From an optimization exercise on the open Yosys and OpenROAD flow, aimed at small area; shortcuts taken in it are not production practice.
Where RTL was checked, it was by simulation tests only, not by an equivalence proof against the original.
The series may have gaps, and a smaller design here may also do less where the tests do not look.
For runs 3 to 5, 9 and 10, only the layout was checked, not whether the RTL still works.
In runs 8 to 10 the design's own scripts or RTL, not TritonCTS, make the clock network.
The flow treats the clock pin as an ideal source. Dropping or thinning the clock tree relies on that and would not hold on a real chip.
No activity file was given, so power comes from the tool's default toggle rates.

File: design/flow/constraint.sdc
create_clock -name core_clock -period 10.0 [get_ports {clk}]
set_input_delay 2.0000 -clock core_clock [delete_from_list [all_inputs] [get_ports {clk}]]
set_output_delay 2.0000 -clock core_clock [all_outputs]
set_load 0.01 [all_outputs]
File: design/flow/design.v
module top_module(
    input wire clk,
    input wire rst,                
    input wire speed_up_switch,
    input wire pause_button,
    input wire hour_inc_button,
    input wire hour_dec_button,
    input wire min_inc_button,
    input wire min_dec_button,
    input wire reset_switch,
    input wire [5:0] second_switches,
    output wire [6:0] segments,
    output wire [3:0] anodes,
    output wire [5:0] leds
);
    wire speed_up;
    wire enable;
    wire hour_inc, hour_dec, min_inc, min_dec;
    test_debouncer td(.clk(clk), .rst(rst), .switch(speed_up_switch), .speed_up(speed_up));
    enable_toggle_debouncer enable_debouncer(.clk(clk), .rst(rst), .button(pause_button), .enable(enable));
    debouncer hour_inc_debouncer(.clk(clk), .rst(rst), .PB(hour_inc_button), .PB_up(hour_inc));
    debouncer hour_dec_debouncer(.clk(clk), .rst(rst), .PB(hour_dec_button), .PB_up(hour_dec));
    debouncer min_inc_debouncer(.clk(clk), .rst(rst), .PB(min_inc_button), .PB_up(min_inc));
    debouncer min_dec_debouncer(.clk(clk), .rst(rst), .PB(min_dec_button), .PB_up(min_dec));
    display display_inst (
        .clk(clk), .rst(rst), .speed_up(speed_up), .enable(enable),
        .hour_inc(hour_inc), .hour_dec(hour_dec), .min_inc(min_inc), .min_dec(min_dec),
        .reset_switch(reset_switch), .second_switches(second_switches),
        .segments(segments), .anodes(anodes), .leds(leds)
    );
endmodule
module display(
    input wire clk,
    input wire rst,
    input wire speed_up,
    input wire enable,
    input wire hour_inc,
    input wire hour_dec,
    input wire min_inc,
    input wire min_dec,
    input wire reset_switch,
    input wire [5:0] second_switches,
    output reg [6:0] segments,
    output reg [3:0] anodes,
    output reg [5:0] leds
);
    localparam [9:0] R999 = 10'b1111010110;
    reg [1:0] hours_t;     
    reg [3:0] hours_u;     
    reg [2:0] minutes_t;   
    reg [3:0] minutes_u;   
    reg [7:0] seconds;
    reg [1:0] digit_select;
    reg [9:0] refresh_counter;
    reg [3:0] current_digit;
    wire one_second_pulse;
    reg prev_hour_inc, prev_hour_dec, prev_min_inc, prev_min_dec;
    reg prev_reset_switch;
    clock_divider clk_div(
        .clk(clk), .rst(rst), .speed_up(speed_up), .enable(enable),
        .one_second_pulse(one_second_pulse)
    );
    wire [6:0] seg;
    seven_segment_decoder decoder(.binary_input(current_digit), .segments(seg));
    wire clear = prev_reset_switch & reset_switch;
    wire sec_top = (seconds == 8'd59);
    wire mu9 = minutes_u[3] & minutes_u[0];
    wire mu0 = ~|minutes_u;
    wire mt5 = minutes_t[2] & minutes_t[0];
    wire mt0 = ~|minutes_t;
    wire hu9 = hours_u[3] & hours_u[0];
    wire hu0 = ~|hours_u;
    wire h23 = hours_t[1] & hours_u[1] & hours_u[0];
    wire h0 = ~|hours_t & hu0;
    wire roll = enable & one_second_pulse & sec_top;
    wire min_up = enable ? roll : prev_min_inc;
    wire min_dn = ~enable & ~prev_min_inc & prev_min_dec;
    wire hour_up = enable ? roll & mu9 & mt5 : prev_hour_inc;
    wire hour_dn = ~enable & ~prev_hour_inc & prev_hour_dec;
    always @(posedge clk) begin
        if (rst) begin
            minutes_u <= 0;
            minutes_t <= 0;
        end else if (min_up) begin
            minutes_u <= mu9 ? 4'd0 : minutes_u + 4'd1;
            if (mu9) minutes_t <= mt5 ? 3'd0 : minutes_t + 3'd1;
        end else if (min_dn) begin
            minutes_u <= mu0 ? 4'd9 : minutes_u - 4'd1;
            if (mu0) minutes_t <= mt0 ? 3'd5 : minutes_t - 3'd1;
        end else if (clear) begin
            minutes_u <= 0;
            minutes_t <= 0;
        end
    end
    always @(posedge clk) begin
        if (rst) begin
            hours_u <= 0;
            hours_t <= 0;
        end else if (hour_up) begin
            hours_u <= (h23 | hu9) ? 4'd0 : hours_u + 4'd1;
            hours_t <= h23 ? 2'd0 : hu9 ? hours_t + 2'd1 : hours_t;
        end else if (hour_dn) begin
            hours_u <= h0 ? 4'd3 : hu0 ? 4'd9 : hours_u - 4'd1;
            hours_t <= h0 ? 2'd2 : hu0 ? hours_t - 2'd1 : hours_t;
        end else if (clear) begin
            hours_u <= 0;
            hours_t <= 0;
        end
    end
    always @(posedge clk) begin
        if (rst)
            seconds <= 0;
        else if (~enable)
            seconds <= {2'b00, second_switches};
        else if (one_second_pulse)
            seconds <= sec_top ? 8'd0 : seconds + 8'd1;
        else if (clear)
            seconds <= 0;
    end
    always @(posedge clk) begin
        if (rst) begin
            prev_hour_inc <= 0;
            prev_hour_dec <= 0;
            prev_min_inc <= 0;
            prev_min_dec <= 0;
            prev_reset_switch <= 0;
        end else begin
            prev_hour_inc <= hour_inc;
            prev_hour_dec <= hour_dec;
            prev_min_inc <= min_inc;
            prev_min_dec <= min_dec;
            prev_reset_switch <= reset_switch;
        end
    end
    wire refresh_wrap = (refresh_counter == R999);
    always @(posedge clk) begin
        if (rst | refresh_wrap)
            refresh_counter <= 10'd1;
        else
            refresh_counter <= {refresh_counter[8:0], refresh_counter[9] ^ refresh_counter[6]};
        if (rst)
            digit_select <= 0;
        else if (refresh_wrap)
            digit_select <= digit_select + 2'd1;
    end
    always @(*) begin
        case (digit_select)
            2'b00: begin anodes = 4'b0111; current_digit = {2'b00, hours_t}; end
            2'b01: begin anodes = 4'b1011; current_digit = hours_u; end
            2'b10: begin anodes = 4'b1101; current_digit = {1'b0, minutes_t}; end
            2'b11: begin anodes = 4'b1110; current_digit = minutes_u; end
        endcase
        segments = seg;
        leds = seconds[5:0];
    end
endmodule
module clock_divider(
    input wire clk,
    input wire rst,
    input wire speed_up,
    input wire enable,
    output reg one_second_pulse
);
    localparam [15:0] E998   = 16'b0101010101101100;
    localparam [15:0] E999   = 16'b1010101011011001;
    localparam [15:0] E59999 = 16'b0111110110011110;
    reg [15:0] counter;
    reg speed_up_d;
    reg ge1000;
    wire low_zero = ~|counter[14:0];
    wire fb = counter[15] ^ counter[14] ^ counter[12] ^ counter[3] ^ low_zero;
    wire at_999 = (counter == E999);
    wire at_limit = speed_up_d ? at_999 : (counter == E59999);
    wire at_65535 = counter[15] & low_zero;
    wire adjust = speed_up_d & ~speed_up & ge1000;
    always @(posedge clk) begin
        speed_up_d <= ~rst & speed_up;
        one_second_pulse <= ~rst & enable & at_limit;
        if (rst) begin
            counter <= 16'd0;
            ge1000 <= 1'b0;
        end else if (enable) begin
            if (at_limit) begin
                counter <= 16'd0;
                ge1000 <= 1'b0;
            end else begin
                counter <= {counter[14:0], fb};
                if (at_65535)
                    ge1000 <= 1'b0;
                else if (at_999)
                    ge1000 <= 1'b1;
            end
        end else if (adjust) begin
            counter <= E998;
            ge1000 <= 1'b0;
        end
    end
endmodule
module debouncer(
    input clk,
    input rst,
    input PB,
    output PB_up
);
    reg PB_sync_0, PB_sync_1, PB_state;
    reg [9:0] PB_cnt;
    wire PB_idle = (PB_state == PB_sync_1);
    wire low_zero = ~|PB_cnt[8:0];
    wire PB_cnt_max = PB_cnt[9] & low_zero;
    wire fb = PB_cnt[9] ^ PB_cnt[6] ^ low_zero;
    always @(posedge clk) begin
        PB_sync_0 <= ~(rst | PB);
        PB_sync_1 <= ~rst & PB_sync_0;
        if (rst | PB_idle)
            PB_cnt <= 10'd0;
        else
            PB_cnt <= {PB_cnt[8:0], fb};
        if (rst)
            PB_state <= 1'b0;
        else if (PB_cnt_max)
            PB_state <= PB_sync_1;
    end
    assign PB_up = PB_cnt_max & PB_state & ~PB_sync_1;
endmodule
module enable_toggle_debouncer(
    input wire clk,
    input wire rst,
    input wire button,
    output reg enable
);
    wire up;
    reg up_d;
    debouncer db(.clk(clk), .rst(rst), .PB(button), .PB_up(up));
    always @(posedge clk) begin
        up_d <= ~rst & up;
        enable <= rst | (enable ^ up_d);
    end
endmodule
module seven_segment_decoder(
    input wire [3:0] binary_input,
    output wire [6:0] segments
);
    wire A = binary_input[3], B = binary_input[2], C = binary_input[1], D = binary_input[0];
    wire a = A | C | (B & D) | (~B & ~D);
    wire b = ~B | (~C & ~D) | (C & D);
    wire c = B | ~C | D;
    wire d = A | (~B & ~D) | (~B & C) | (C & ~D) | (B & ~C & D);
    wire e = (~B & ~D) | (C & ~D);
    wire f = A | (~C & ~D) | (B & ~C) | (B & ~D);
    wire g = A | (~B & C) | (B & ~C) | (C & ~D);
    assign segments = ~{g, f, e, d, c, b, a};
endmodule
module test_debouncer(
    input wire clk,
    input wire rst,
    input wire switch,
    output reg speed_up
);
    always @(posedge clk) speed_up <= ~rst & switch;
endmodule
File: design/flow/run.sh
#!/bin/bash
# synth_recipe.tcl (not shown) runs the flow's synth.tcl, then flattens the netlist and writes it again
# the make line also repeats each setting of config.mk as NAME=value (left out here)
make -C /OpenROAD-flow-scripts/flow DESIGN_CONFIG=/design/flow/config.mk WORK_HOME=/design/flow/orfs CLKGATE_MAP_FILE= SYNTH_SCRIPT=/design/flow/synth_recipe.tcl finish
File: design/flow/config.mk
export PLATFORM = sky130hd
export DESIGN_NAME = top_module
export DESIGN_NICKNAME = top_module
export VERILOG_FILES = /design/flow/design.v
export SDC_FILE = /design/flow/constraint.sdc
export NUM_CORES = 4
export LEC_CHECK = 0
export CAP_MARGIN = 20
export CORE_MARGIN = 2
export CORE_UTILIZATION = 40
export CTS_BUF_LIST = sky130_fd_sc_hd__clkbuf_4
export CTS_CLUSTER_DIAMETER = 100
export CTS_CLUSTER_SIZE = 30
export SLEW_MARGIN = 20
Run 1, met1 routing:
The bar under the picture is 20 µm long. Supply wires on this layer in grey.
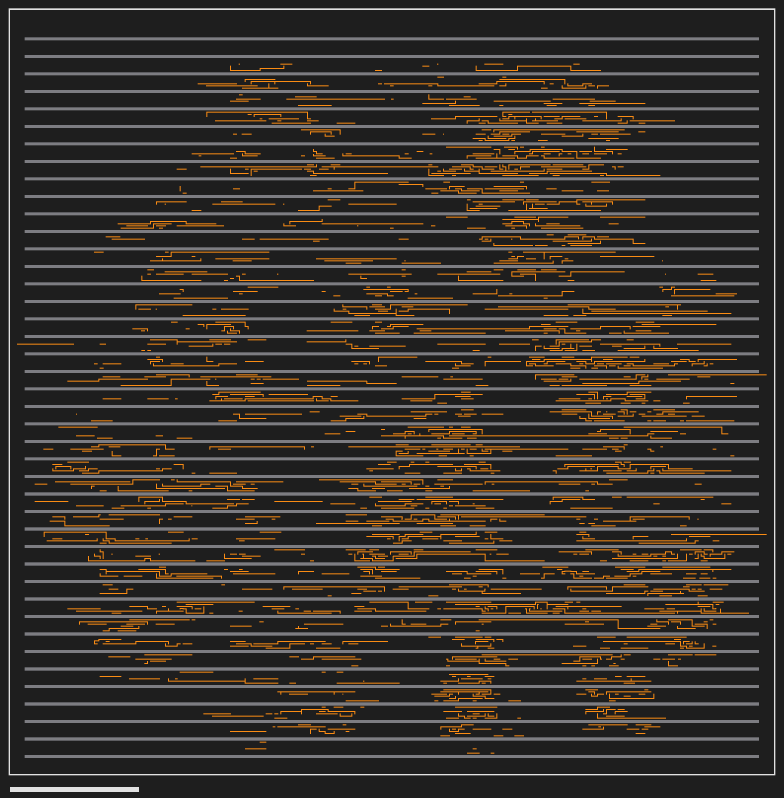
The layer holds 49% of the routed length. 587 nets have wire on it. The longest straight run is 30.8 µm. The wires run mostly horizontal.
final wirelength: 10350 µm
M1 GR Usage: 20.67%
DR vias: 4104

Run 1, met2 routing:
The bar under the picture is 20 µm long.
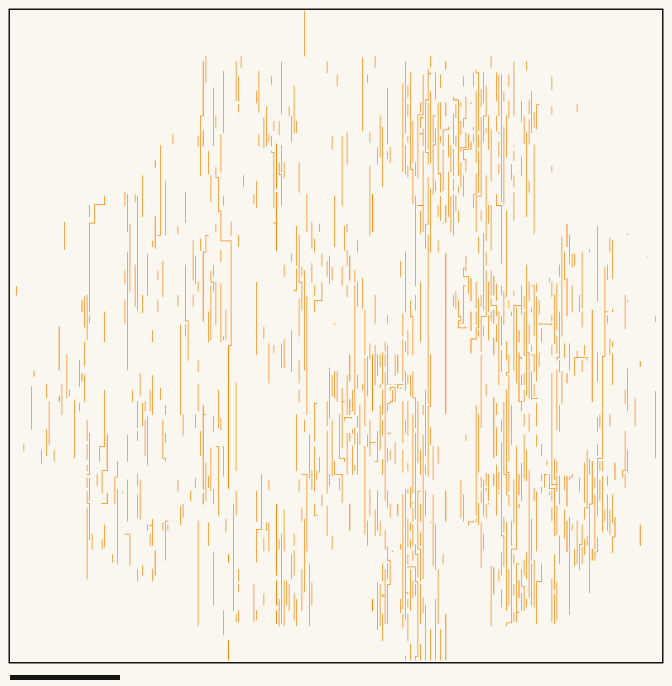
The layer carries 4680 µm of wire. The wires run mostly vertical. 528 nets have wire on it.
M2 GR Usage: 23.60%

Run 1, M3 wires:
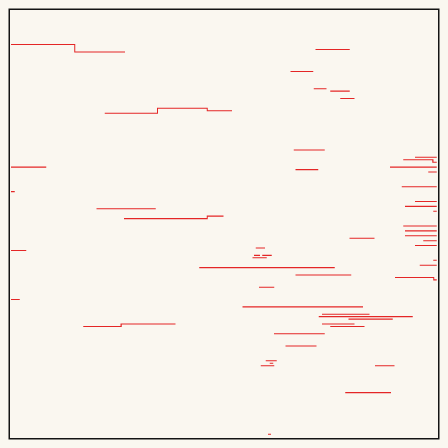
The layer carries 526 µm of wire. The wires run mostly horizontal. The longest straight run is 37.3 µm.
M3 GR Usage: 5.212%

run 1: cell type report:
type,count,area [µm²],share of cell area [%]
inverter,21,78.83,1.318
multi-input combinational,404,2551,42.66
clock inverter,15,192.7,3.222
clock buffer,17,127.6,2.134
tap,172,215.2,3.598
sequential,125,2502,41.84
timing repair buffer,32,312.8,5.230
run 1: stage by stage:
| stage | instances | hold slack, ns |
|---|---|---|
| floorplan | 577 | 0.4138 |
| global placement | 754 | 0.4220 |
| detailed placement | 754 | 0.4302 |
| CTS | 786 | 0.4563 |
| global route | 786 | 0.4711 |
| finish | 786 | 0.4521 |
run 1: state kept, by name (all words and copies together), names as in the netlist, 2 cells and up:
name,cells
hour_dec_debouncer.PB_cnt,10
hour_inc_debouncer.PB_cnt,10
display_inst.seconds,8
display_inst.minutes_t,3
display_inst.minutes_u,4
display_inst.digit_select,2
display_inst.hours_t,2
enable_debouncer.db.PB_cnt,10
display_inst.refresh_counter,10
min_inc_debouncer.PB_cnt,10
display_inst.hours_u,4
display_inst.clk_div.counter,16
min_dec_debouncer.PB_cnt,10
run 1: synth_stat cells, types with 15 or more instances:
cell type	n
a21oi_1	28
and2_1	53
clkbuf_1	16
dfxtp_1	125
ha_1	15
inv_1	21
nand2_1	24
nand3_1	16
nor2_1	59
nor3_1	35
o21ai_0	15
xnor2_1	23
run 1: power by group:
group          switching, µW  internal [µW]
sequential              4.55            504
combinational           16.1           14.1
clock                    190            198
total                    211            716
run 1: logic make-up after synthesis:
| logic type | count (synthesis) |
|---|---|
| multiplexers | 9 |
| AO/OA/AOI/OAI | 105 |
| XOR/XNOR | 24 |
| flip-flops | 125 |
| buffers and inverters | 48 |
| AND/OR/NAND/NOR | 251 |
| adder cells (fa/ha/maj) | 15 |
run 1: metal layers:
layer | global-route usage (%) | part of all wire (%) | up-vias
met5 | 0 | 0 | -
met4 | 6.771 | 0.94 | 0
met3 | 5.212 | 5.1 | 8
met2 | 23.60 | 45 | 87
met1 | 20.67 | 49 | 1907
li1 | - | - | 2102
run 1: worst paths after layout:
check	cells after the start	endpoint	from	slack (ns)
worst max-delay path	8	segments[3]	display_inst.digit_select[1]	5.06
worst min register to register	1	hour_inc_debouncer.PB_sync_1	hour_inc_debouncer.PB_sync_0	0.45
worst max register to register	5	display_inst.minutes_u[2]	enable_debouncer.enable	7.02
worst min-delay path	1	hour_inc_debouncer.PB_sync_1	hour_inc_debouncer.PB_sync_0	0.45
==> impl_metrics.tcl, run 1 <==
set metrics [dict create \
    cts-hold-fix-buffers 0 \
    fmax_mhz 202.3 \
    route.detailed.drc 0 \
    worstSetupStartpointType "flop" \
    crit_family "buffers and inverters" \
    critPathMaxStageDelay_ns 0.57 \
    maxSlewHeadroom_pct 35.88 \
    syn_to_final_growth_pct 13.59 \
    syn_area_um2 5265 \
    finClkSkew_ns 0.01749 \
    htree_levels 4 \
    ios 32 \
    firstDrtPassIters 5 \
    layout_commonest_cell "dfxtp_1" \
    cts_inserted_buffers 17 \
    cp_max_fo 5 \
    wl_per_cell_um 13.17 \
    grt_max_degree 67 \
    synth-simple-area-share_pct 25.86 \
    path_buf_inv 2 \
    fin_area_um2 5981 \
    netlist-cell-type-count 61 \
    p_total_uw 926.7 \
    grt_pass1_vias 3908 \
    synthAdderAreaFrac_pct 3.565 \
    hold_violations 0 \
    crit_top_cell "nor3_1" \
    syn-instance-count 577 \
    p_leak_uw 0.002215 \
    fill_cells 1245 \
    cellPowerDensity_nw_per_um2 155.0 \
    final_cell_mix "dfxtp_1 (125), nor2_1 (59), and2_1 (53)" \
    drt_first_iter_violations 274 \
    start_util_pct 41.38 \
    cts_setup_buffers 0 \
    slowest_stage "clkdlybuf4s50_1" \
    clock_path_buffers 2 \
    drv_cap 0 \
    antenna_left 0 \
    antenna_found_initial 0 \
    setup_viol 0 \
    drive_above_1_share_pct 6.515 \
    ys_seq_elements 125 \
    min_period_ns 4.943 \
    finalCritPeriodShare_pct 49.43 \
    netlist.area_leader.share_pct 47.53 \
    tightest_slew_ns 0.9536 \
    async_flop_share_pct 0 \
    layout_setup_ws_ns 5.057 \
    grt.total_usage_pct 15.76 \
    crit_chain "inv_1, ha_1, a22oi_1, o211ai_1, nor3_1, xnor2_1, nor3_1, clkdlybuf4s50_1" \
    synth_compound_area_share_pct 13.31 \
    die_h_um 118.7 \
    synthFlopType "dfxtp_1" \
    core_area_um2 12720 \
    cts_root_buf "clkbuf_4" \
    crit_required_ns 8.00 \
    rsz0062_at_grt "no" \
    clock-sinks 125 \
    cts_tree "done" \
    grt_overflow_total 0 \
    nets 631 \
    dp_hpwl_um 7109 \
    dieArea_um2 14100 \
    worstSkewPairLatency_ns 0.52 \
    crit_type "flop to primary output" \
    finalMaxSlewViolations 0 \
    yosys-top-cells-area "dfxtp_1 (48%), and2_1 (6.3%), nor2_1 (4.2%)" \
    port_buffers 31 \
    synth_top_family_by_area "simple AND/OR/NAND/NOR gates" \
    syn_avg_cell_area_um2 9.125 \
    peakVddDrop_mv 0.1093 \
    synth_nets 607 \
    antennaDiodeCount 0 \
    setup_tns_ns 0 \
    muxShareOfSynthArea_pct 1.735 \
    post_dp_cell_area_um2 5660 \
    clk_pin_slew_ns 0.11 \
    synth_edf_count 0 \
    vias_per_cell 5.221 \
    place_congestion 0.9079 \
    end_kind "primary output" \
    synthXorXnorAreaFrac_pct 3.992 \
    status "timing/DRC/antenna clean" \
    cts_resized 0 \
    synth_top_area_cell "dfxtp_1" \
    yosys_warnings 5 \
    utilization_pct 47.01 \
    pre_cts_ws_ns 5.656 \
    hp-class "flop to flop" \
    ys_seq_area_share_pct 47.53 \
    rows 41 \
    grt_pass1_wl_um 18240 \
    die_x_um 118.7 \
    crit_arrival_ns 2.94 \
]
## Run 2: what changed since run 1
==> design/flow/flow/run.sh (new file) <==
#!/bin/bash
# Own layout flow: the standard ORFS flow with
#  - the standard synthesis script (synth_recipe.tcl) run unchanged, except that the
#    combinational logic is mapped with an area-oriented ABC script (flow/abc_area.script)
#    and adders are left to ABC (no separate half/full-adder extraction);
#  - ports buffered with the smallest buffer (buf_1);
#  - clock tree built from clkbuf_4 without dummy loads.
# Each tool's output goes to make.log / write_def.log here, and ORFS's per-step logs
# to orfs/logs/.
set -euo pipefail
W=$(pwd)
export BUFFER_PORTS_ARGS="-buffer_cell sky130_fd_sc_hd__buf_1"
export CTS_ARGS="-sink_clustering_enable -repair_clock_nets -buf_list sky130_fd_sc_hd__clkbuf_4 -sink_clustering_size 30 -sink_clustering_max_diameter 100 -dont_use_dummy_load"
KNOBS=()
while IFS= read -r line; do
  k=${line#export }; k=${k%% =*}; v=${line#*= }
  KNOBS+=("$k=$v")
done < <(grep -E '^export (CORE_UTILIZATION|CORE_MARGIN|CAP_MARGIN|SLEW_MARGIN|PLACE_DENSITY|DIE_AREA|CORE_AREA|CORE_ASPECT_RATIO|CTS_BUF_LIST|CTS_CLUSTER_SIZE|CTS_CLUSTER_DIAMETER) ' config.mk || true)
make -C "$FLOW_HOME" DESIGN_CONFIG="$W/config.mk" WORK_HOME="$W/orfs" CLKGATE_MAP_FILE= \
  ADDER_MAP_FILE= SYNTH_SCRIPT="$W/flow/synth.tcl" "${KNOBS[@]}" finish > "$W/make.log" 2>&1
R="$W/orfs/results/${FLOW_PLATFORM}/top_module/base"
: # left out here: write the final layout as DEF
==> design/flow/flow/abc_area.script (new file) <==
strash
dc2
&get -n
&dch -f
&nf -R 1000
&put
strash
dc2
&get -n
&dch -f
&nf -R 1000
&put
topo
==> design/flow/flow/synth.tcl (new file) <==
# The standard synthesis script, with ABC's mapping script replaced by an area one.
set own_abc_script [file join [file dirname [info script]] abc_area.script]
proc abc {args} {
  global own_abc_script
  set i [lsearch -exact $args -script]
  if {$i >= 0} { set args [lreplace $args $i [expr {$i + 1}] -script $own_abc_script] }
  yosys abc {*}$args
}
source [file join [file dirname [info script]] .. synth_recipe.tcl]
==> design/flow/standard.sh (new file) <==
#!/bin/bash
# synth_recipe.tcl (not shown) runs the flow's synth.tcl, then flattens the netlist and writes it again
# the make line also repeats each setting of config.mk as NAME=value (left out here)
make -C /OpenROAD-flow-scripts/flow DESIGN_CONFIG=/design/flow/config.mk WORK_HOME=/design/flow/orfs CLKGATE_MAP_FILE= SYNTH_SCRIPT=/design/flow/synth_recipe.tcl "${@:-finish}"
--- a/design/flow/config.mk
+++ b/design/flow/config.mk
@@ -8,7 +8,4 @@
 export CAP_MARGIN = 20
 export CORE_MARGIN = 2
 export CORE_UTILIZATION = 40
-export CTS_BUF_LIST = sky130_fd_sc_hd__clkbuf_4
-export CTS_CLUSTER_DIAMETER = 100
-export CTS_CLUSTER_SIZE = 30
 export SLEW_MARGIN = 20
removed: design/flow/run.sh
Run 2, M3 wires:
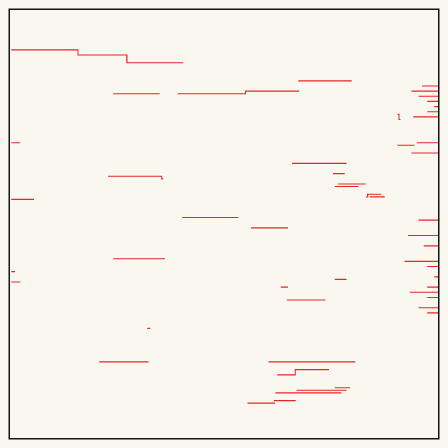
M3 GR Usage: 5.035%
final wirelength: 9307 µm
DR vias: 3731

Run 2, M4 wires:
Supply wires on this layer in grey. Cells faint in the background.
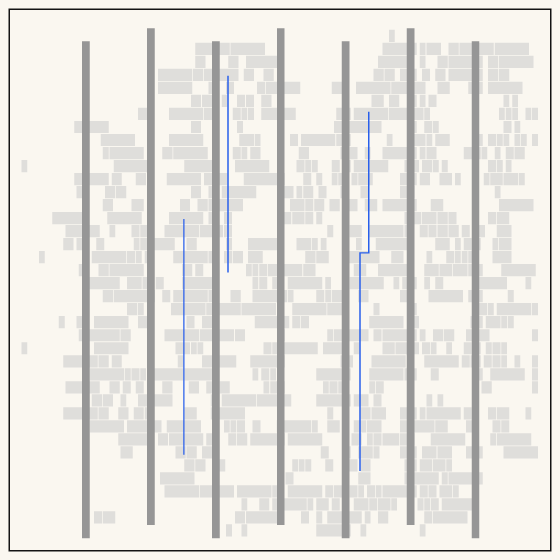
The wires run mostly vertical. The layer holds 1.8% of the routed length. The layer carries 166 µm of wire. The longest straight run is 49.0 µm. 2 nets have wire on it.

Run 2, the worst timing path:
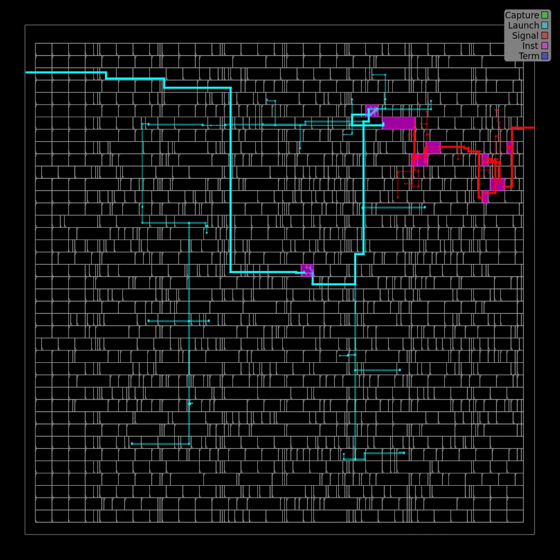
post-route setup slack: 5.579 ns
post-layout util: 44.70%
Final Non-Filler Cells: 717
setup TNS: 0 ns
Tmin final: 4.421 ns

==> impl_metrics.tcl, run 2 <==
set metrics [dict create \
    clk_pin_slew_ns 0.10 \
    crit_chain "clkinv_1, and3_1, a221oi_1, nor2_1, nor2_1, and3b_1, buf_1" \
    netlist-cell-type-count 41 \
    tightest_slew_ns 1.082 \
    setup_viol 0 \
    cts_setup_buffers 0 \
    die_x_um 112.9 \
    grt_pass1_wl_um 16270 \
    hold_violations 0 \
    fmax_mhz 226.2 \
    ys_seq_area_share_pct 52.80 \
    synth_edf_count 0 \
    hp-class "flop to flop" \
    rsz0062_at_grt "no" \
    dieArea_um2 12740 \
    switching_power_uw 171.0 \
    yosys_warnings 5 \
    drv_cap 0 \
    finalCritPeriodShare_pct 44.21 \
    netlist.area_leader.share_pct 52.80 \
    cp_max_fo 7 \
    power.internal_uw 594.0 \
    syn_avg_cell_area_um2 8.926 \
    async_flop_share_pct 0 \
    slowest_stage "a221oi_1" \
    antenna_left 0 \
    syn_area_um2 4740 \
    cts_resized 0 \
    antennaDiodeCount 0 \
    grt_max_degree 66 \
    synth.top_cells.by_count "dfxtp_1 (125), nor2_1 (82), and2_0 (58), nand2_1 (41), nor3_1 (41)" \
    grt_overflow_total 0 \
    rows 39 \
    maxSlewHeadroom_pct 27.12 \
    path_buf_inv 2 \
    cts-hold-fix-buffers 0 \
    largest_reg_flops 16 \
    critPathMaxStageDelay_ns 0.49 \
    drt_first_iter_violations 216 \
    worst_hold_slack_ns 0.4309 \
    crit_top_cell "nor2_1" \
    fill_cells 1141 \
    place_congestion 0.8489 \
    grt_pass1_vias 3594 \
    antenna_found_initial 0 \
    swShare_pct 22.36 \
    htree_levels 4 \
    ios 32 \
    cts_root_buf "clkbuf_4" \
    layout_commonest_cell "dfxtp_1" \
    die_h_um 112.9 \
    pwr-share-seq_pct 66.7 \
    firstDrtPassIters 5 \
    synth_top_area_cell "dfxtp_1" \
    synth.most_common_cell "dfxtp_1" \
    wl_per_cell_um 12.98 \
    finClkSkew_ns 0.02764 \
    port_buffers 31 \
    cts_tree "done" \
    start_util_pct 41.33 \
    nets 591 \
    synthFlopType "dfxtp_1" \
    vias_per_cell 5.204 \
    worstSkewPairLatency_ns 0.51 \
    p_leak_uw 0.001883 \
    drive_above_1_share_pct 3.310 \
    cellPowerDensity_nw_per_um2 149.2 \
    clkPwrFrac_pct 29.4 \
    crit_arrival_ns 2.42 \
    dp_hpwl_um 6327 \
    p_comb_share_pct 3.9 \
    route.detailed.drc 0 \
    core_area_um2 11470 \
    grt.total_usage_pct 16.01 \
    worstSetupStartpointType "flop" \
    crit_family "simple AND/OR/NAND/NOR gates" \
    status "timing/DRC/antenna clean" \
    crit_type "flop to primary output" \
    final_cell_mix "dfxtp_1 (125), nor2_1 (82), and2_0 (58)" \
    peakVddDrop_mv 0.07648 \
    syn-instance-count 531 \
    end_kind "primary output" \
    yosys-top-cells-area "dfxtp_1 (53%), and2_0 (7.7%), nor2_1 (6.5%)" \
    regMostFlops "display_inst.clk_div.counter" \
    clock_path_buffers 2 \
    syn_to_final_growth_pct 8.157 \
    cts_inserted_buffers 17 \
    synth_nets 546 \
    finalMaxSlewViolations 0 \
    crit_required_ns 8.00 \
    clock-sinks 125 \
    ys_seq_elements 125 \
]
-- run 2: logic make-up after synthesis --
kind of cell           after synthesis  share of synthesized area (%)
multiplexers                         1                         0.2376
XOR/XNOR                            16                          2.957
buffers and inverters               11                          1.346
AND/OR/NAND/NOR                    280                          29.88
flip-flops                         125                          52.80
AO/OA/AOI/OAI                       98                          12.78
-- run 2: power by group through the flow --
stage	registers [µW]	clock network (µW)	logic [µW]
floorplan	520	0	19.5
global placement	522	0	29.6
detailed placement	522	0	30.2
CTS	510	237	30.3
global route	511	261	35.4
finish	510	225	30.1
-- run 2: worst paths after layout --
path,start,endpoint,slack [ns],cells past startpoint
setup / recovery,display_inst.digit_select[0],segments[5],5.58,7
hold / removal,min_inc_debouncer.PB_sync_0,min_inc_debouncer.PB_sync_1,0.43,1
setup reg to reg,enable_debouncer.enable,display_inst.minutes_t[0],7.43,6
hold reg to reg,min_inc_debouncer.PB_sync_0,min_inc_debouncer.PB_sync_1,0.43,1
-- run 2: layout make-up --
| type | instances | area [µm²] | share of cell area, % |
|---|---|---|---|
| Multi-Input combinational cell | 395 | 2173 | 42.40 |
| Clock buffer | 17 | 127.6 | 2.490 |
| Inverter | 5 | 18.77 | 0.3661 |
| Tap cell | 143 | 178.9 | 3.490 |
| Timing Repair Buffer | 32 | 125.1 | 2.441 |
| Sequential cell | 125 | 2502 | 48.82 |
-- run 2: worst reg2reg max path, cell delays in order (launching register included) --
cell and delay, ns:
dfxtp_1 0.61, clkinv_1 0.57, o2bb2ai_1 0.38, nand2b_1 0.23, a21o_1 0.22, and2_0 0.22, a211oi_1 0.26
-- run 2: metrics by stage --
stage / setup WS, ns / total power [µW] / cells / instance area (µm²) / utilization [%]
after floorplan: 6.386 / 539.4 / 531 / 4740 / -
after detailed placement: 6.109 / 551.8 / 700 / 4999 / 43.59
after global routing: 5.273 / 807.4 / 717 / 5126 / 44.70
after global placement: 6.269 / 551.2 / 700 / 4999 / 43.59
final: 5.579 / 765.0 / 717 / 5126 / 44.70
after CTS: 5.519 / 777.8 / 717 / 5126 / 44.70
-- run 2: layer usage --
metal	GRT usage [%]	wire [µm]
met4	7.398	166
met3	5.035	409
met5	0	0
met2	24.83	3997
met1	20.41	4734
==> run 3: a larger rewrite; changed files in full <==
==> design/flow/design.v <==
module top_module(
    input wire clk,
    input wire rst,                
    input wire speed_up_switch,
    input wire pause_button,
    input wire hour_inc_button,
    input wire hour_dec_button,
    input wire min_inc_button,
    input wire min_dec_button,
    input wire reset_switch,
    input wire [5:0] second_switches,
    output wire [6:0] segments,
    output wire [3:0] anodes,
    output wire [5:0] leds
);
    wire speed_up;
    wire enable;
    wire hour_inc, hour_dec, min_inc, min_dec;
    test_debouncer td(.clk(clk), .rst(rst), .switch(speed_up_switch), .speed_up(speed_up));
    enable_toggle_debouncer enable_debouncer(.clk(clk), .rst(rst), .button(pause_button), .enable(enable));
    debouncer hour_inc_debouncer(.clk(clk), .rst(rst), .PB(hour_inc_button), .PB_up(hour_inc));
    debouncer hour_dec_debouncer(.clk(clk), .rst(rst), .PB(hour_dec_button), .PB_up(hour_dec));
    debouncer min_inc_debouncer(.clk(clk), .rst(rst), .PB(min_inc_button), .PB_up(min_inc));
    debouncer min_dec_debouncer(.clk(clk), .rst(rst), .PB(min_dec_button), .PB_up(min_dec));
    display display_inst (
        .clk(clk), .rst(rst), .speed_up(speed_up), .enable(enable),
        .hour_inc(hour_inc), .hour_dec(hour_dec), .min_inc(min_inc), .min_dec(min_dec),
        .reset_switch(reset_switch), .second_switches(second_switches),
        .segments(segments), .anodes(anodes), .leds(leds)
    );
endmodule
module display(
    input wire clk,
    input wire rst,
    input wire speed_up,
    input wire enable,
    input wire hour_inc,
    input wire hour_dec,
    input wire min_inc,
    input wire min_dec,
    input wire reset_switch,
    input wire [5:0] second_switches,
    output reg [6:0] segments,
    output reg [3:0] anodes,
    output reg [5:0] leds
);
    localparam [9:0] R999 = 10'b1001101110;
    reg [1:0] hours_t;
    reg [4:0] hours_u;
    reg [2:0] minutes_t;
    reg [4:0] minutes_u;
    reg [7:0] seconds;
    reg [1:0] digit_select;
    reg [9:0] refresh_counter;
    reg [4:0] current_digit;
    wire one_second_pulse;
    reg prev_hour_inc, prev_hour_dec, prev_min_inc, prev_min_dec;
    reg prev_reset_switch;
    clock_divider clk_div(
        .clk(clk), .rst(rst), .speed_up(speed_up), .enable(enable),
        .one_second_pulse(one_second_pulse)
    );
    wire [6:0] seg;
    seven_segment_decoder decoder(.binary_input(current_digit), .segments(seg));
    wire clear = prev_reset_switch & reset_switch;
    wire sec_top = (seconds == 8'd59);
    wire mu9 = minutes_u[4] & ~minutes_u[3];
    wire mu0 = ~minutes_u[4] & ~minutes_u[0];
    wire mt5 = minutes_t[2] & ~minutes_t[1];
    wire hu9 = hours_u[4] & ~hours_u[3];
    wire hu0 = ~hours_u[4] & ~hours_u[0];
    wire h23 = hours_t[1] & hours_u[2];             
    wire h0 = ~hours_t[0] & hu0;
    wire roll = enable & one_second_pulse & sec_top;
    wire min_up = enable ? roll : prev_min_inc;
    wire min_dn = ~enable & ~prev_min_inc & prev_min_dec;
    wire hour_up = enable ? roll & mu9 & mt5 : prev_hour_inc;
    wire hour_dn = ~enable & ~prev_hour_inc & prev_hour_dec;
    always @(posedge clk) begin
        if (rst) begin
            minutes_u <= 0;
            minutes_t <= 0;
        end else if (min_up) begin
            minutes_u <= {minutes_u[3:0], ~minutes_u[4]};
            if (mu9) minutes_t <= {minutes_t[1:0], ~minutes_t[2]};
        end else if (min_dn) begin
            minutes_u <= {~minutes_u[0], minutes_u[4:1]};
            if (mu0) minutes_t <= {~minutes_t[0], minutes_t[2:1]};
        end else if (clear) begin
            minutes_u <= 0;
            minutes_t <= 0;
        end
    end
    always @(posedge clk) begin
        if (rst) begin
            hours_u <= 0;
            hours_t <= 0;
        end else if (hour_up) begin
            if (h23) begin
                hours_u <= 0;
                hours_t <= 0;
            end else begin
                hours_u <= {hours_u[3:0], ~hours_u[4]};
                if (hu9) hours_t <= {hours_t[0], 1'b1};
            end
        end else if (hour_dn) begin
            if (h0) begin
                hours_u <= 5'b00111;
                hours_t <= 2'b11;
            end else begin
                hours_u <= {~hours_u[0], hours_u[4:1]};
                if (hu0) hours_t <= {1'b0, hours_t[1]};
            end
        end else if (clear) begin
            hours_u <= 0;
            hours_t <= 0;
        end
    end
    always @(posedge clk) begin
        if (rst)
            seconds <= 0;
        else if (~enable)
            seconds <= {2'b00, second_switches};
        else if (one_second_pulse)
            seconds <= sec_top ? 8'd0 : seconds + 8'd1;
        else if (clear)
            seconds <= 0;
    end
    always @(posedge clk) begin
        if (rst) begin
            prev_hour_inc <= 0;
            prev_hour_dec <= 0;
            prev_min_inc <= 0;
            prev_min_dec <= 0;
            prev_reset_switch <= 0;
        end else begin
            prev_hour_inc <= hour_inc;
            prev_hour_dec <= hour_dec;
            prev_min_inc <= min_inc;
            prev_min_dec <= min_dec;
            prev_reset_switch <= reset_switch;
        end
    end
    wire refresh_wrap = (refresh_counter == R999);
    wire refresh_clr = rst | refresh_wrap;
    always @(posedge clk) begin
        refresh_counter <= ~({refresh_counter[8:0], refresh_counter[9] ^ refresh_counter[6]} | {10{refresh_clr}});
        if (rst)
            digit_select <= 0;
        else if (refresh_wrap)
            digit_select <= digit_select + 2'd1;
    end
    wire [4:0] mt_code = {minutes_t[2] & ~minutes_t[1], minutes_t[2] & ~minutes_t[0], minutes_t[2],
                          minutes_t[1] | minutes_t[2], minutes_t[0] | minutes_t[2]};
    always @(*) begin
        case (digit_select)
            2'b00: begin anodes = 4'b0111; current_digit = {3'b000, hours_t}; end
            2'b01: begin anodes = 4'b1011; current_digit = hours_u; end
            2'b10: begin anodes = 4'b1101; current_digit = mt_code; end
            2'b11: begin anodes = 4'b1110; current_digit = minutes_u; end
        endcase
        segments = seg;
        leds = seconds[5:0];
    end
endmodule
module clock_divider(
    input wire clk,
    input wire rst,
    input wire speed_up,
    input wire enable,
    output reg one_second_pulse
);
    localparam [15:0] E998   = 16'b0101010101101100;
    localparam [15:0] E999   = 16'b1010101011011001;
    localparam [15:0] E59999 = 16'b0111110110011110;
    reg [15:0] counter;
    reg speed_up_d;
    reg ge1000;
    wire low_zero = ~|counter[14:0];
    wire fb = counter[15] ^ counter[14] ^ counter[12] ^ counter[3] ^ low_zero;
    wire at_999 = (counter == E999);
    wire at_limit = speed_up_d ? at_999 : (counter == E59999);
    wire at_65535 = counter[15] & low_zero;
    wire adjust = speed_up_d & ~speed_up & ge1000;
    always @(posedge clk) begin
        speed_up_d <= ~rst & speed_up;
        one_second_pulse <= ~rst & enable & at_limit;
        if (rst) begin
            counter <= 16'd0;
            ge1000 <= 1'b0;
        end else if (enable) begin
            if (at_limit) begin
                counter <= 16'd0;
                ge1000 <= 1'b0;
            end else begin
                counter <= {counter[14:0], fb};
                if (at_65535)
                    ge1000 <= 1'b0;
                else if (at_999)
                    ge1000 <= 1'b1;
            end
        end else if (adjust) begin
            counter <= E998;
            ge1000 <= 1'b0;
        end
    end
endmodule
module debouncer(
    input clk,
    input rst,
    input PB,
    output PB_up
);
    reg PB_sync_0, PB_sync_1, PB_state;
    reg [9:0] PB_cnt;
    wire PB_idle = (PB_state == PB_sync_1);
    wire low_zero = ~|PB_cnt[8:0];
    wire PB_cnt_max = PB_cnt[9] & low_zero;
    wire fb = PB_cnt[9] ^ PB_cnt[6] ^ low_zero;
    always @(posedge clk) begin
        PB_sync_0 <= ~(rst | PB);
        PB_sync_1 <= ~rst & PB_sync_0;
        if (rst | PB_idle)
            PB_cnt <= 10'd0;
        else
            PB_cnt <= {PB_cnt[8:0], fb};
        if (rst)
            PB_state <= 1'b0;
        else if (PB_cnt_max)
            PB_state <= PB_sync_1;
    end
    assign PB_up = PB_cnt_max & PB_state & ~PB_sync_1;
endmodule
module enable_toggle_debouncer(
    input wire clk,
    input wire rst,
    input wire button,
    output reg enable
);
    wire up;
    reg up_d;
    debouncer db(.clk(clk), .rst(rst), .PB(button), .PB_up(up));
    always @(posedge clk) begin
        up_d <= ~rst & up;
        enable <= rst | (enable ^ up_d);
    end
endmodule
module seven_segment_decoder(
    input wire [4:0] binary_input,
    output wire [6:0] segments
);
    wire [4:0] q = binary_input;
    wire d1 = q[0] & ~q[1];
    wire d4 = q[3] & ~q[4];
    wire d7 = q[2] & ~q[1];
    wire a = d1 | d4;                                   
    wire b = q[4] & q[1];                               
    wire c = q[1] & ~q[2];                              
    wire d = d1 | d4 | d7;                              
    wire e = d1 | (q[2] & q[0]) | d7 | (q[4] & ~q[3]);  
    wire f = (q[0] & ~q[3]) | d7;                       
    wire g = ~q[1] & (~q[4] | q[2]);                    
    assign segments = {g, f, e, d, c, b, a};
endmodule
module test_debouncer(
    input wire clk,
    input wire rst,
    input wire switch,
    output reg speed_up
);
    always @(posedge clk) speed_up <= ~rst & switch;
endmodule
==> design/flow/flow/run.sh <==
#!/bin/bash
# Own layout flow: the standard ORFS flow with
#  - the standard synthesis script (synth_recipe.tcl) run unchanged, except that the
#    combinational logic is mapped with an area-oriented ABC script (flow/abc_area.script)
#    and adders are left to ABC (no separate half/full-adder extraction);
#  - ports buffered with the smallest buffer (buf_1);
#  - clock tree built without dummy loads, from the buffers in CTS_BUF_LIST.
# Each tool's output goes to make.log / write_def.log here, and ORFS's per-step logs
# to orfs/logs/.
set -euo pipefail
W=$(pwd)
export BUFFER_PORTS_ARGS="-buffer_cell sky130_fd_sc_hd__buf_1"
KNOBS=()
while IFS= read -r line; do
  k=${line#export }; k=${k%% =*}; v=${line#*= }
  KNOBS+=("$k=$v")
done < <(grep -E '^export (CORE_UTILIZATION|CORE_MARGIN|CAP_MARGIN|SLEW_MARGIN|PLACE_DENSITY|DIE_AREA|CORE_AREA|CORE_ASPECT_RATIO|CTS_BUF_LIST|CTS_CLUSTER_SIZE|CTS_CLUSTER_DIAMETER) ' config.mk || true)
cfg() { grep -E "^export $1 = " config.mk | head -n 1 | sed -e "s/^export $1 = //"; }
CTS_BUFS=$(cfg CTS_BUF_LIST); CTS_BUFS=${CTS_BUFS:-sky130_fd_sc_hd__clkbuf_4}
CTS_SIZE=$(cfg CTS_CLUSTER_SIZE); CTS_SIZE=${CTS_SIZE:-30}
CTS_DIAM=$(cfg CTS_CLUSTER_DIAMETER); CTS_DIAM=${CTS_DIAM:-100}
export CTS_ARGS="-sink_clustering_enable -repair_clock_nets -buf_list {$CTS_BUFS} -sink_clustering_size $CTS_SIZE -sink_clustering_max_diameter $CTS_DIAM -dont_use_dummy_load"
make -C "$FLOW_HOME" DESIGN_CONFIG="$W/config.mk" WORK_HOME="$W/orfs" CLKGATE_MAP_FILE= \
  ADDER_MAP_FILE= SYNTH_SCRIPT="$W/flow/synth.tcl" "${KNOBS[@]}" finish > "$W/make.log" 2>&1
R="$W/orfs/results/${FLOW_PLATFORM}/top_module/base"
: # left out here: write the final layout as DEF
==> design/flow/config.mk <==
export PLATFORM = sky130hd
export DESIGN_NAME = top_module
export DESIGN_NICKNAME = top_module
export VERILOG_FILES = /design/flow/design.v
export SDC_FILE = /design/flow/constraint.sdc
export NUM_CORES = 4
export LEC_CHECK = 0
export CAP_MARGIN = 20
export CORE_MARGIN = 2
export CORE_UTILIZATION = 40
export CTS_BUF_LIST = sky130_fd_sc_hd__clkbuf_16
export CTS_CLUSTER_DIAMETER = 200
export CTS_CLUSTER_SIZE = 70
export SLEW_MARGIN = 20
==> impl_metrics.tcl, run 3 <==
set metrics [dict create \
    hp-class "flop to flop" \
    hold_violations 0 \
    netlist-cell-type-count 37 \
    grt_pass1_wl_um 15840 \
    syn_area_um2 4686 \
    regMostFlops "display_inst.clk_div.counter" \
    syn_avg_cell_area_um2 8.994 \
    ys_seq_elements 127 \
    rows 39 \
    cts_resized 0 \
    async_flop_share_pct 0 \
    end_kind "primary output" \
    die_h_um 112.2 \
    crit_arrival_ns 2.19 \
    drv_cap 0 \
    yosys_warnings 5 \
    cellPowerDensity_nw_per_um2 192.2 \
    rsz0062_at_grt "no" \
    synth.top_cells.by_count "dfxtp_1 (127), nor2_1 (80), and2_0 (51), nand2_1 (39), a21oi_1 (38)" \
    holdCritStartpoint "display_inst.refresh_counter[8]" \
    fmax_mhz 238.6 \
    htree_levels 4 \
    clock_path_buffers 2 \
    largest_reg_flops 16 \
    die_x_um 112.2 \
    syn_to_final_growth_pct 13.48 \
    ys_seq_area_share_pct 54.26 \
    grt.total_usage_pct 15.37 \
    start_util_pct 41.04 \
    finClkSkew_ns 0.01579 \
    grt_overflow_total 0 \
    synthFlopType "dfxtp_1" \
    synth_nets 536 \
    final_cell_mix "dfxtp_1 (127), nor2_1 (80), and2_0 (51)" \
    firstDrtPassIters 4 \
    grt_max_degree 67 \
    worstSetupStartpointType "flop" \
    finalCritPeriodShare_pct 41.91 \
    route.detailed.drc 0 \
    crit_required_ns 8.00 \
    grt_pass1_vias 3457 \
    syn-instance-count 521 \
    worst_hold_slack_ns 0.4154 \
    r2r_slack_ns 7.06 \
    clk_pin_slew_ns 0.05 \
    netlist.area_leader.share_pct 54.26 \
    p_total_uw 1022 \
    min_period_ns 4.191 \
    finalMaxSlewViolations 0 \
    setup_tns_ns 0 \
    drt_first_iter_violations 258 \
    cts_setup_buffers 0 \
    maxSlewHeadroom_pct 45.08 \
    layout_commonest_cell "dfxtp_1" \
    antennaDiodeCount 0 \
    cts_tree "done" \
    tightest_slew_ns 0.8151 \
    setup_viol 0 \
    crit_type "flop to primary output" \
    ios 32 \
    peakVddDrop_mv 0.1157 \
    antenna_found_initial 0 \
    dieArea_um2 12600 \
    synth_edf_count 0 \
    cts_inserted_buffers 17 \
    status "timing/DRC/antenna clean" \
    synth.most_common_cell "dfxtp_1" \
    stdcell_count 700 \
    cts-hold-fix-buffers 0 \
    nets 574 \
    p_leak_uw 0.001982 \
    core_area_um2 11420 \
    wl_per_cell_um 12.89 \
    drive_above_1_share_pct 3.411 \
    vias_per_cell 5.214 \
    cp_max_fo 10 \
    cts_root_buf "clkbuf_16" \
    hold_depth 1 \
    hold_path_end "display_inst.refresh_counter[9]" \
    place_congestion 0.8201 \
    yosys-top-cells-area "dfxtp_1 (54%), and2_0 (6.8%), nor2_1 (6.4%)" \
    dp_hpwl_um 6092 \
    antenna_left 0 \
    synth_top_area_cell "dfxtp_1" \
    reg2reg_to "display_inst.minutes_t[2]" \
    worstRegToRegCells 6 \
    crit-reg2reg-launch "enable_debouncer.enable" \
    port_buffers 31 \
    dp_cells 683 \
]
[run 3: changes by cell type after synthesis, moves of 3 or more]
cell	delta
a222oi_1	+4
xor2_1	-5
a22oi_1	+3
a31oi_1	+3
a211oi_1	-4
clkinv_1	+6
nor3_1	-7
and2_0	-7
o21ai_0	+3
xnor2_1	-3
buf_4	+7
[run 3: final cells by class]
class	count	area (µm²)
clock buffer	17	425.4
fill	1100	6101
inverter	11	41.29
multi-input combinational	370	2004
sequential	127	2542
tap	143	178.9
timing repair buffer	32	125.1
[run 3: report_power, final]
group | switching, µW | leakage, µW | total (µW) | internal [µW]
clock | 178 | 0.000209 | 471 | 292
combinational | 17.1 | 0.000742 | 28.1 | 11.1
sequential | 6.75 | 0.00103 | 523 | 516
[run 3: worst max-delay path by stage]
stage,end,depth (start not counted),startpoint,slack (ns)
2_1_floorplan,segments[3],6,display_inst.digit_select[1],6.54
3_3_place_gp,segments[3],7,display_inst.digit_select[1],6.36
3_5_place_dp,segments[3],6,display_inst.digit_select[0],6.25
4_1_cts,segments[3],6,display_inst.digit_select[0],5.82
5_1_grt,segments[3],6,display_inst.digit_select[0],5.62
6_report,segments[3],6,display_inst.digit_select[0],5.81
[run 3: critical path, stage by stage, from the launching register on]
cell	delay [ns]
dfxtp_1	0.37
and2_0	0.28
a221oi_1	0.53
nor2_1	0.13
o22ai_1	0.19
nand2b_1	0.14
buf_1	0.15
[run 3: per-layer routing]
metal	vias to the layer above	routed length (µm)	GRT usage (%)
li1	1885	-	-
met2	69	4025	23.01
met1	1685	4535	20.21
met3	11	366	5.562
met5	-	0	0
met4	0	93	6.341
[run 3: through the flow]
stage	worst slack, ns	util, %	area (µm²)
floorplan	6.539	-	4686
global placement	6.355	42.84	4892
detailed placement	6.252	42.84	4892
CTS	5.815	46.57	5318
global route	5.620	46.57	5318
finish	5.809	46.57	5318
[run 3: cells by family after synthesis]
family	synth area share (%)
buffers and inverters	2.964
AND/OR/NAND/NOR	27.61
AO/OA/AOI/OAI	13.67
flip-flops	54.26
XOR/XNOR	1.495
Run 3, met1 routing:
The bar under the picture is 20 µm long. Supply wires on this layer in grey.
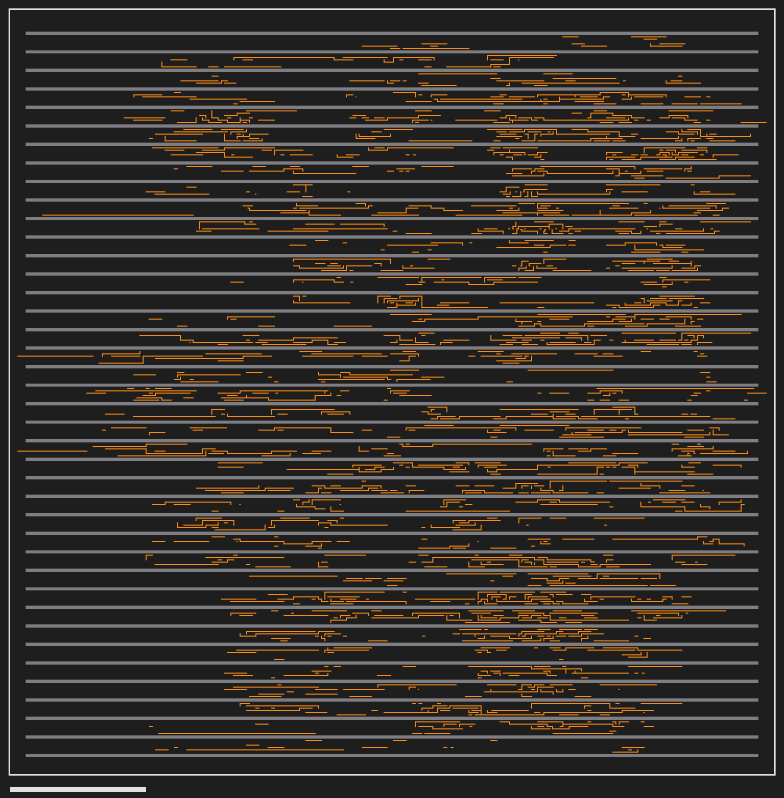
The wires run mostly horizontal. The layer carries 4540 µm of wire.
M1 GR Usage: 20.21%
final wirelength: 9020 µm
DR vias: 3650

Run 3, the clock network:
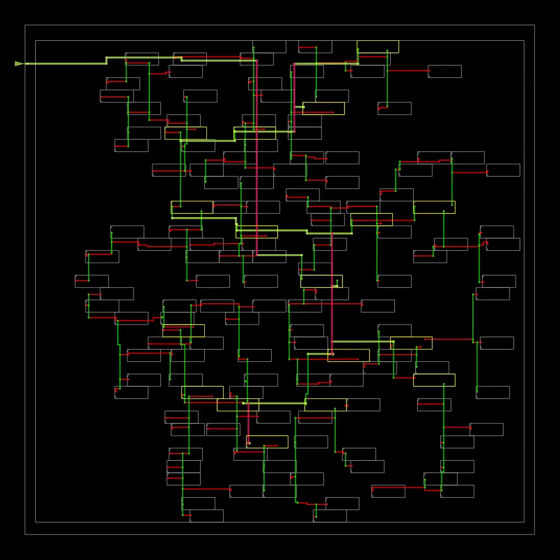
clk latency of the worst-skew pair: 0.40 ns
# clock sinks: 127
clock group power: 471 µW

Run 3, register map, names as in the netlist:
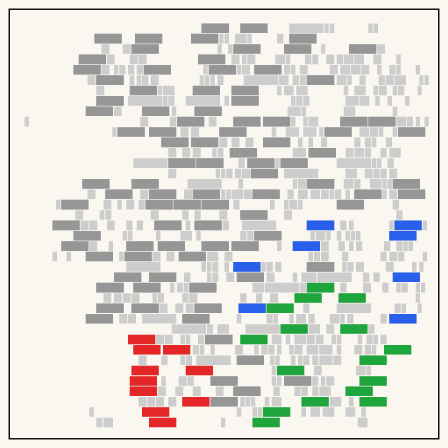
Key: `display_inst.clk_div.counter` = green [placed flops 16, where lower right]; `min_dec_debouncer.PB_cnt` = red [placed flops 10]; `display_inst.seconds` = blue [placed flops 8, where middle right]
FF/Latch Area: 2542 µm²
fraction of area in registers: 47.81%
Sequential Power: 523 µW
post-layout util: 46.57%

## Run 4: what changed since run 3
--- a/design/flow/config.mk
+++ b/design/flow/config.mk
@@ -8,7 +8,7 @@
 export CAP_MARGIN = 20
 export CORE_MARGIN = 2
 export CORE_UTILIZATION = 40
-export CTS_BUF_LIST = sky130_fd_sc_hd__clkbuf_16
-export CTS_CLUSTER_DIAMETER = 200
-export CTS_CLUSTER_SIZE = 70
+export CTS_BUF_LIST = sky130_fd_sc_hd__clkbuf_8
+export CTS_CLUSTER_DIAMETER = 100
+export CTS_CLUSTER_SIZE = 30
 export SLEW_MARGIN = 20
==> impl_metrics.tcl, run 4 <==
set metrics [dict create \
    status "timing/DRC/antenna clean" \
    grt_pass1_vias 3444 \
    ios 32 \
    port_buffers 31 \
    final_cell_mix "dfxtp_1 (127), nor2_1 (80), and2_0 (51)" \
    syn-instance-count 521 \
    synthXorXnorAreaFrac_pct 1.495 \
    clk_pin_slew_ns 0.07 \
    hp-class "flop to flop" \
    route.detailed.drc 0 \
    cts_setup_buffers 0 \
    cts_tree "done" \
    ys_seq_elements 127 \
    antenna_found_initial 0 \
    layout_commonest_cell "dfxtp_1" \
    crit_required_ns 8.00 \
    p_leak_uw 0.001895 \
    cellPowerDensity_nw_per_um2 167.2 \
    worstSetupStartpointType "flop" \
    p_comb_share_pct 3.3 \
    regMostFlops "display_inst.clk_div.counter" \
    vias_per_cell 5.204 \
    pre_cts_ws_ns 6.252 \
    worstSkewPairLatency_ns 0.43 \
    synthAdderAreaFrac_pct 0 \
    synth.top_cells.by_count "dfxtp_1 (127), nor2_1 (80), and2_0 (51), nand2_1 (39), a21oi_1 (38)" \
    maxSlewHeadroom_pct 43.48 \
    synth_edf_count 0 \
    antennaDiodeCount 0 \
    drive_above_1_share_pct 3.411 \
    finalCritPeriodShare_pct 42.05 \
    place_congestion 0.8201 \
    synth_top_area_cell "dfxtp_1" \
    wl_per_cell_um 12.85 \
    die_x_um 112.2 \
    htree_levels 4 \
    core_area_um2 11420 \
    fin_area_um2 5126 \
    post_dp_cell_area_um2 4892 \
    hold_violations 0 \
    swShare_pct 21.21 \
    synth_compound_area_share_pct 13.67 \
    netlist.area_leader.share_pct 54.26 \
    finalMaxSlewViolations 0 \
    synth-simple-area-share_pct 27.61 \
    clkPwrFrac_pct 35.8 \
    yosys-top-cells-area "dfxtp_1 (54%), and2_0 (6.8%), nor2_1 (6.4%)" \
    end_kind "primary output" \
    die_h_um 112.2 \
    ys_seq_area_share_pct 54.26 \
    start_util_pct 41.04 \
    cts_root_buf "clkbuf_8" \
    yosys_warnings 5 \
    nets 574 \
    synth_nets 536 \
    drv_cap 0 \
    peakVddDrop_mv 0.07195 \
    cts_resized 0 \
    cts_inserted_buffers 17 \
    cts-hold-fix-buffers 0 \
    fmax_mhz 237.8 \
    crit_arrival_ns 2.21 \
    tightest_slew_ns 0.8389 \
    power.internal_uw 675.3 \
    firstDrtPassIters 6 \
    clock-sinks 127 \
    dieArea_um2 12600 \
    synth.most_common_cell "dfxtp_1" \
    largest_reg_flops 16 \
    pwr-share-seq_pct 60.9 \
    syn_to_final_growth_pct 9.399 \
    fill_cells 1124 \
    clock_path_buffers 2 \
    grt_max_degree 67 \
    muxShareOfSynthArea_pct 0 \
    finClkSkew_ns 0.02317 \
    async_flop_share_pct 0 \
    syn_area_um2 4686 \
    setup_viol 0 \
    rows 39 \
    netlist-cell-type-count 37 \
    cp_max_fo 10 \
    drt_first_iter_violations 238 \
    antenna_left 0 \
    crit_type "flop to primary output" \
    grt_overflow_total 0 \
    synth_top_family_by_area "simple AND/OR/NAND/NOR gates" \
    dp_hpwl_um 6092 \
    switching_power_uw 181.8 \
    r2r_slack_ns 7.07 \
    rsz0062_at_grt "no" \
    setup_tns_ns 0 \
    syn_avg_cell_area_um2 8.994 \
    synthFlopType "dfxtp_1" \
    grt.total_usage_pct 15.26 \
    grt_pass1_wl_um 15730 \
]
[run 4: cell count changes in the layout (fill, tap and decap cells not counted)]
cell | before | now
clkbuf_8 | 0 | 17
clkbuf_16 | 17 | 0
[run 4: power groups by stage]
stage | clock network [µW] | registers, µW | logic, µW
2_1_floorplan | 0 | 531 | 18.3
3_3_place_gp | 0 | 533 | 27.8
3_5_place_dp | 0 | 533 | 28.5
4_1_cts | 320 | 522 | 28.6
5_1_grt | 340 | 523 | 32.1
6_report | 307 | 522 | 28.2
[run 4: through the flow]
stage | hold WS, ns | instances | power, µW
6_report | 0.4100 | 700 | 857.0
5_1_grt | 0.4156 | 700 | 894.6
4_1_cts | 0.4083 | 700 | 869.9
3_5_place_dp | 0.3995 | 683 | 561.2
3_3_place_gp | 0.3956 | 683 | 560.4
2_1_floorplan | 0.3847 | 521 | 549.1
[run 4: path summary, 6_finish.rpt]
kind,from,end,depth (start not counted)
worst max register to register,enable_debouncer.enable,display_inst.minutes_t[2],6
worst max-delay path,display_inst.digit_select[0],segments[3],6
worst min-delay path,display_inst.refresh_counter[7],display_inst.refresh_counter[8],1
worst min register to register,display_inst.refresh_counter[7],display_inst.refresh_counter[8],1
[run 4: worst max-delay path: stages (launching register included)]
cell	delay, ns
dfxtp_1	0.37
and2_0	0.28
a221oi_1	0.53
nor2_1	0.13
o22ai_1	0.19
nand2b_1	0.14
buf_1	0.15
[run 4: area by class of cell]
cell class | instances | area [µm²] | share of cell area [%]
sequential | 127 | 2542 | 49.60
clock buffer | 17 | 234.0 | 4.564
multi-input combinational | 370 | 2004 | 39.10
tap | 143 | 178.9 | 3.490
timing repair buffer | 32 | 125.1 | 2.441
inverter | 11 | 41.29 | 0.8055
[run 4: routing by layer]
| metal | share of wire (%) | vias to the layer above | GRT usage (%) |
|---|---|---|---|
| li1 | - | 1880 | - |
| met1 | 50 | 1687 | 20.11 |
| met2 | 44 | 66 | 23.17 |
| met3 | 3.7 | 10 | 4.914 |
| met4 | 1.4 | 0 | 6.423 |
| met5 | 0 | - | 0 |
[run 4: cells by family (layout without fill, tap and decap cells)]
kind of cell    Yosys count  count (layout)
flops                   127             127
buf+inv                  24              60
xor+xnor                  8               8
compound gates          103             103
simple gates            259             259
Run 4, met1 routing:
The bar under the picture is 20 µm long. Supply wires on this layer in grey.
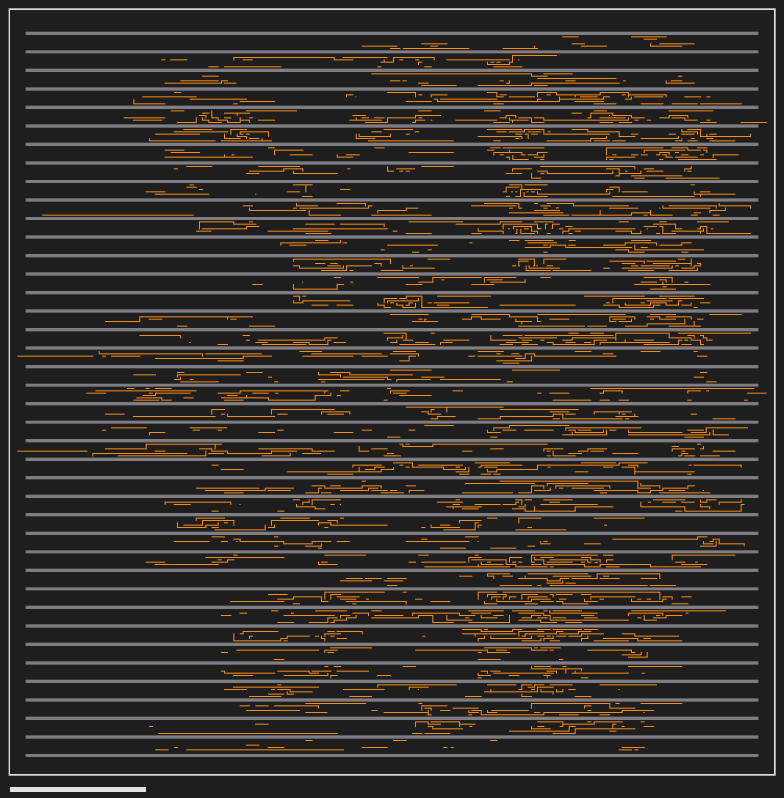
The layer holds 50% of the routed length. The longest straight run is 26.2 µm. The wires run mostly horizontal.
M1 GR Usage: 20.11%
final wirelength: 8994 µm
DR vias: 3643

Run 4, M3 wires:
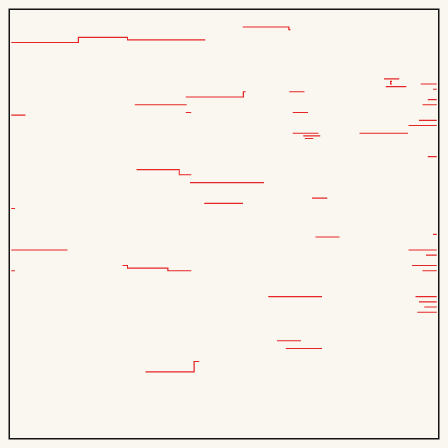
M3 GR Usage: 4.914%

Run 4, the worst timing path:
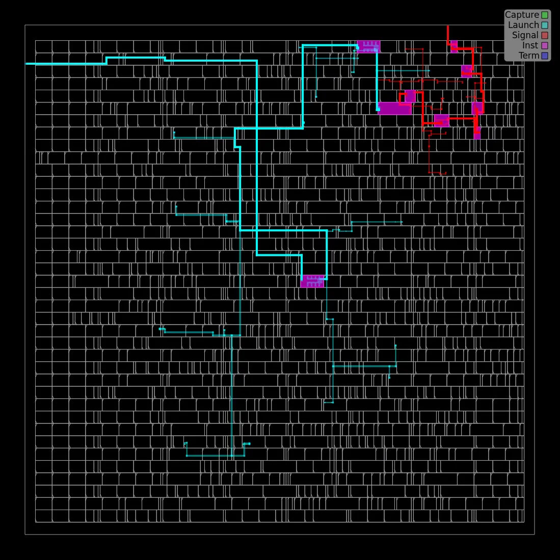
Tmin final: 4.205 ns
post-layout util: 44.89%
Final Non-Filler Cells: 700
post-route setup slack: 5.795 ns

## Run 5: what changed since run 4
--- a/design/flow/design.v
+++ b/design/flow/design.v
@@ -170,38 +170,39 @@
     input wire enable,
     output reg one_second_pulse
 );
-    localparam [15:0] E998   = 16'b0101010101101100;
-    localparam [15:0] E999   = 16'b1010101011011001;
-    localparam [15:0] E59999 = 16'b0111110110011110;
-    reg [15:0] counter;
+    localparam [6:0] A0 = 7'b0100001;
+    localparam [9:0] B0 = 10'b0000000001;
+    localparam [9:0] E998 = 10'b1111101011;
+    reg [6:0] a;
+    reg [9:0] b;
     reg speed_up_d;
-    reg ge1000;
-    wire low_zero = ~|counter[14:0];
-    wire fb = counter[15] ^ counter[14] ^ counter[12] ^ counter[3] ^ low_zero;
-    wire at_999 = (counter == E999);
-    wire at_limit = speed_up_d ? at_999 : (counter == E59999);
-    wire at_65535 = counter[15] & low_zero;
-    wire adjust = speed_up_d & ~speed_up & ge1000;
+    wire a_zero = ~a[1] & ~a[2] & ~a[3] & ~a[4];            
+    wire a_59 = ~a[0] & ~a[2] & ~a[4] & ~a[6];
+    wire a_65 = a[1] & a[2] & a[3] & a[4] & a[5];
+    wire b_999 = ~b[0] & b[1] & b[2] & ~b[3] & b[4] & ~b[5] & b[6] & b[7] & b[8] & b[9];
+    wire b_535 = b[0] & b[1] & b[2] & b[3] & ~b[4] & ~b[5] & b[6] & b[7] & b[8] & ~b[9];
+    wire at_limit = b_999 & (speed_up_d ? a_zero : a_59);   
+    wire at_65535 = a_65 & b_535;
+    wire adjust = speed_up_d & ~speed_up & ~a_zero;         
     always @(posedge clk) begin
         speed_up_d <= ~rst & speed_up;
         one_second_pulse <= ~rst & enable & at_limit;
         if (rst) begin
-            counter <= 16'd0;
-            ge1000 <= 1'b0;
+            a <= A0;
+            b <= B0;
         end else if (enable) begin
-            if (at_limit) begin
-                counter <= 16'd0;
-                ge1000 <= 1'b0;
+            if (at_limit | at_65535) begin
+                a <= A0;
+                b <= B0;
+            end else if (b_999) begin
+                a <= {a[5:0], a[6] ^ a[5]};
+                b <= B0;
             end else begin
-                counter <= {counter[14:0], fb};
-                if (at_65535)
-                    ge1000 <= 1'b0;
-                else if (at_999)
-                    ge1000 <= 1'b1;
+                b <= {b[8:0], b[9] ^ b[6]};
             end
         end else if (adjust) begin
-            counter <= E998;
-            ge1000 <= 1'b0;
+            a <= A0;
+            b <= E998;
         end
     end
 endmodule
--- a/design/flow/flow/run.sh
+++ b/design/flow/flow/run.sh
@@ -15,11 +15,13 @@
   k=${line#export }; k=${k%% =*}; v=${line#*= }
   KNOBS+=("$k=$v")
 done < <(grep -E '^export (CORE_UTILIZATION|CORE_MARGIN|CAP_MARGIN|SLEW_MARGIN|PLACE_DENSITY|DIE_AREA|CORE_AREA|CORE_ASPECT_RATIO|CTS_BUF_LIST|CTS_CLUSTER_SIZE|CTS_CLUSTER_DIAMETER) ' config.mk || true)
-cfg() { grep -E "^export $1 = " config.mk | head -n 1 | sed -e "s/^export $1 = //"; }
+cfg() { grep -E "^export $1 = " config.mk | head -n 1 | sed -e "s/^export $1 = //" || true; }
 CTS_BUFS=$(cfg CTS_BUF_LIST); CTS_BUFS=${CTS_BUFS:-sky130_fd_sc_hd__clkbuf_4}
 CTS_SIZE=$(cfg CTS_CLUSTER_SIZE); CTS_SIZE=${CTS_SIZE:-30}
 CTS_DIAM=$(cfg CTS_CLUSTER_DIAMETER); CTS_DIAM=${CTS_DIAM:-100}
-export CTS_ARGS="-sink_clustering_enable -repair_clock_nets -buf_list {$CTS_BUFS} -sink_clustering_size $CTS_SIZE -sink_clustering_max_diameter $CTS_DIAM -dont_use_dummy_load"
+CTS_ROOT=""
+ROOT_ARG=""; [ -n "$CTS_ROOT" ] && ROOT_ARG="-root_buf $CTS_ROOT"
+export CTS_ARGS="$ROOT_ARG -sink_clustering_enable -repair_clock_nets -buf_list {$CTS_BUFS} -sink_clustering_size $CTS_SIZE -sink_clustering_max_diameter $CTS_DIAM -dont_use_dummy_load"
 make -C "$FLOW_HOME" DESIGN_CONFIG="$W/config.mk" WORK_HOME="$W/orfs" CLKGATE_MAP_FILE= \
   ADDER_MAP_FILE= SYNTH_SCRIPT="$W/flow/synth.tcl" "${KNOBS[@]}" finish > "$W/make.log" 2>&1
 R="$W/orfs/results/${FLOW_PLATFORM}/top_module/base"
--- a/design/flow/config.mk
+++ b/design/flow/config.mk
@@ -8,7 +8,7 @@
 export CAP_MARGIN = 20
 export CORE_MARGIN = 2
 export CORE_UTILIZATION = 40
-export CTS_BUF_LIST = sky130_fd_sc_hd__clkbuf_8
+export CTS_BUF_LIST = sky130_fd_sc_hd__clkbuf_4
 export CTS_CLUSTER_DIAMETER = 100
-export CTS_CLUSTER_SIZE = 30
+export CTS_CLUSTER_SIZE = 60
 export SLEW_MARGIN = 20
Run 5, met2 routing:
The bar under the picture is 20 µm long.
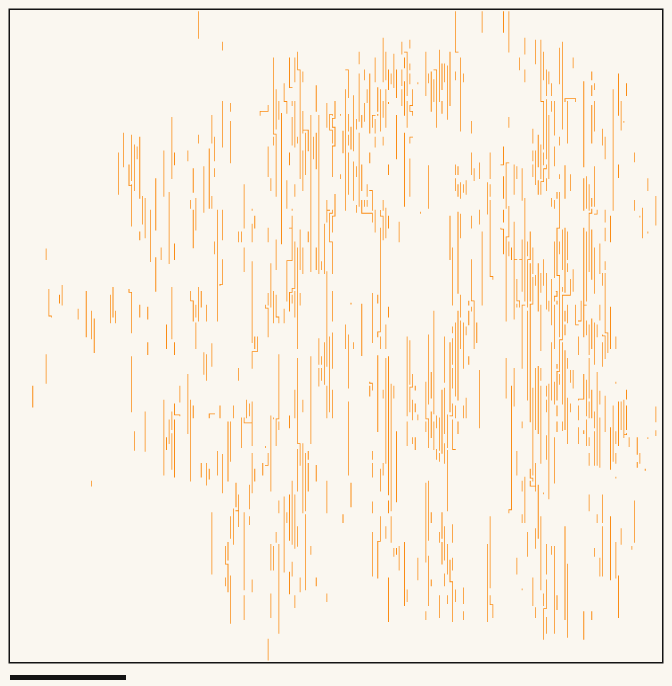
final wirelength: 8648 µm
M2 GR Usage: 22.05%
DR vias: 3563

Run 5, met1 routing:
The bar under the picture is 20 µm long. Supply wires on this layer in grey.
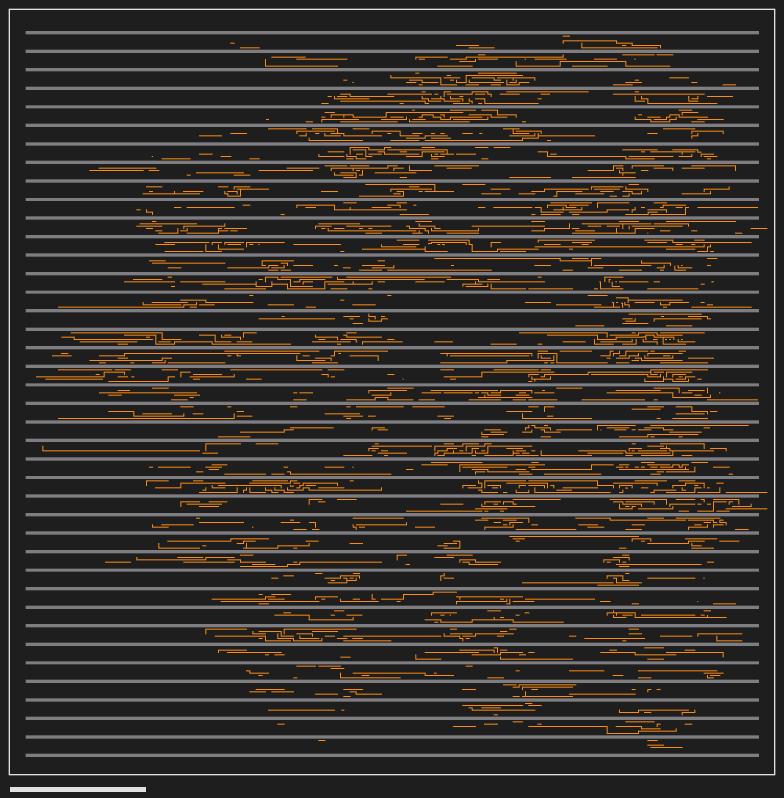
The layer carries 4450 µm of wire. The layer holds 51% of the routed length. The wires run mostly horizontal.
M1 GR Usage: 19.77%

==> impl_metrics.tcl, run 5 <==
set metrics [dict create \
    status "timing/DRC/antenna clean" \
    hold_depth 1 \
    nets 562 \
    setup_viol 0 \
    grt_pass1_wl_um 15360 \
    wl_per_cell_um 12.57 \
    async_flop_share_pct 0 \
    netlist-cell-type-count 41 \
    pwr-share-seq_pct 67.3 \
    p_leak_uw 0.001788 \
    rows 39 \
    synth_nets 524 \
    fill_cells 1153 \
    clock-sinks 127 \
    syn_area_um2 4677 \
    clkPwrFrac_pct 29.3 \
    worstRegToRegCells 6 \
    cts_resized 0 \
    critPathMaxStageDelay_ns 0.44 \
    rsz0062_at_grt "no" \
    dieArea_um2 12570 \
    grt.total_usage_pct 14.85 \
    synth.top_cells.by_count "dfxtp_1 (127), nor2_1 (70), and2_0 (52), nor3_1 (41), a21oi_1 (34)" \
    final_cell_mix "dfxtp_1 (127), nor2_1 (70), and2_0 (52)" \
    syn_to_final_growth_pct 7.143 \
    peakVddDrop_mv 0.08103 \
    ios 32 \
    netlist.area_leader.share_pct 54.36 \
    vias_per_cell 5.179 \
    crit_top_cell "nor2b_1" \
    die_h_um 112.1 \
    htree_levels 4 \
    finalMaxSlewViolations 0 \
    place_congestion 0.8544 \
    worstSetupStartpointType "flop" \
    power.internal_uw 601.8 \
    yosys_warnings 5 \
    die_x_um 112.1 \
    synthXorXnorAreaFrac_pct 1.498 \
    layout_commonest_cell "dfxtp_1" \
    crit_chain "nor2b_1, clkinv_1, nor2_1, o22ai_1, o21a_1, nor2b_1, o211ai_1, buf_1" \
    core_area_um2 11420 \
    crit_arrival_ns 2.27 \
    r2r_slack_ns 7.09 \
    maxSlewHeadroom_pct 33.00 \
    slowest_stage "dfxtp_1" \
    cts_setup_buffers 0 \
    antenna_left 0 \
    crit-reg2reg-launch "enable_debouncer.enable" \
    grt_pass1_vias 3358 \
    setup_tns_ns 0 \
    cts_tree "done" \
    pre_cts_ws_ns 6.185 \
    cts_inserted_buffers 17 \
    switching_power_uw 172.1 \
    synthAdderAreaFrac_pct 0 \
    clk_pin_slew_ns 0.11 \
    drive_above_1_share_pct 3.486 \
    synth_top_area_cell "dfxtp_1" \
    antenna_found_initial 0 \
    path_buf_inv 2 \
    crit_required_ns 8.00 \
    hp-class "flop to flop" \
    synth-simple-area-share_pct 27.26 \
    start_util_pct 40.96 \
]
Run 5, the worst timing path:
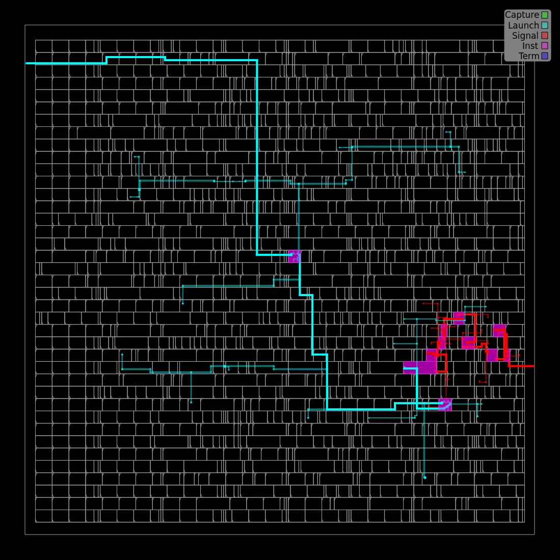
Final Non-Filler Cells: 688
post-layout util: 43.89%
post-route setup slack: 5.726 ns
Tmin final: 4.274 ns

-- run 5: cell types whose count changed after synthesis, sizes merged, moves of 4 or more --
cell,delta
nor2,-10
a22oi,-9
and3,-6
a21oi,-4
a22o,+5
nand3,-4
nor3,+7
nand2,-6
-- run 5: logic make-up after synthesis --
logic type      Yosys count
simple gates            249
flops                   127
compound gates           99
buf+inv                  26
xor+xnor                  8
-- run 5: power groups by stage --
stage / clock network [µW] / logic (µW) / registers (µW)
detailed placement: 0 / 26.8 / 532
global placement: 0 / 26.1 / 532
finish: 227 / 26.5 / 521
CTS: 239 / 26.8 / 521
floorplan: 0 / 17.9 / 530
global route: 264 / 30.5 / 522
-- run 5: per-layer routing --
metal | share of wire (%) | global-route usage [%]
met1 | 51 | 19.77
met2 | 43 | 22.05
met3 | 4.8 | 5.454
met4 | 0.98 | 5.772
met5 | 0 | 0
-- run 5: metrics by stage --
step                std cells  hold WS (ns)  area [µm²]  total power, µW  util (%)
finish                    688        0.4149        5011            773.9     43.89
global route              688        0.4350        5011            817.1     43.89
CTS                       688        0.4221        5011            786.6     43.89
detailed placement        671        0.4038        4883            559.2     42.77
global placement          671        0.3981        4883            558.1     42.77
floorplan                 509        0.3833        4677            548.3         -
-- run 5: cell type report --
cell class | count | area, µm² | share of cell area (%)
multi-input cells | 356 | 1988 | 39.68
flip-flops and latches | 127 | 2542 | 50.74
clock buffers | 17 | 127.6 | 2.547
repair buffers | 32 | 125.1 | 2.497
inverters | 13 | 48.80 | 0.9738
well taps | 143 | 178.9 | 3.571
-- run 5: worst register-to-register path: stages (launching register included) --
cell and delay, ns:
dfxtp_1 0.68, clkinv_1 0.52, and3_1 0.41, a211oi_1 0.57
nand3b_1 0.30, a221oi_1 0.08, a211oi_1 0.26
-- run 5: worst min path at each step --
stage	from	to
final	display_inst.refresh_counter[0]	display_inst.refresh_counter[1]
after global routing	display_inst.refresh_counter[3]	display_inst.refresh_counter[4]
after CTS	display_inst.refresh_counter[0]	display_inst.refresh_counter[1]
after detailed placement	display_inst.refresh_counter[5]	display_inst.refresh_counter[6]
after global placement	display_inst.refresh_counter[8]	display_inst.refresh_counter[9]
after floorplan	display_inst.refresh_counter[4]	display_inst.refresh_counter[5]
## Run 6: what changed since run 5
--- a/design/flow/design.v
+++ b/design/flow/design.v
@@ -127,19 +127,11 @@
             seconds <= 0;
     end
     always @(posedge clk) begin
-        if (rst) begin
-            prev_hour_inc <= 0;
-            prev_hour_dec <= 0;
-            prev_min_inc <= 0;
-            prev_min_dec <= 0;
-            prev_reset_switch <= 0;
-        end else begin
-            prev_hour_inc <= hour_inc;
-            prev_hour_dec <= hour_dec;
-            prev_min_inc <= min_inc;
-            prev_min_dec <= min_dec;
-            prev_reset_switch <= reset_switch;
-        end
+        prev_hour_inc <= hour_inc;
+        prev_hour_dec <= hour_dec;
+        prev_min_inc <= min_inc;
+        prev_min_dec <= min_dec;
+        prev_reset_switch <= reset_switch;
     end
     wire refresh_wrap = (refresh_counter == R999);
     wire refresh_clr = rst | refresh_wrap;
@@ -185,7 +177,7 @@
     wire at_65535 = a_65 & b_535;
     wire adjust = speed_up_d & ~speed_up & ~a_zero;         
     always @(posedge clk) begin
-        speed_up_d <= ~rst & speed_up;
+        speed_up_d <= speed_up;    
         one_second_pulse <= ~rst & enable & at_limit;
         if (rst) begin
             a <= A0;
@@ -269,5 +261,5 @@
     input wire switch,
     output reg speed_up
 );
-    always @(posedge clk) speed_up <= ~rst & switch;
-endmodule
+    always @(posedge clk) speed_up <= switch;
+endmodule
--- a/design/flow/config.mk
+++ b/design/flow/config.mk
@@ -9,6 +9,4 @@
 export CORE_MARGIN = 2
 export CORE_UTILIZATION = 40
 export CTS_BUF_LIST = sky130_fd_sc_hd__clkbuf_4
-export CTS_CLUSTER_DIAMETER = 100
-export CTS_CLUSTER_SIZE = 60
 export SLEW_MARGIN = 20
==> impl_metrics.tcl, run 6 <==
set metrics [dict create \
    hold_violations 0 \
    holdCritStartpoint "td.speed_up" \
    syn_area_um2 4611 \
    hold_path_end "display_inst.clk_div.speed_up_d" \
    final_cell_mix "dfxtp_1 (127), nor2_1 (74), and2_0 (54)" \
    finalMaxSlewViolations 0 \
    pwr-share-seq_pct 67.8 \
    cellPowerDensity_nw_per_um2 154.8 \
    ios 32 \
    cts_root_buf "clkbuf_4" \
    syn-instance-count 501 \
    finClkSkew_ns 0.03016 \
    end_kind "primary output" \
    synth_top_area_cell "dfxtp_1" \
    worst_hold_slack_ns 0.3986 \
    slowest_stage "a221oi_1" \
    cts_setup_buffers 0 \
    cts-hold-fix-buffers 0 \
    swShare_pct 21.64 \
    antennaDiodeCount 0 \
    grt.total_usage_pct 14.87 \
    ys_seq_elements 127 \
    fmax_mhz 233.9 \
    layout_commonest_cell "dfxtp_1" \
    antenna_found_initial 0 \
    worstSetupStartpointType "flop" \
    critPathLaunch "display_inst.digit_select[0]" \
    fin_area_um2 4945 \
    hp-class "flop to flop" \
    power.internal_uw 600.0 \
    r2r_slack_ns 6.73 \
    syn_avg_cell_area_um2 9.203 \
    drive_above_1_share_pct 3.538 \
    clock_path_buffers 2 \
    crit_family "compound AO/OA/AOI/OAI gates" \
    critPathMaxStageDelay_ns 0.54 \
    synth.most_common_cell "dfxtp_1" \
    dieArea_um2 12400 \
    synth_edf_count 0 \
    netlist-cell-type-count 42 \
    syn_to_final_growth_pct 7.246 \
    yosys_warnings 5 \
    yosys-top-cells-area "dfxtp_1 (55%), and2_0 (7.3%), nor2_1 (6.0%)" \
    cts_resized 0 \
    firstDrtPassIters 5 \
    cts_tree "done" \
    hold_depth 0 \
    synth_nets 516 \
    synthFlopType "dfxtp_1" \
    reg2reg_to "display_inst.hours_t[1]" \
    switching_power_uw 165.7 \
    htree_levels 4 \
    nets 554 \
    worstRegToRegCells 13 \
    clock-sinks 127 \
    start_util_pct 40.73 \
    vias_per_cell 5.162 \
    grt_pass1_vias 3352 \
    finalCritPeriodShare_pct 42.76 \
    dp_hpwl_um 5944 \
    crit_chain "and2_0, a221oi_1, nor2_1, o2bb2ai_1, nand2b_1, buf_1" \
    grt_max_degree 59 \
    die_x_um 111.4 \
    cp_max_fo 8 \
    grt_overflow_total 0 \
    p_leak_uw 0.001813 \
    place_congestion 0.8239 \
    crit_required_ns 8.00 \
    crit_arrival_ns 2.28 \
    antenna_left 0 \
    setup_tns_ns 0 \
    crit_type "flop to primary output" \
    core_area_um2 11320 \
    status "timing/DRC/antenna clean" \
    setup_viol 0 \
    port_buffers 31 \
    rows 39 \
    crit-reg2reg-launch "display_inst.seconds[0]" \
    maxSlewHeadroom_pct 31.24 \
    synth.top_cells.by_count "dfxtp_1 (127), nor2_1 (74), and2_0 (54), nand2_1 (36), nor3_1 (33)" \
    clk_pin_slew_ns 0.08 \
    die_h_um 111.4 \
    route.detailed.drc 0 \
    clkPwrFrac_pct 29.1 \
    path_buf_inv 1 \
    wl_per_cell_um 12.67 \
    worstSkewPairLatency_ns 0.50 \
    post_dp_cell_area_um2 4817 \
    drt_first_iter_violations 195 \
    peakVddDrop_mv 0.07642 \
    drv_cap 0 \
    tightest_slew_ns 1.029 \
    ys_seq_area_share_pct 55.14 \
    async_flop_share_pct 0 \
    rsz0062_at_grt "no" \
    min_period_ns 4.276 \
    grt_pass1_wl_um 15120 \
    netlist.area_leader.share_pct 55.14 \
    p_comb_share_pct 3.1 \
]
[run 6: changes by cell type after synthesis, sizes merged, moves of 4 or more]
| cell | change |
|---|---|
| a21oi | -11 |
| nand3 | +5 |
| nor3 | -8 |
| nor2b | -4 |
| nor2 | +4 |
| nor3b | +4 |
| o21ai | +4 |
[run 6: final cells by class]
class	instances	area, µm²
clock buffers	17	127.6
fillers	1161	6376
repair buffers	32	125.1
flip-flops and latches	127	2542
inverters	15	56.30
multi-input cells	346	1914
well taps	143	178.9
[run 6: stage by stage]
step	setup WS, ns	std cells	util [%]	total power, µW
floorplan	6.527	501	-	544.4
global placement	6.383	663	42.55	554.3
detailed placement	6.257	663	42.55	554.9
CTS	5.694	680	43.68	778.9
global route	5.531	680	43.68	804.1
finish	5.724	680	43.68	765.6
[run 6: layer usage]
layer / global-route usage (%) / up-vias / routed length, µm
li1: - / 1813 / -
met1: 19.52 / 1610 / 4314
met2: 22.60 / 78 / 3778
met3: 4.954 / 9 / 415
met4: 6.255 / 0 / 107
met5: 0 / - / 0
[run 6: logic make-up (layout without fill, tap and decap cells)]
| kind of cell | count (synthesis) | after routing | share of synthesized area, % |
|---|---|---|---|
| compound gates | 94 | 94 | 13.41 |
| xor+xnor | 9 | 9 | 1.710 |
| buf+inv | 28 | 64 | 3.338 |
| flops | 127 | 127 | 55.14 |
| simple gates | 243 | 243 | 26.40 |
[run 6: worst max-delay path by stage]
stage	endpoint	slack (ns)	depth (start not counted)
floorplan	segments[3]	6.53	6
global placement	segments[3]	6.38	6
detailed placement	segments[3]	6.26	6
CTS	segments[3]	5.69	6
global route	segments[3]	5.53	6
finish	segments[3]	5.72	6
[run 6: power by group through the flow]
stage	clock network [µW]	logic, µW	registers, µW
after floorplan	0	15.1	529
after global placement	0	23.6	531
after detailed placement	0	24.1	531
after CTS	236	24.2	519
after global routing	256	27.4	520
final	223	23.8	519
Run 6, the clock network:
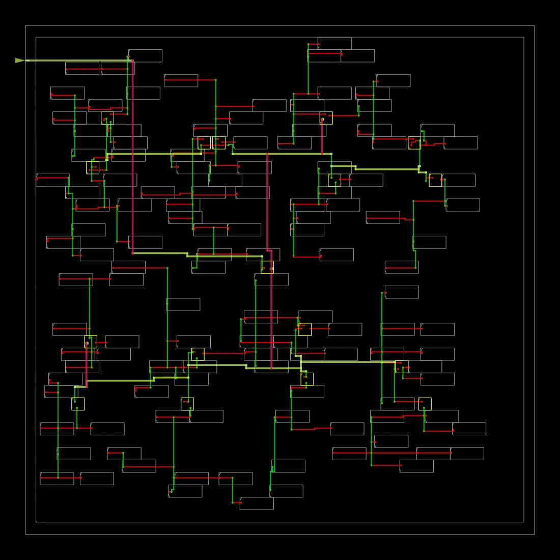
seq_cells: 127
clock buffer count from CTS: 17

Run 6, M3 wires:
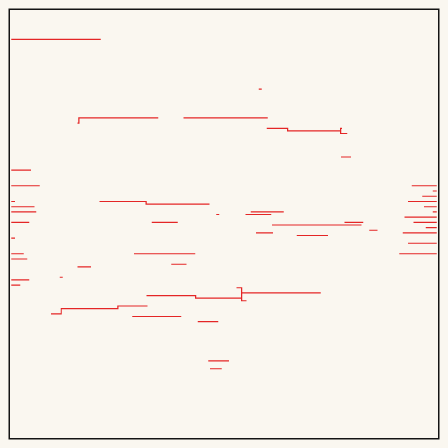
The layer holds 4.8% of the routed length. 41 nets have wire on it. The longest straight run is 23.0 µm.
DR vias: 3510
final wirelength: 8615 µm

Run 6, layout detail:
Region (8, 64) to (48, 104) µm. Cells in grey, sequential cells in the stronger grey; small squares are vias.
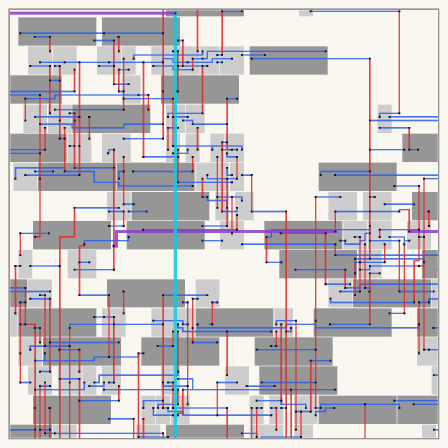
Key: metal 3 = purple; metal 1 = blue; metal 4 = cyan; metal 2 = red
84 logic cells have their middle in the window. Most frequent: dfxtp_1 (27), and2_0 (23). Netlist names of flops here include `min_dec_debouncer.PB_cnt` (9), `hour_inc_debouncer.PB_cnt` (6), `min_inc_debouncer.PB_cnt` (6). Sequential cells in the window: 27.

## Run 7: what changed since run 6
--- a/design/flow/design.v
+++ b/design/flow/design.v
@@ -204,19 +204,20 @@
     input PB,
     output PB_up
 );
+    localparam [9:0] MASK = 10'b1010101010;
     reg PB_sync_0, PB_sync_1, PB_state;
-    reg [9:0] PB_cnt;
+    reg [9:0] r;
+    wire [9:0] c = r ^ MASK;                    
     wire PB_idle = (PB_state == PB_sync_1);
-    wire low_zero = ~|PB_cnt[8:0];
-    wire PB_cnt_max = PB_cnt[9] & low_zero;
-    wire fb = PB_cnt[9] ^ PB_cnt[6] ^ low_zero;
+    wire clr = rst | PB_idle;
+    wire low_zero = ~|c[8:0];
+    wire PB_cnt_max = c[9] & low_zero;
+    wire fb = c[9] ^ c[6] ^ low_zero;
     always @(posedge clk) begin
         PB_sync_0 <= ~(rst | PB);
         PB_sync_1 <= ~rst & PB_sync_0;
-        if (rst | PB_idle)
-            PB_cnt <= 10'd0;
-        else
-            PB_cnt <= {PB_cnt[8:0], fb};
+        r <= {~(r[8] & ~clr), ~(r[7] | clr), ~(r[6] & ~clr), ~(r[5] | clr), ~(r[4] & ~clr),
+              ~(r[3] | clr), ~(r[2] & ~clr), ~(r[1] | clr), ~(r[0] & ~clr), fb & ~clr};
         if (rst)
             PB_state <= 1'b0;
         else if (PB_cnt_max)
Run 7, layout detail:
Region (8, 63) to (48, 103) µm. Cells in grey, sequential cells in the stronger grey; small squares are vias.
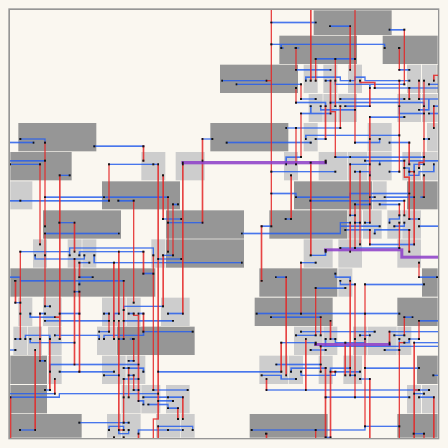

Run 7, met2 routing:
The bar under the picture is 20 µm long.
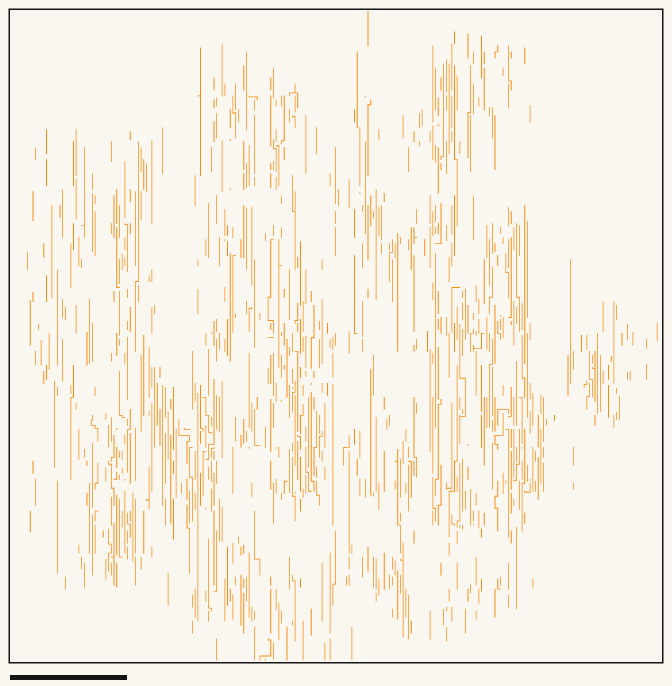
The layer holds 45% of the routed length. The wires run mostly vertical. The longest straight run is 38.8 µm.
DR vias: 3713
M2 GR Usage: 24.74%

==> impl_metrics.tcl, run 7 <==
set metrics [dict create \
    yosys_warnings 5 \
    cp_max_fo 8 \
    switching_power_uw 170.4 \
    ios 32 \
    grt.met3_usage_pct 4.921 \
    multiInputGateArea_um2 1879 \
    cts_setup_buffers 0 \
    start_util_pct 40.63 \
    synth.top_cells.by_count "dfxtp_1 (127), nor2_1 (94), nand2_1 (65), nor3_1 (27), a21oi_1 (25)" \
    clk_pin_slew_ns 0.10 \
    drive_above_1_share_pct 3.986 \
    syn_avg_cell_area_um2 8.909 \
    dieArea_um2 12320 \
    route.detailed.drc 0 \
    grt.total_usage_pct 15.33 \
    syn_to_final_growth_pct 7.678 \
    ff_latch_area_um2 2542 \
    power.internal_uw 600.5 \
    cellPowerDensity_nw_per_um2 156.3 \
    die_x_um 111.0 \
    clock_path_buffers 2 \
    vias_per_cell 5.335 \
    fmax_mhz 234.4 \
    finalCritPeriodShare_pct 42.67 \
    grt_pass1_vias 3529 \
    end_kind "primary output" \
    min_period_ns 4.267 \
    drt_first_iter_violations 180 \
    pwr-share-seq_pct 67.4 \
    htree_levels 4 \
    p_leak_uw 0.001813 \
    post_dp_cell_area_um2 4801 \
    maxSlewHeadroom_pct 46.28 \
    hold_depth 1 \
    firstDrtPassIters 5 \
    cts_tree "done" \
    grt_pass1_wl_um 15540 \
    core_area_um2 11270 \
    async_flop_share_pct 0 \
    grt_overflow_total 0 \
    synth.most_common_cell "dfxtp_1" \
    clkPwrFrac_pct 29.3 \
    finalMaxSlewViolations 0 \
    p_comb_share_pct 3.3 \
    antenna_left 0 \
    port_buffers 31 \
    synth_top_area_cell "dfxtp_1" \
    worstRegToRegCells 8 \
    crit_required_ns 8.00 \
    setup_viol 0 \
    finClkSkew_ns 0.02930 \
    peakVddDrop_mv 0.08233 \
    crit_type "flop to primary output" \
    netlist-cell-type-count 42 \
    ys_seq_area_share_pct 55.52 \
    syn_area_um2 4579 \
    antenna_found_initial 1 \
    swShare_pct 22.11 \
    clock-sinks 127 \
    grt_max_degree 61 \
    nets 569 \
    status "timing/DRC/antenna clean" \
    yosys-top-cells-area "dfxtp_1 (56%), nor2_1 (7.7%), nand2_1 (5.3%)" \
    layout_commonest_cell "dfxtp_1" \
    hp-class "flop to flop" \
    tightest_slew_ns 0.7985 \
    grt-busiest-layer "met2" \
    r2r_slack_ns 7.36 \
    synth_nets 529 \
    p_total_uw 770.9 \
    place_congestion 0.8342 \
    die_h_um 111.0 \
    worst_hold_slack_ns 0.3744 \
    syn-instance-count 514 \
    fin_area_um2 4931 \
    setup_tns_ns 0 \
    cts_root_buf "clkbuf_4" \
    drv_cap 0 \
    crit_arrival_ns 2.27 \
    final_cell_mix "dfxtp_1 (127), nor2_1 (94), nand2_1 (65)" \
    rows 39 \
    cts-hold-fix-buffers 0 \
    wl_per_cell_um 13.14 \
    rsz0062_at_grt "no" \
    fill_cells 1122 \
    dp_hpwl_um 6357 \
    synthFlopType "dfxtp_1" \
    synth_edf_count 0 \
    worstSetupStartpointType "flop" \
    cts_resized 0 \
    hold_violations 0 \
    cts_inserted_buffers 17 \
    worstSkewPairLatency_ns 0.51 \
    utilization_pct 43.75 \
    netlist.area_leader.share_pct 55.52 \
    ys_seq_elements 127 \
]
Run 7, met1 routing:
The bar under the picture is 20 µm long. Supply wires on this layer in grey.
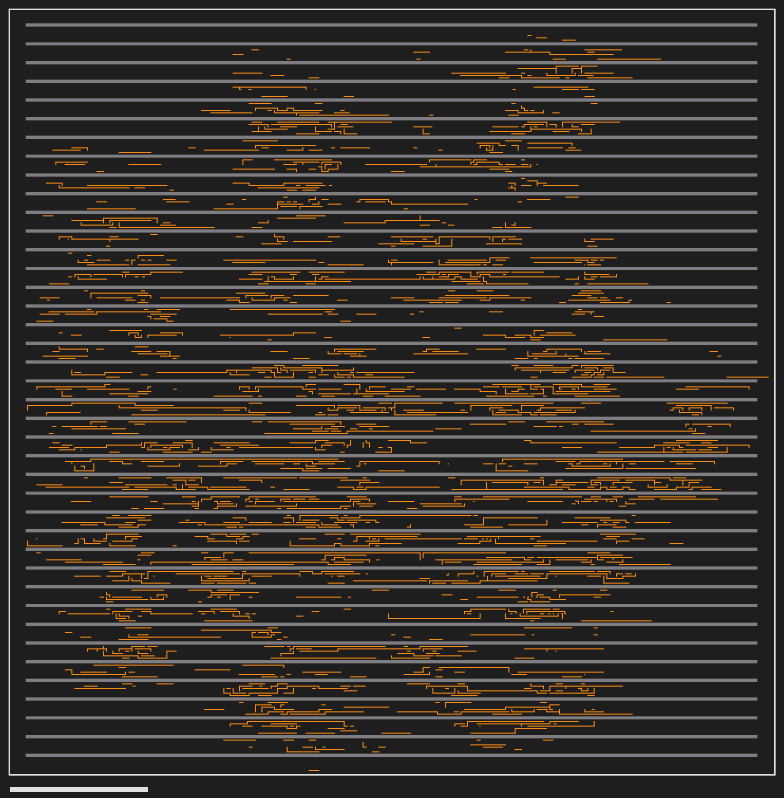
The layer carries 4500 µm of wire. The longest straight run is 35.9 µm.
M1 GR Usage: 19.06%
final wirelength: 9143 µm

## run 7: critical path, stage by stage (launching register included)
cell      delay, ns
dfxtp_1        0.39
and2_0         0.28
a221oi_1       0.40
o21bai_1       0.24
nand2_1        0.07
o21ai_0        0.10
nand2b_1       0.13
buf_1          0.15
## run 7: stage by stage
stage               cells  setup slack [ns]
global placement      678             6.337
finish                696             5.733
floorplan             514             6.502
CTS                   695             5.687
detailed placement    678             6.262
global route          696             5.429
## run 7: cells by family after synthesis
group | synth area share (%)
and+or+nand+nor | 25.38
DFF | 55.52
buffers and inverters | 3.443
xor gates and xnor gates | 0.5739
AOI/OAI and AO/OA | 13.93
muxes | 1.148
## run 7: path summary, 6_finish.rpt
kind | start | end
worst max-delay path | display_inst.digit_select[0] | segments[3]
worst min-delay path | hour_inc_debouncer.r[8] | hour_inc_debouncer.r[9]
worst max register to register | display_inst.seconds[0] | display_inst.minutes_t[0]
worst min register to register | hour_inc_debouncer.r[8] | hour_inc_debouncer.r[9]
## run 7: power by group through the flow
stage / clock network [µW] / registers, µW / logic, µW
2_1_floorplan: 0 / 529 / 16.2
3_3_place_gp: 0 / 531 / 25.0
3_5_place_dp: 0 / 531 / 25.8
4_1_cts: 236 / 519 / 26.0
5_1_grt: 257 / 521 / 29.2
6_report: 226 / 519 / 25.7
## run 7: area by class of cell
class	count	area share [%]
timing repair buffer	34	2.842
sequential	127	51.56
clock buffer	17	2.588
multi-input combinational	358	38.11
tap	143	3.629
antenna	1	0.05075
inverter	16	1.218
## run 7: metal layers
layer  vias to the layer above  share of wire (%)
met2                        85                 45
met4                         0                1.3
met1                      1756                 49
li1                       1861                  -
met3                        11                4.7
met5                         -                  0
## Run 8: what changed since run 7
--- a/design/flow/design.v
+++ b/design/flow/design.v
@@ -204,20 +204,19 @@
     input PB,
     output PB_up
 );
-    localparam [9:0] MASK = 10'b1010101010;
     reg PB_sync_0, PB_sync_1, PB_state;
-    reg [9:0] r;
-    wire [9:0] c = r ^ MASK;                    
+    reg [9:0] PB_cnt;
     wire PB_idle = (PB_state == PB_sync_1);
-    wire clr = rst | PB_idle;
-    wire low_zero = ~|c[8:0];
-    wire PB_cnt_max = c[9] & low_zero;
-    wire fb = c[9] ^ c[6] ^ low_zero;
+    wire low_zero = ~|PB_cnt[8:0];
+    wire PB_cnt_max = PB_cnt[9] & low_zero;
+    wire fb = PB_cnt[9] ^ PB_cnt[6] ^ low_zero;
     always @(posedge clk) begin
         PB_sync_0 <= ~(rst | PB);
         PB_sync_1 <= ~rst & PB_sync_0;
-        r <= {~(r[8] & ~clr), ~(r[7] | clr), ~(r[6] & ~clr), ~(r[5] | clr), ~(r[4] & ~clr),
-              ~(r[3] | clr), ~(r[2] & ~clr), ~(r[1] | clr), ~(r[0] & ~clr), fb & ~clr};
+        if (rst | PB_idle)
+            PB_cnt <= 10'd0;
+        else
+            PB_cnt <= {PB_cnt[8:0], fb};
         if (rst)
             PB_state <= 1'b0;
         else if (PB_cnt_max)
--- a/design/flow/flow/run.sh
+++ b/design/flow/flow/run.sh
@@ -4,7 +4,7 @@
 #    combinational logic is mapped with an area-oriented ABC script (flow/abc_area.script)
 #    and adders are left to ABC (no separate half/full-adder extraction);
 #  - ports buffered with the smallest buffer (buf_1);
-#  - clock tree built without dummy loads, from the buffers in CTS_BUF_LIST.
+#  - a one-level clock tree built by flow/clock_tree.tcl in place of TritonCTS.
 # Each tool's output goes to make.log / write_def.log here, and ORFS's per-step logs
 # to orfs/logs/.
 set -euo pipefail
@@ -21,6 +21,8 @@
 CTS_DIAM=$(cfg CTS_CLUSTER_DIAMETER); CTS_DIAM=${CTS_DIAM:-100}
 CTS_ROOT=""
 ROOT_ARG=""; [ -n "$CTS_ROOT" ] && ROOT_ARG="-root_buf $CTS_ROOT"
+export PRE_CTS_TCL="$W/flow/clock_tree.tcl"
+export OWN_CTS_BUF=sky130_fd_sc_hd__clkbuf_16 OWN_CTS_GROUPS=4
 export CTS_ARGS="$ROOT_ARG -sink_clustering_enable -repair_clock_nets -buf_list {$CTS_BUFS} -sink_clustering_size $CTS_SIZE -sink_clustering_max_diameter $CTS_DIAM -dont_use_dummy_load"
 make -C "$FLOW_HOME" DESIGN_CONFIG="$W/config.mk" WORK_HOME="$W/orfs" CLKGATE_MAP_FILE= \
   ADDER_MAP_FILE= SYNTH_SCRIPT="$W/flow/synth.tcl" "${KNOBS[@]}" finish > "$W/make.log" 2>&1
==> design/flow/flow/clock_tree.tcl (new file) <==
set cts_buf_master sky130_fd_sc_hd__clkbuf_16
set cts_groups 1
if {[info exists ::env(OWN_CTS_BUF)]} { set cts_buf_master $::env(OWN_CTS_BUF) }
if {[info exists ::env(OWN_CTS_GROUPS)]} { set cts_groups $::env(OWN_CTS_GROUPS) }
set block [ord::get_db_block]
set db [ord::get_db]
set clk_net [$block findNet clk]
set sinks {}
foreach it [$clk_net getITerms] { lappend sinks $it }
# split the sinks into cts_groups groups: by x into columns, each column by y
proc sink_x {it} { return [lindex [[$it getInst] getLocation] 0] }
proc sink_y {it} { return [lindex [[$it getInst] getLocation] 1] }
proc split_by {lst n key} {
  set lst [lsort -command [list apply {{k a b} { expr {[$k $a] - [$k $b]} }} $key] $lst]
  set per [expr {int(ceil(double([llength $lst]) / $n))}]
  set out {}
  for {set i 0} {$i < $n} {incr i} { lappend out [lrange $lst [expr {$i * $per}] [expr {($i + 1) * $per - 1}]] }
  return $out
}
set cols [expr {$cts_groups >= 2 ? 2 : 1}]
set rows [expr {int(ceil(double($cts_groups) / $cols))}]
set groups {}
foreach col [split_by $sinks $cols sink_x] {
  foreach grp [split_by $col $rows sink_y] { lappend groups $grp }
}
set master [$db findMaster $cts_buf_master]
set g -1
foreach grp $groups {
  incr g
  if {[llength $grp] == 0} continue
  set net [odb::dbNet_create $block "clknet_own_$g"]
  $net setSigType CLOCK
  set sx 0; set sy 0
  foreach it $grp {
    set loc [[$it getInst] getLocation]
    set sx [expr {$sx + [lindex $loc 0]}]; set sy [expr {$sy + [lindex $loc 1]}]
    $it disconnect
    $it connect $net
  }
  set inst [odb::dbInst_create $block $master "clkbuf_own_$g"]
  [$inst findITerm A] connect $clk_net
  [$inst findITerm X] connect $net
  $inst setLocation [expr {$sx / [llength $grp]}] [expr {$sy / [llength $grp]}]
  $inst setPlacementStatus PLACED
  puts "own clock tree: buffer $g ($cts_buf_master) drives [llength $grp] sinks"
}
proc clock_tree_synthesis {args} { puts "clock_tree_synthesis skipped: own clock tree built" }
==> impl_metrics.tcl, run 8 <==
set metrics [dict create \
    status "timing/DRC/antenna clean" \
    syn_to_final_growth_pct 6.649 \
    syn_area_um2 4611 \
    switching_power_uw 141.9 \
    synth_edf_count 0 \
    finClkSkew_ns 0.007302 \
    finalCritPeriodShare_pct 39.58 \
    grt_pass1_vias 3247 \
    fill_cells 1157 \
    grt.total_usage_pct 13.36 \
    syn_avg_cell_area_um2 9.203 \
    multiInputGateArea_um2 1914 \
    place_congestion 0.8239 \
    synthFlopType "dfxtp_1" \
    p_comb_share_pct 3.2 \
    firstDrtPassIters 4 \
    antenna_found_initial 0 \
    cts_setup_buffers 0 \
    worst_hold_slack_ns 0.3816 \
    dp_hpwl_um 5944 \
    drive_above_1_share_pct 1.145 \
    swShare_pct 19.20 \
    post_dp_cell_area_um2 4817 \
    syn-instance-count 501 \
    power.internal_uw 597.2 \
    p_total_uw 739.1 \
    p_leak_uw 0.001784 \
    synth.top_cells.by_count "dfxtp_1 (127), nor2_1 (74), and2_0 (54), nand2_1 (36), nor3_1 (33)" \
    ff_latch_area_um2 2542 \
    start_util_pct 40.73 \
    ios 32 \
    drt_first_iter_violations 194 \
    clkPwrFrac_pct 26.5 \
    wl_per_cell_um 12.57 \
    dp_cells 663 \
    synth_nets 516 \
    setup_viol 0 \
    crit_required_ns 8.00 \
    vias_per_cell 5.162 \
    peakVddDrop_mv 0.08766 \
    fin_area_um2 4917 \
    end_kind "primary output" \
    hp-class "flop to flop" \
    async_flop_share_pct 0 \
    layout_commonest_cell "dfxtp_1" \
    pwr-share-seq_pct 70.3 \
    synth.most_common_cell "dfxtp_1" \
    finalMaxSlewViolations 0 \
    synth_top_area_cell "dfxtp_1" \
    holdCritStartpoint "td.speed_up" \
    cts_resized 0 \
    dieArea_um2 12400 \
    cts-hold-fix-buffers 0 \
    netlist.area_leader.share_pct 55.14 \
    maxSlewHeadroom_pct 30.46 \
    crit_arrival_ns 1.96 \
    final_cell_mix "dfxtp_1 (127), nor2_1 (74), and2_0 (54)" \
    core_area_um2 11320 \
    cellPowerDensity_nw_per_um2 150.3 \
    critPathLaunch "display_inst.digit_select[0]" \
    grt_overflow_total 0 \
    route.detailed.drc 0 \
    setup_tns_ns 0 \
    hold_violations 0 \
    grt_pass1_wl_um 14820 \
    stdcell_count 667 \
    clk_pin_slew_ns 0.11 \
    rsz0062_at_grt "no" \
    crit-reg2reg-launch "display_inst.seconds[0]" \
    yosys_warnings 5 \
    rows 39 \
]
## run 8: through the flow
stage | setup slack, ns | util [%]
2_1_floorplan | 6.527 | -
3_3_place_gp | 6.383 | 42.55
3_5_place_dp | 6.257 | 42.55
4_1_cts | 6.259 | 43.44
5_1_grt | 5.881 | 43.44
6_report | 6.042 | 43.44
## run 8: layout make-up
cell class / instances / area share (%)
flip-flops and latches: 127 / 51.70
multi-input cells: 346 / 38.93
well taps: 143 / 3.639
repair buffers: 32 / 2.545
plain buffers: 4 / 2.036
inverters: 15 / 1.145
## run 8: final timing paths
path	to	slack (ns)	cells after the start
setup / recovery	segments[3]	6.04	6
hold / removal	display_inst.clk_div.speed_up_d	0.38	0
setup reg to reg	display_inst.hours_t[1]	6.81	14
hold reg to reg	display_inst.clk_div.speed_up_d	0.38	0
## run 8: cells by family (layout without fill, tap and decap cells)
family	Yosys count	after routing	synth area share [%]
AND/OR/NAND/NOR	243	243	26.40
XOR/XNOR	9	9	1.710
buffers and inverters	28	51	3.338
AO/OA/AOI/OAI	94	94	13.41
flip-flops	127	127	55.14
## run 8: worst max-delay path, cell delays in order, from the launching register on
cell,delay [ns]
dfxtp_1,0.38
and2_0,0.28
a221oi_1,0.53
nor2_1,0.13
o2bb2ai_1,0.19
nand2b_1,0.13
buf_1,0.15
## run 8: layer usage
metal | track usage [%] | up-vias | part of all wire, %
li1 | - | 1783 | -
met1 | 19.63 | 1587 | 52
met2 | 22.52 | 68 | 43
met3 | 1.089 | 5 | 3.8
met4 | 1.235 | 0 | 0.88
met5 | 0 | - | 0
## run 8: power by group through the flow
stage	logic (µW)	registers, µW	clock network, µW
after floorplan	15.1	529	0
after global placement	23.6	531	0
after detailed placement	24.1	531	0
after CTS	24.2	531	150
after global routing	27.4	521	222
final	23.8	519	196
Run 8, M3 wires:
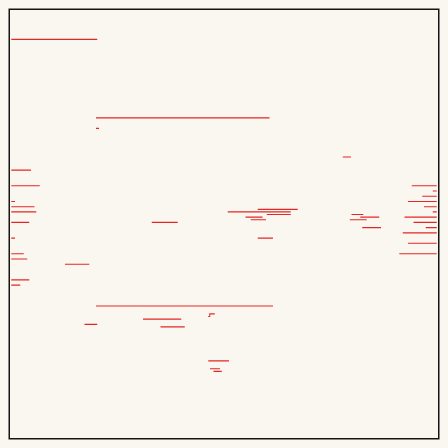
The layer carries 322 µm of wire. The longest straight run is 45.8 µm. The layer holds 3.9% of the routed length. 42 nets have wire on it. The wires run mostly horizontal.
M3 GR Usage: 1.089%
final wirelength: 8381 µm
DR vias: 3443

Run 8, the worst timing path:
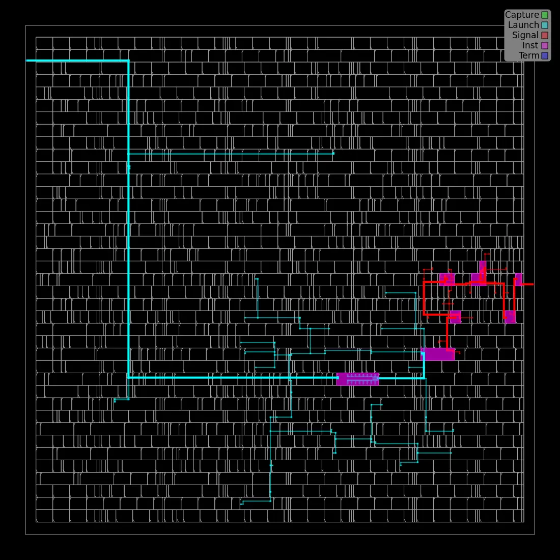
post-route setup slack: 6.042 ns
Tmin final: 3.958 ns

Run 8, met1 routing:
The bar under the picture is 20 µm long. Supply wires on this layer in grey.
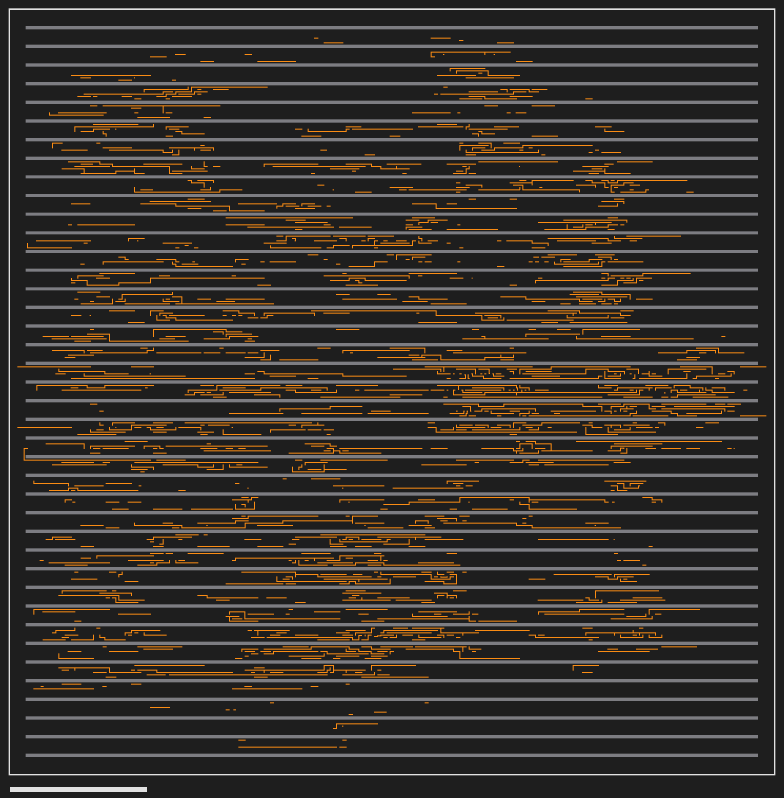
The wires run mostly horizontal. The layer carries 4350 µm of wire. The layer holds 52% of the routed length. 511 nets have wire on it. The longest straight run is 26.7 µm.
M1 GR Usage: 19.63%

## Run 9: what changed since run 8
--- a/design/flow/design.v
+++ b/design/flow/design.v
@@ -116,16 +116,11 @@
             hours_t <= 0;
         end
     end
-    always @(posedge clk) begin
-        if (rst)
-            seconds <= 0;
-        else if (~enable)
-            seconds <= {2'b00, second_switches};
-        else if (one_second_pulse)
-            seconds <= sec_top ? 8'd0 : seconds + 8'd1;
-        else if (clear)
-            seconds <= 0;
-    end
+    wire [7:0] sec_carry = {&seconds[6:0], &seconds[5:0], &seconds[4:0], &seconds[3:0],
+                            &seconds[2:0], &seconds[1:0], seconds[0], 1'b1} & {8{one_second_pulse}};
+    wire sec_kill = one_second_pulse ? sec_top : clear;
+    always @(posedge clk)
+        seconds <= rst ? 8'd0 : enable ? (seconds ^ sec_carry) & ~{8{sec_kill}} : {2'b00, second_switches};
     always @(posedge clk) begin
         prev_hour_inc <= hour_inc;
         prev_hour_dec <= hour_dec;
@@ -204,19 +199,20 @@
     input PB,
     output PB_up
 );
+    localparam [9:0] MASK = 10'b1010101010;
     reg PB_sync_0, PB_sync_1, PB_state;
-    reg [9:0] PB_cnt;
+    reg [9:0] r;
+    wire [9:0] c = r ^ MASK;                    
     wire PB_idle = (PB_state == PB_sync_1);
-    wire low_zero = ~|PB_cnt[8:0];
-    wire PB_cnt_max = PB_cnt[9] & low_zero;
-    wire fb = PB_cnt[9] ^ PB_cnt[6] ^ low_zero;
+    wire clr = rst | PB_idle;
+    wire low_zero = ~|c[8:0];
+    wire PB_cnt_max = c[9] & low_zero;
+    wire fb = c[9] ^ c[6] ^ low_zero;
     always @(posedge clk) begin
         PB_sync_0 <= ~(rst | PB);
         PB_sync_1 <= ~rst & PB_sync_0;
-        if (rst | PB_idle)
-            PB_cnt <= 10'd0;
-        else
-            PB_cnt <= {PB_cnt[8:0], fb};
+        r <= {~(r[8] & ~clr), ~(r[7] | clr), ~(r[6] & ~clr), ~(r[5] | clr), ~(r[4] & ~clr),
+              ~(r[3] | clr), ~(r[2] & ~clr), ~(r[1] | clr), ~(r[0] & ~clr), fb & ~clr};
         if (rst)
             PB_state <= 1'b0;
         else if (PB_cnt_max)
--- a/design/flow/flow/run.sh
+++ b/design/flow/flow/run.sh
@@ -4,7 +4,7 @@
 #    combinational logic is mapped with an area-oriented ABC script (flow/abc_area.script)
 #    and adders are left to ABC (no separate half/full-adder extraction);
 #  - ports buffered with the smallest buffer (buf_1);
-#  - a one-level clock tree built by flow/clock_tree.tcl in place of TritonCTS.
+#  - a two-level inverter clock tree built by flow/clock_tree.tcl in place of TritonCTS.
 # Each tool's output goes to make.log / write_def.log here, and ORFS's per-step logs
 # to orfs/logs/.
 set -euo pipefail
@@ -22,7 +22,7 @@
 CTS_ROOT=""
 ROOT_ARG=""; [ -n "$CTS_ROOT" ] && ROOT_ARG="-root_buf $CTS_ROOT"
 export PRE_CTS_TCL="$W/flow/clock_tree.tcl"
-export OWN_CTS_BUF=sky130_fd_sc_hd__clkbuf_16 OWN_CTS_GROUPS=4
+export OWN_CTS_ROOT=sky130_fd_sc_hd__clkinv_8 OWN_CTS_LEAF=sky130_fd_sc_hd__inv_8 OWN_CTS_GROUPS=6
 export CTS_ARGS="$ROOT_ARG -sink_clustering_enable -repair_clock_nets -buf_list {$CTS_BUFS} -sink_clustering_size $CTS_SIZE -sink_clustering_max_diameter $CTS_DIAM -dont_use_dummy_load"
 make -C "$FLOW_HOME" DESIGN_CONFIG="$W/config.mk" WORK_HOME="$W/orfs" CLKGATE_MAP_FILE= \
   ADDER_MAP_FILE= SYNTH_SCRIPT="$W/flow/synth.tcl" "${KNOBS[@]}" finish > "$W/make.log" 2>&1
==> design/flow/flow/clock_tree.tcl (replaced) <==
# Runs at the start of the CTS step (PRE_CTS_TCL), in place of TritonCTS:
# a two-level inverter clock tree. The clock port drives one root inverter
# (OWN_CTS_ROOT); it drives OWN_CTS_GROUPS leaf inverters (OWN_CTS_LEAF), each
# placed at the centre of one group of flip-flops (split by position into two
# columns and then rows) and driving that group. Every flip-flop sees the clock
# through exactly two inverters, so its polarity is unchanged and the clock
# arrives at the same depth everywhere. The rest of the CTS step (placement
# legalisation, timing repair) runs as usual.
set root_master $::env(OWN_CTS_ROOT)
set leaf_master $::env(OWN_CTS_LEAF)
set cts_groups $::env(OWN_CTS_GROUPS)
set block [ord::get_db_block]
set db [ord::get_db]
set clk_net [$block findNet clk]
set sinks {}
foreach it [$clk_net getITerms] { lappend sinks $it }
proc sink_x {it} { return [lindex [[$it getInst] getLocation] 0] }
proc sink_y {it} { return [lindex [[$it getInst] getLocation] 1] }
proc split_by {lst n key} {
  set lst [lsort -command [list apply {{k a b} { expr {[$k $a] - [$k $b]} }} $key] $lst]
  set per [expr {int(ceil(double([llength $lst]) / $n))}]
  set out {}
  for {set i 0} {$i < $n} {incr i} { lappend out [lrange $lst [expr {$i * $per}] [expr {($i + 1) * $per - 1}]] }
  return $out
}
set cols [expr {$cts_groups >= 2 ? 2 : 1}]
set rows [expr {int(ceil(double($cts_groups) / $cols))}]
set groups {}
foreach col [split_by $sinks $cols sink_x] {
  foreach grp [split_by $col $rows sink_y] { if {[llength $grp]} { lappend groups $grp } }
}
# root inverter
set mid_net [odb::dbNet_create $block clknet_own_root]
$mid_net setSigType CLOCK
set root [odb::dbInst_create $block [$db findMaster $root_master] clkinv_own_root]
[$root findITerm A] connect $clk_net
[$root findITerm Y] connect $mid_net
set ax 0; set ay 0; set na 0
set g -1
foreach grp $groups {
  incr g
  set net [odb::dbNet_create $block "clknet_own_$g"]
  $net setSigType CLOCK
  set sx 0; set sy 0
  foreach it $grp {
    set loc [[$it getInst] getLocation]
    set sx [expr {$sx + [lindex $loc 0]}]; set sy [expr {$sy + [lindex $loc 1]}]
    $it disconnect
    $it connect $net
  }
  set inst [odb::dbInst_create $block [$db findMaster $leaf_master] "clkinv_own_$g"]
  [$inst findITerm A] connect $mid_net
  [$inst findITerm Y] connect $net
  set x [expr {$sx / [llength $grp]}]; set y [expr {$sy / [llength $grp]}]
  $inst setLocation $x $y
  $inst setPlacementStatus PLACED
  set ax [expr {$ax + $x}]; set ay [expr {$ay + $y}]; incr na
  puts "own clock tree: leaf $g ($leaf_master) drives [llength $grp] sinks"
}
$root setLocation [expr {$ax / $na}] [expr {$ay / $na}]
$root setPlacementStatus PLACED
proc clock_tree_synthesis {args} { puts "clock_tree_synthesis skipped: own clock tree built" }
# cts.tcl next clones clock-tree inverters next to each of their loads; that
# would undo this tree, so it is skipped too.
proc repair_clock_inverters {args} { puts "repair_clock_inverters skipped: own clock tree built" }
==> impl_metrics.tcl, run 9 <==
set metrics [dict create \
    async_flop_share_pct 0 \
    wl_per_cell_um 12.25 \
    firstDrtPassIters 5 \
    antenna_found_initial 0 \
    grt_pass1_wl_um 14850 \
    yosys-top-cells-area "dfxtp_1 (56%), nor2_1 (7.8%), nand2_1 (4.3%)" \
    synth.most_common_cell "dfxtp_1" \
    die_h_um 110.8 \
    crit_family "compound AO/OA/AOI/OAI gates" \
    synthAdderAreaFrac_pct 0 \
    grt_pass1_vias 3360 \
    slowest_stage "dfxtp_1" \
    hold_violations 0 \
    pre_cts_ws_ns 6.303 \
    syn_to_final_growth_pct 6.360 \
    yosys_warnings 5 \
    synth_nets 522 \
    cellPowerDensity_nw_per_um2 152.1 \
    cts_resized 0 \
    nets 550 \
    cp_max_fo 8 \
    synth_compound_area_share_pct 13.13 \
    synth_top_area_cell "dfxtp_1" \
    core_area_um2 11270 \
    synth.top_cells.by_count "dfxtp_1 (127), nor2_1 (95), nand2_1 (52), nor3_1 (31), o21ai_0 (29)" \
    ys_seq_area_share_pct 55.70 \
    min_period_ns 4.014 \
    netlist.area_leader.share_pct 55.70 \
    finalCritPeriodShare_pct 40.14 \
    worstSetupStartpointType "flop" \
    drv_cap 0 \
    dp_hpwl_um 5886 \
    layout_setup_ws_ns 5.986 \
    crit_type "flop to primary output" \
    clk_pin_slew_ns 0.11 \
    fmax_mhz 249.1 \
    synth_edf_count 0 \
    layout_commonest_cell "dfxtp_1" \
    muxShareOfSynthArea_pct 0.4386 \
    syn-instance-count 507 \
    cts_setup_buffers 0 \
    synth-simple-area-share_pct 26.45 \
    finalMaxSlewViolations 0 \
    syn_area_um2 4564 \
    final_cell_mix "dfxtp_1 (127), nor2_1 (95), nand2_1 (52)" \
    place_congestion 0.7951 \
    end_kind "primary output" \
    rows 39 \
    vias_per_cell 5.154 \
    syn_avg_cell_area_um2 9.003 \
    drt_first_iter_violations 143 \
    antenna_left 0 \
    setup_tns_ns 0 \
    maxSlewHeadroom_pct 30.26 \
    synthXorXnorAreaFrac_pct 1.151 \
    antennaDiodeCount 0 \
    ys_seq_elements 127 \
    post_dp_cell_area_um2 4771 \
    synth_top_family_by_area "simple AND/OR/NAND/NOR gates" \
    grt.total_usage_pct 13.46 \
    port_buffers 31 \
    p_leak_uw 0.001730 \
    dieArea_um2 12280 \
    die_x_um 110.8 \
    status "timing/DRC/antenna clean" \
    fin_area_um2 4855 \
    grt_max_degree 65 \
    cts-hold-fix-buffers 0 \
    path_buf_inv 2 \
    synthFlopType "dfxtp_1" \
    ios 32 \
    grt_overflow_total 0 \
    peakVddDrop_mv 0.06592 \
    rsz0062_at_grt "no" \
    setup_viol 0 \
    route.detailed.drc 0 \
    drive_above_1_share_pct 1.689 \
    crit_arrival_ns 2.01 \
    netlist-cell-type-count 40 \
    critPathMaxStageDelay_ns 0.42 \
    start_util_pct 40.49 \
    crit_chain "nand2b_1, or2_0, nor2_1, a221oi_1, clkinv_1, o221ai_1, buf_1" \
    tightest_slew_ns 1.044 \
    hp-class "flop to flop" \
    crit_required_ns 8.00 \
]
==> run 9: cell count changes after synthesis, moves of 7 or more <==
cell,delta
a211oi_1,+9
nand2_1,+16
nor2b_1,+7
nor2_1,+21
and2_0,-42
nand2b_1,+7
==> run 9: path summary, 6_finish.rpt <==
kind	start	end	cells after the start	slack (ns)
min	td.speed_up	display_inst.clk_div.speed_up_d	0	0.36
min reg2reg	td.speed_up	display_inst.clk_div.speed_up_d	0	0.36
max reg2reg	enable_debouncer.enable	display_inst.minutes_t[0]	6	7.04
max	display_inst.digit_select[0]	segments[4]	7	5.99
==> run 9: layout make-up <==
cell class	count	area [µm²]
Multi-Input combinational cell	355	1879
Timing Repair Buffer	32	125.1
Inverter	19	128.9
Fill cell	1104	6417
Tap cell	143	178.9
Sequential cell	127	2542
==> run 9: power by group <==
group / total [µW] / switching (µW) / internal (µW)
Clock: 192 / 166 / 25.7
Combinational: 26.5 / 16.5 / 9.96
Sequential: 520 / 5.97 / 514
==> run 9: cell families after synthesis <==
kind of cell / count (synthesis)
buf+inv: 25
simple gates: 254
xor+xnor: 6
compound gates: 93
flops: 127
mux: 2
==> run 9: routing by layer <==
layer,vias up,wire (µm),global-route usage [%]
met1,1598,4053,18.08
met5,-,0,0
met2,56,3779,23.68
li1,1816,-,-
met4,0,178,2.750
met3,14,270,1.258
==> run 9: metrics by stage <==
step	total power (µW)	std cells	hold WS (ns)	utilization (%)
after floorplan	548.1	507	0.3314	-
after global placement	558.0	669	0.3434	42.32
after detailed placement	558.3	669	0.3494	42.32
after CTS	704.3	676	0.3507	43.07
after global routing	774.4	676	0.3783	43.07
final	738.3	676	0.3642	43.07
==> run 9: worst register-to-register path, cell delays in order (launching register included) <==
cell and delay, ns:
dfxtp_1 0.51, nor3b_1 0.93, a211oi_1 0.28, a21o_1 0.26, a221oi_1 0.54, mux2i_1 0.25
nor2_1 0.05
Run 9, the clock network:
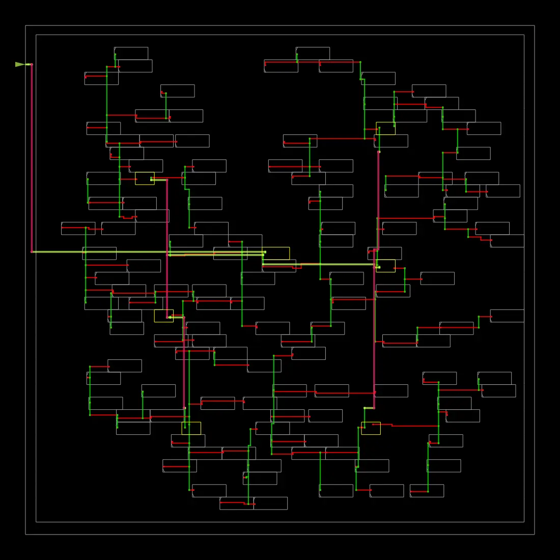
Worst Skew: 0.01315 ns
clock group power: 192 µW
clk latency of the worst-skew pair: 0.27 ns

Run 9, M3 wires:
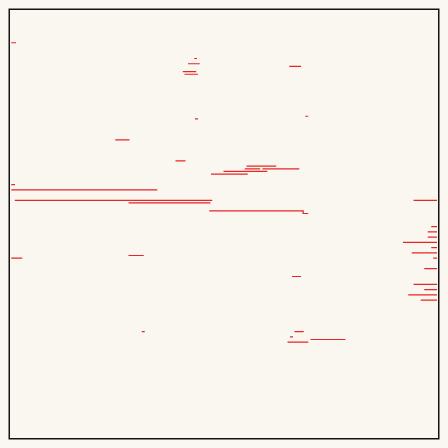
The wires run mostly horizontal. 31 nets have wire on it. The layer holds 3.3% of the routed length. The layer carries 271 µm of wire. The longest straight run is 50.8 µm.
M3 GR Usage: 1.258%
final wirelength: 8282 µm
DR vias: 3484

Run 9, met2 routing:
The bar under the picture is 20 µm long.
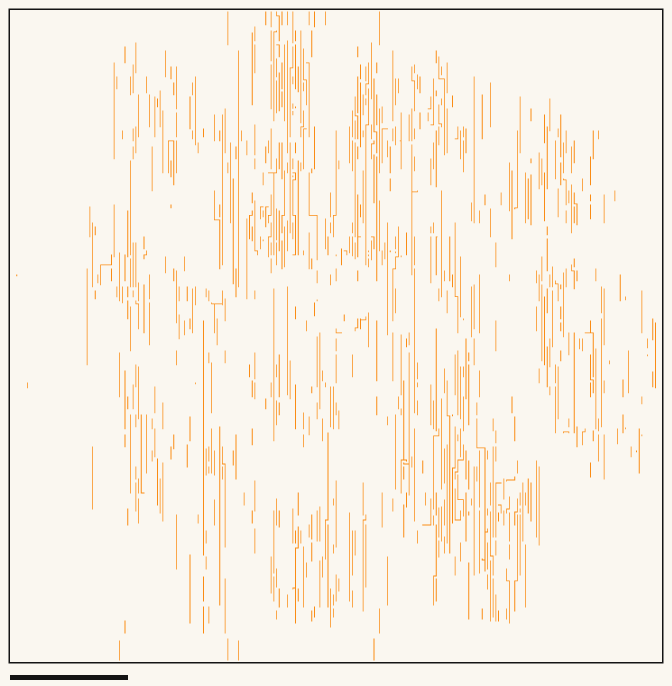
M2 GR Usage: 23.68%

## Run 10: what changed since run 9
--- a/design/flow/flow/run.sh
+++ b/design/flow/flow/run.sh
@@ -22,7 +22,7 @@
 CTS_ROOT=""
 ROOT_ARG=""; [ -n "$CTS_ROOT" ] && ROOT_ARG="-root_buf $CTS_ROOT"
 export PRE_CTS_TCL="$W/flow/clock_tree.tcl"
-export OWN_CTS_ROOT=sky130_fd_sc_hd__clkinv_8 OWN_CTS_LEAF=sky130_fd_sc_hd__inv_8 OWN_CTS_GROUPS=6
+export OWN_CTS_ROOT=sky130_fd_sc_hd__clkinv_8 OWN_CTS_LEAF=sky130_fd_sc_hd__inv_6 OWN_CTS_GROUPS=8
 export CTS_ARGS="$ROOT_ARG -sink_clustering_enable -repair_clock_nets -buf_list {$CTS_BUFS} -sink_clustering_size $CTS_SIZE -sink_clustering_max_diameter $CTS_DIAM -dont_use_dummy_load"
 make -C "$FLOW_HOME" DESIGN_CONFIG="$W/config.mk" WORK_HOME="$W/orfs" CLKGATE_MAP_FILE= \
   ADDER_MAP_FILE= SYNTH_SCRIPT="$W/flow/synth.tcl" "${KNOBS[@]}" finish > "$W/make.log" 2>&1
Run 10, met1 routing:
The bar under the picture is 20 µm long. Supply wires on this layer in grey.
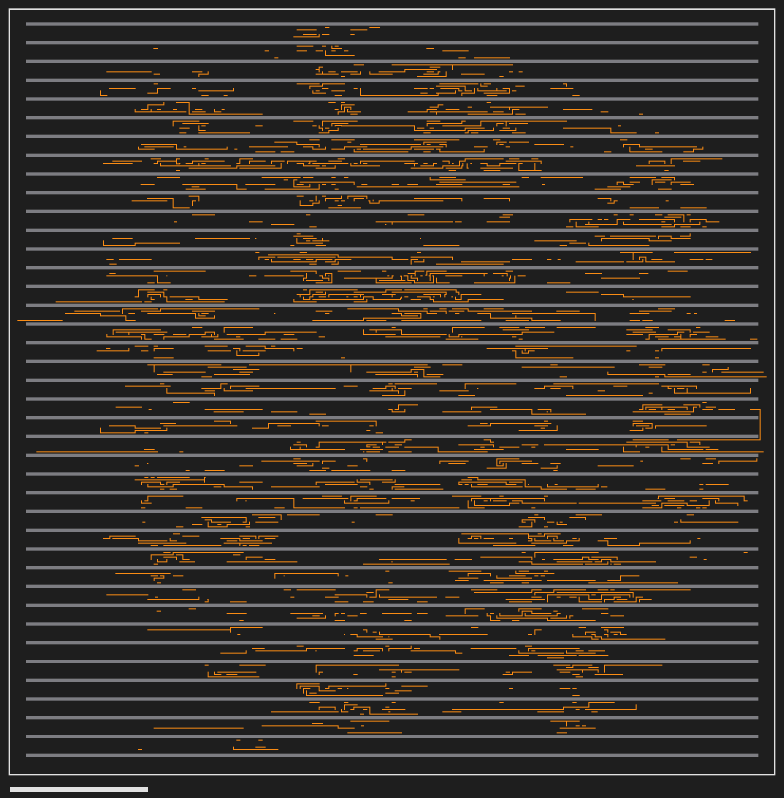
DR vias: 3521
final wirelength: 8292 µm
M1 GR Usage: 18.02%

Run 10, met2 routing:
The bar under the picture is 20 µm long.
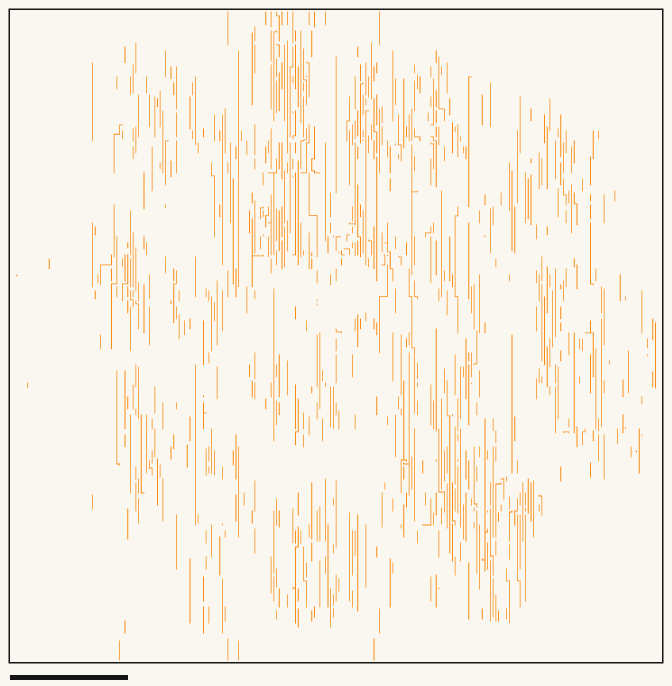
The layer holds 45% of the routed length. The wires run mostly vertical. 460 nets have wire on it. The layer carries 3720 µm of wire.
M2 GR Usage: 23.64%

Run 10, M4 wires:
Supply wires on this layer in grey. Cells faint in the background.
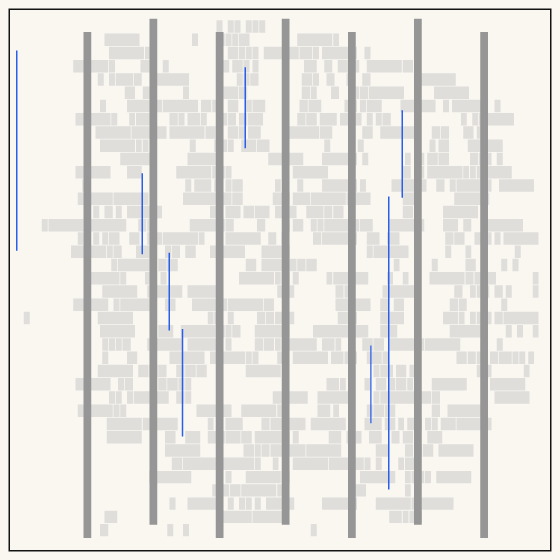

==> impl_metrics.tcl, run 10 <==
set metrics [dict create \
    status "timing/DRC/antenna clean" \
    muxShareOfSynthArea_pct 0.4386 \
    rows 39 \
    dp_hpwl_um 5886 \
    crit_arrival_ns 2.03 \
    async_flop_share_pct 0 \
    critPathLaunch "display_inst.digit_select[0]" \
    setup_tns_ns 0 \
    core_area_um2 11270 \
    synthAdderAreaFrac_pct 0 \
    grt_max_degree 65 \
    layout_commonest_cell "dfxtp_1" \
    p_leak_uw 0.001729 \
    end_kind "primary output" \
    firstDrtPassIters 4 \
    die_h_um 110.8 \
    synthFlopType "dfxtp_1" \
    drt_first_iter_violations 167 \
    peakVddDrop_mv 0.06479 \
    finClkSkew_ns 0.01136 \
    fmax_mhz 248.4 \
    synth.top_cells.by_count "dfxtp_1 (127), nor2_1 (95), nand2_1 (52), nor3_1 (31), o21ai_0 (29)" \
    synth-simple-area-share_pct 26.45 \
    grt_pass1_vias 3368 \
    grt_pass1_wl_um 14860 \
    ys_seq_area_share_pct 55.70 \
    tightest_slew_ns 1.096 \
    nets 552 \
    finalCritPeriodShare_pct 40.26 \
    antennaDiodeCount 0 \
    crit-reg2reg-launch "enable_debouncer.enable" \
    crit_type "flop to primary output" \
    start_util_pct 40.49 \
    hold_violations 0 \
    dieArea_um2 12280 \
    hp-class "flop to flop" \
    synth_nets 522 \
    r2r_slack_ns 6.99 \
    ys_seq_elements 127 \
    worstSkewPairLatency_ns 0.27 \
    antenna_left 0 \
    antenna_found_initial 0 \
    cts_setup_buffers 0 \
    syn_to_final_growth_pct 6.414 \
    drv_cap 0 \
    syn-instance-count 507 \
    clk_pin_slew_ns 0.10 \
    min_period_ns 4.026 \
    die_x_um 110.8 \
    synthXorXnorAreaFrac_pct 1.151 \
    reg2reg_to "display_inst.minutes_t[0]" \
    grt_overflow_total 0 \
    netlist-cell-type-count 40 \
    cts_resized 0 \
    worstSetupStartpointType "flop" \
    synth_top_family_by_area "simple AND/OR/NAND/NOR gates" \
    port_buffers 31 \
    ios 32 \
    place_congestion 0.7951 \
    maxSlewHeadroom_pct 26.76 \
    cts-hold-fix-buffers 0 \
    vias_per_cell 5.193 \
    synth_edf_count 0 \
    wl_per_cell_um 12.23 \
    netlist.area_leader.share_pct 55.70 \
    crit_end "segments[4]" \
    yosys_warnings 5 \
    route.detailed.drc 0 \
    synth.most_common_cell "dfxtp_1" \
    syn_area_um2 4564 \
]
==> run 10: worst min-delay path by stage <==
| stage | startpoint | to | slack, ns | cells after the start |
|---|---|---|---|---|
| after global placement | td.speed_up | display_inst.clk_div.speed_up_d | 0.34 | 0 |
| after floorplan | td.speed_up | display_inst.clk_div.speed_up_d | 0.33 | 0 |
| after global routing | td.speed_up | display_inst.clk_div.speed_up_d | 0.38 | 0 |
| after CTS | td.speed_up | display_inst.clk_div.speed_up_d | 0.35 | 0 |
| final | td.speed_up | display_inst.clk_div.speed_up_d | 0.36 | 0 |
| after detailed placement | td.speed_up | display_inst.clk_div.speed_up_d | 0.35 | 0 |
==> run 10: kinds of logic after synthesis <==
kind of cell | after synthesis
compound gates | 93
simple gates | 254
buf+inv | 25
mux | 2
flops | 127
xor+xnor | 6
==> run 10: where the power goes <==
part	leakage, µW	switching (µW)	internal (µW)
Sequential	0.00103	5.93	514
Combinational	0.000653	16.5	9.96
Clock	0.0000431	166	24.9
Total	0.00173	189	549
==> run 10: cell type report <==
| cell class | count | area, µm² |
|---|---|---|
| Sequential cell | 127 | 2542 |
| Inverter | 21 | 131.4 |
| Fill cell | 1114 | 6415 |
| Multi-Input combinational cell | 355 | 1879 |
| Timing Repair Buffer | 32 | 125.1 |
| Tap cell | 143 | 178.9 |
==> run 10: routing by layer <==
metal | part of all wire, % | track usage, %
met5 | 0 | 0
met4 | 2.5 | 3.083
met3 | 4.1 | 1.367
met2 | 45 | 23.64
met1 | 49 | 18.02
==> run 10: stage by stage <==
stage	hold WS (ns)	worst slack [ns]	util (%)	area, µm²	std cells
global route	0.3774	5.750	43.09	4857	678
global placement	0.3434	6.409	42.32	4771	669
finish	0.3626	5.974	43.09	4857	678
CTS	0.3507	6.311	43.09	4857	678
detailed placement	0.3494	6.303	42.32	4771	669
floorplan	0.3314	6.509	-	4564	507
==> run 10: worst max-delay path, cell delays in order, from the launching register on <==
cell,delay [ns]
dfxtp_1,0.42
nand2b_1,0.17
or2_0,0.20
nor2_1,0.06
a221oi_1,0.36
clkinv_1,0.16
o221ai_1,0.22
buf_1,0.17

Setup slack of run 10, layout unchanged: 5.974 ns with ideal ports, 5.922 ns with driving cells assumed (clock clkbuf_16, inputs buf_2), 6.238 ns with port delays also shifted by the 0.316 ns mid clock arrival.
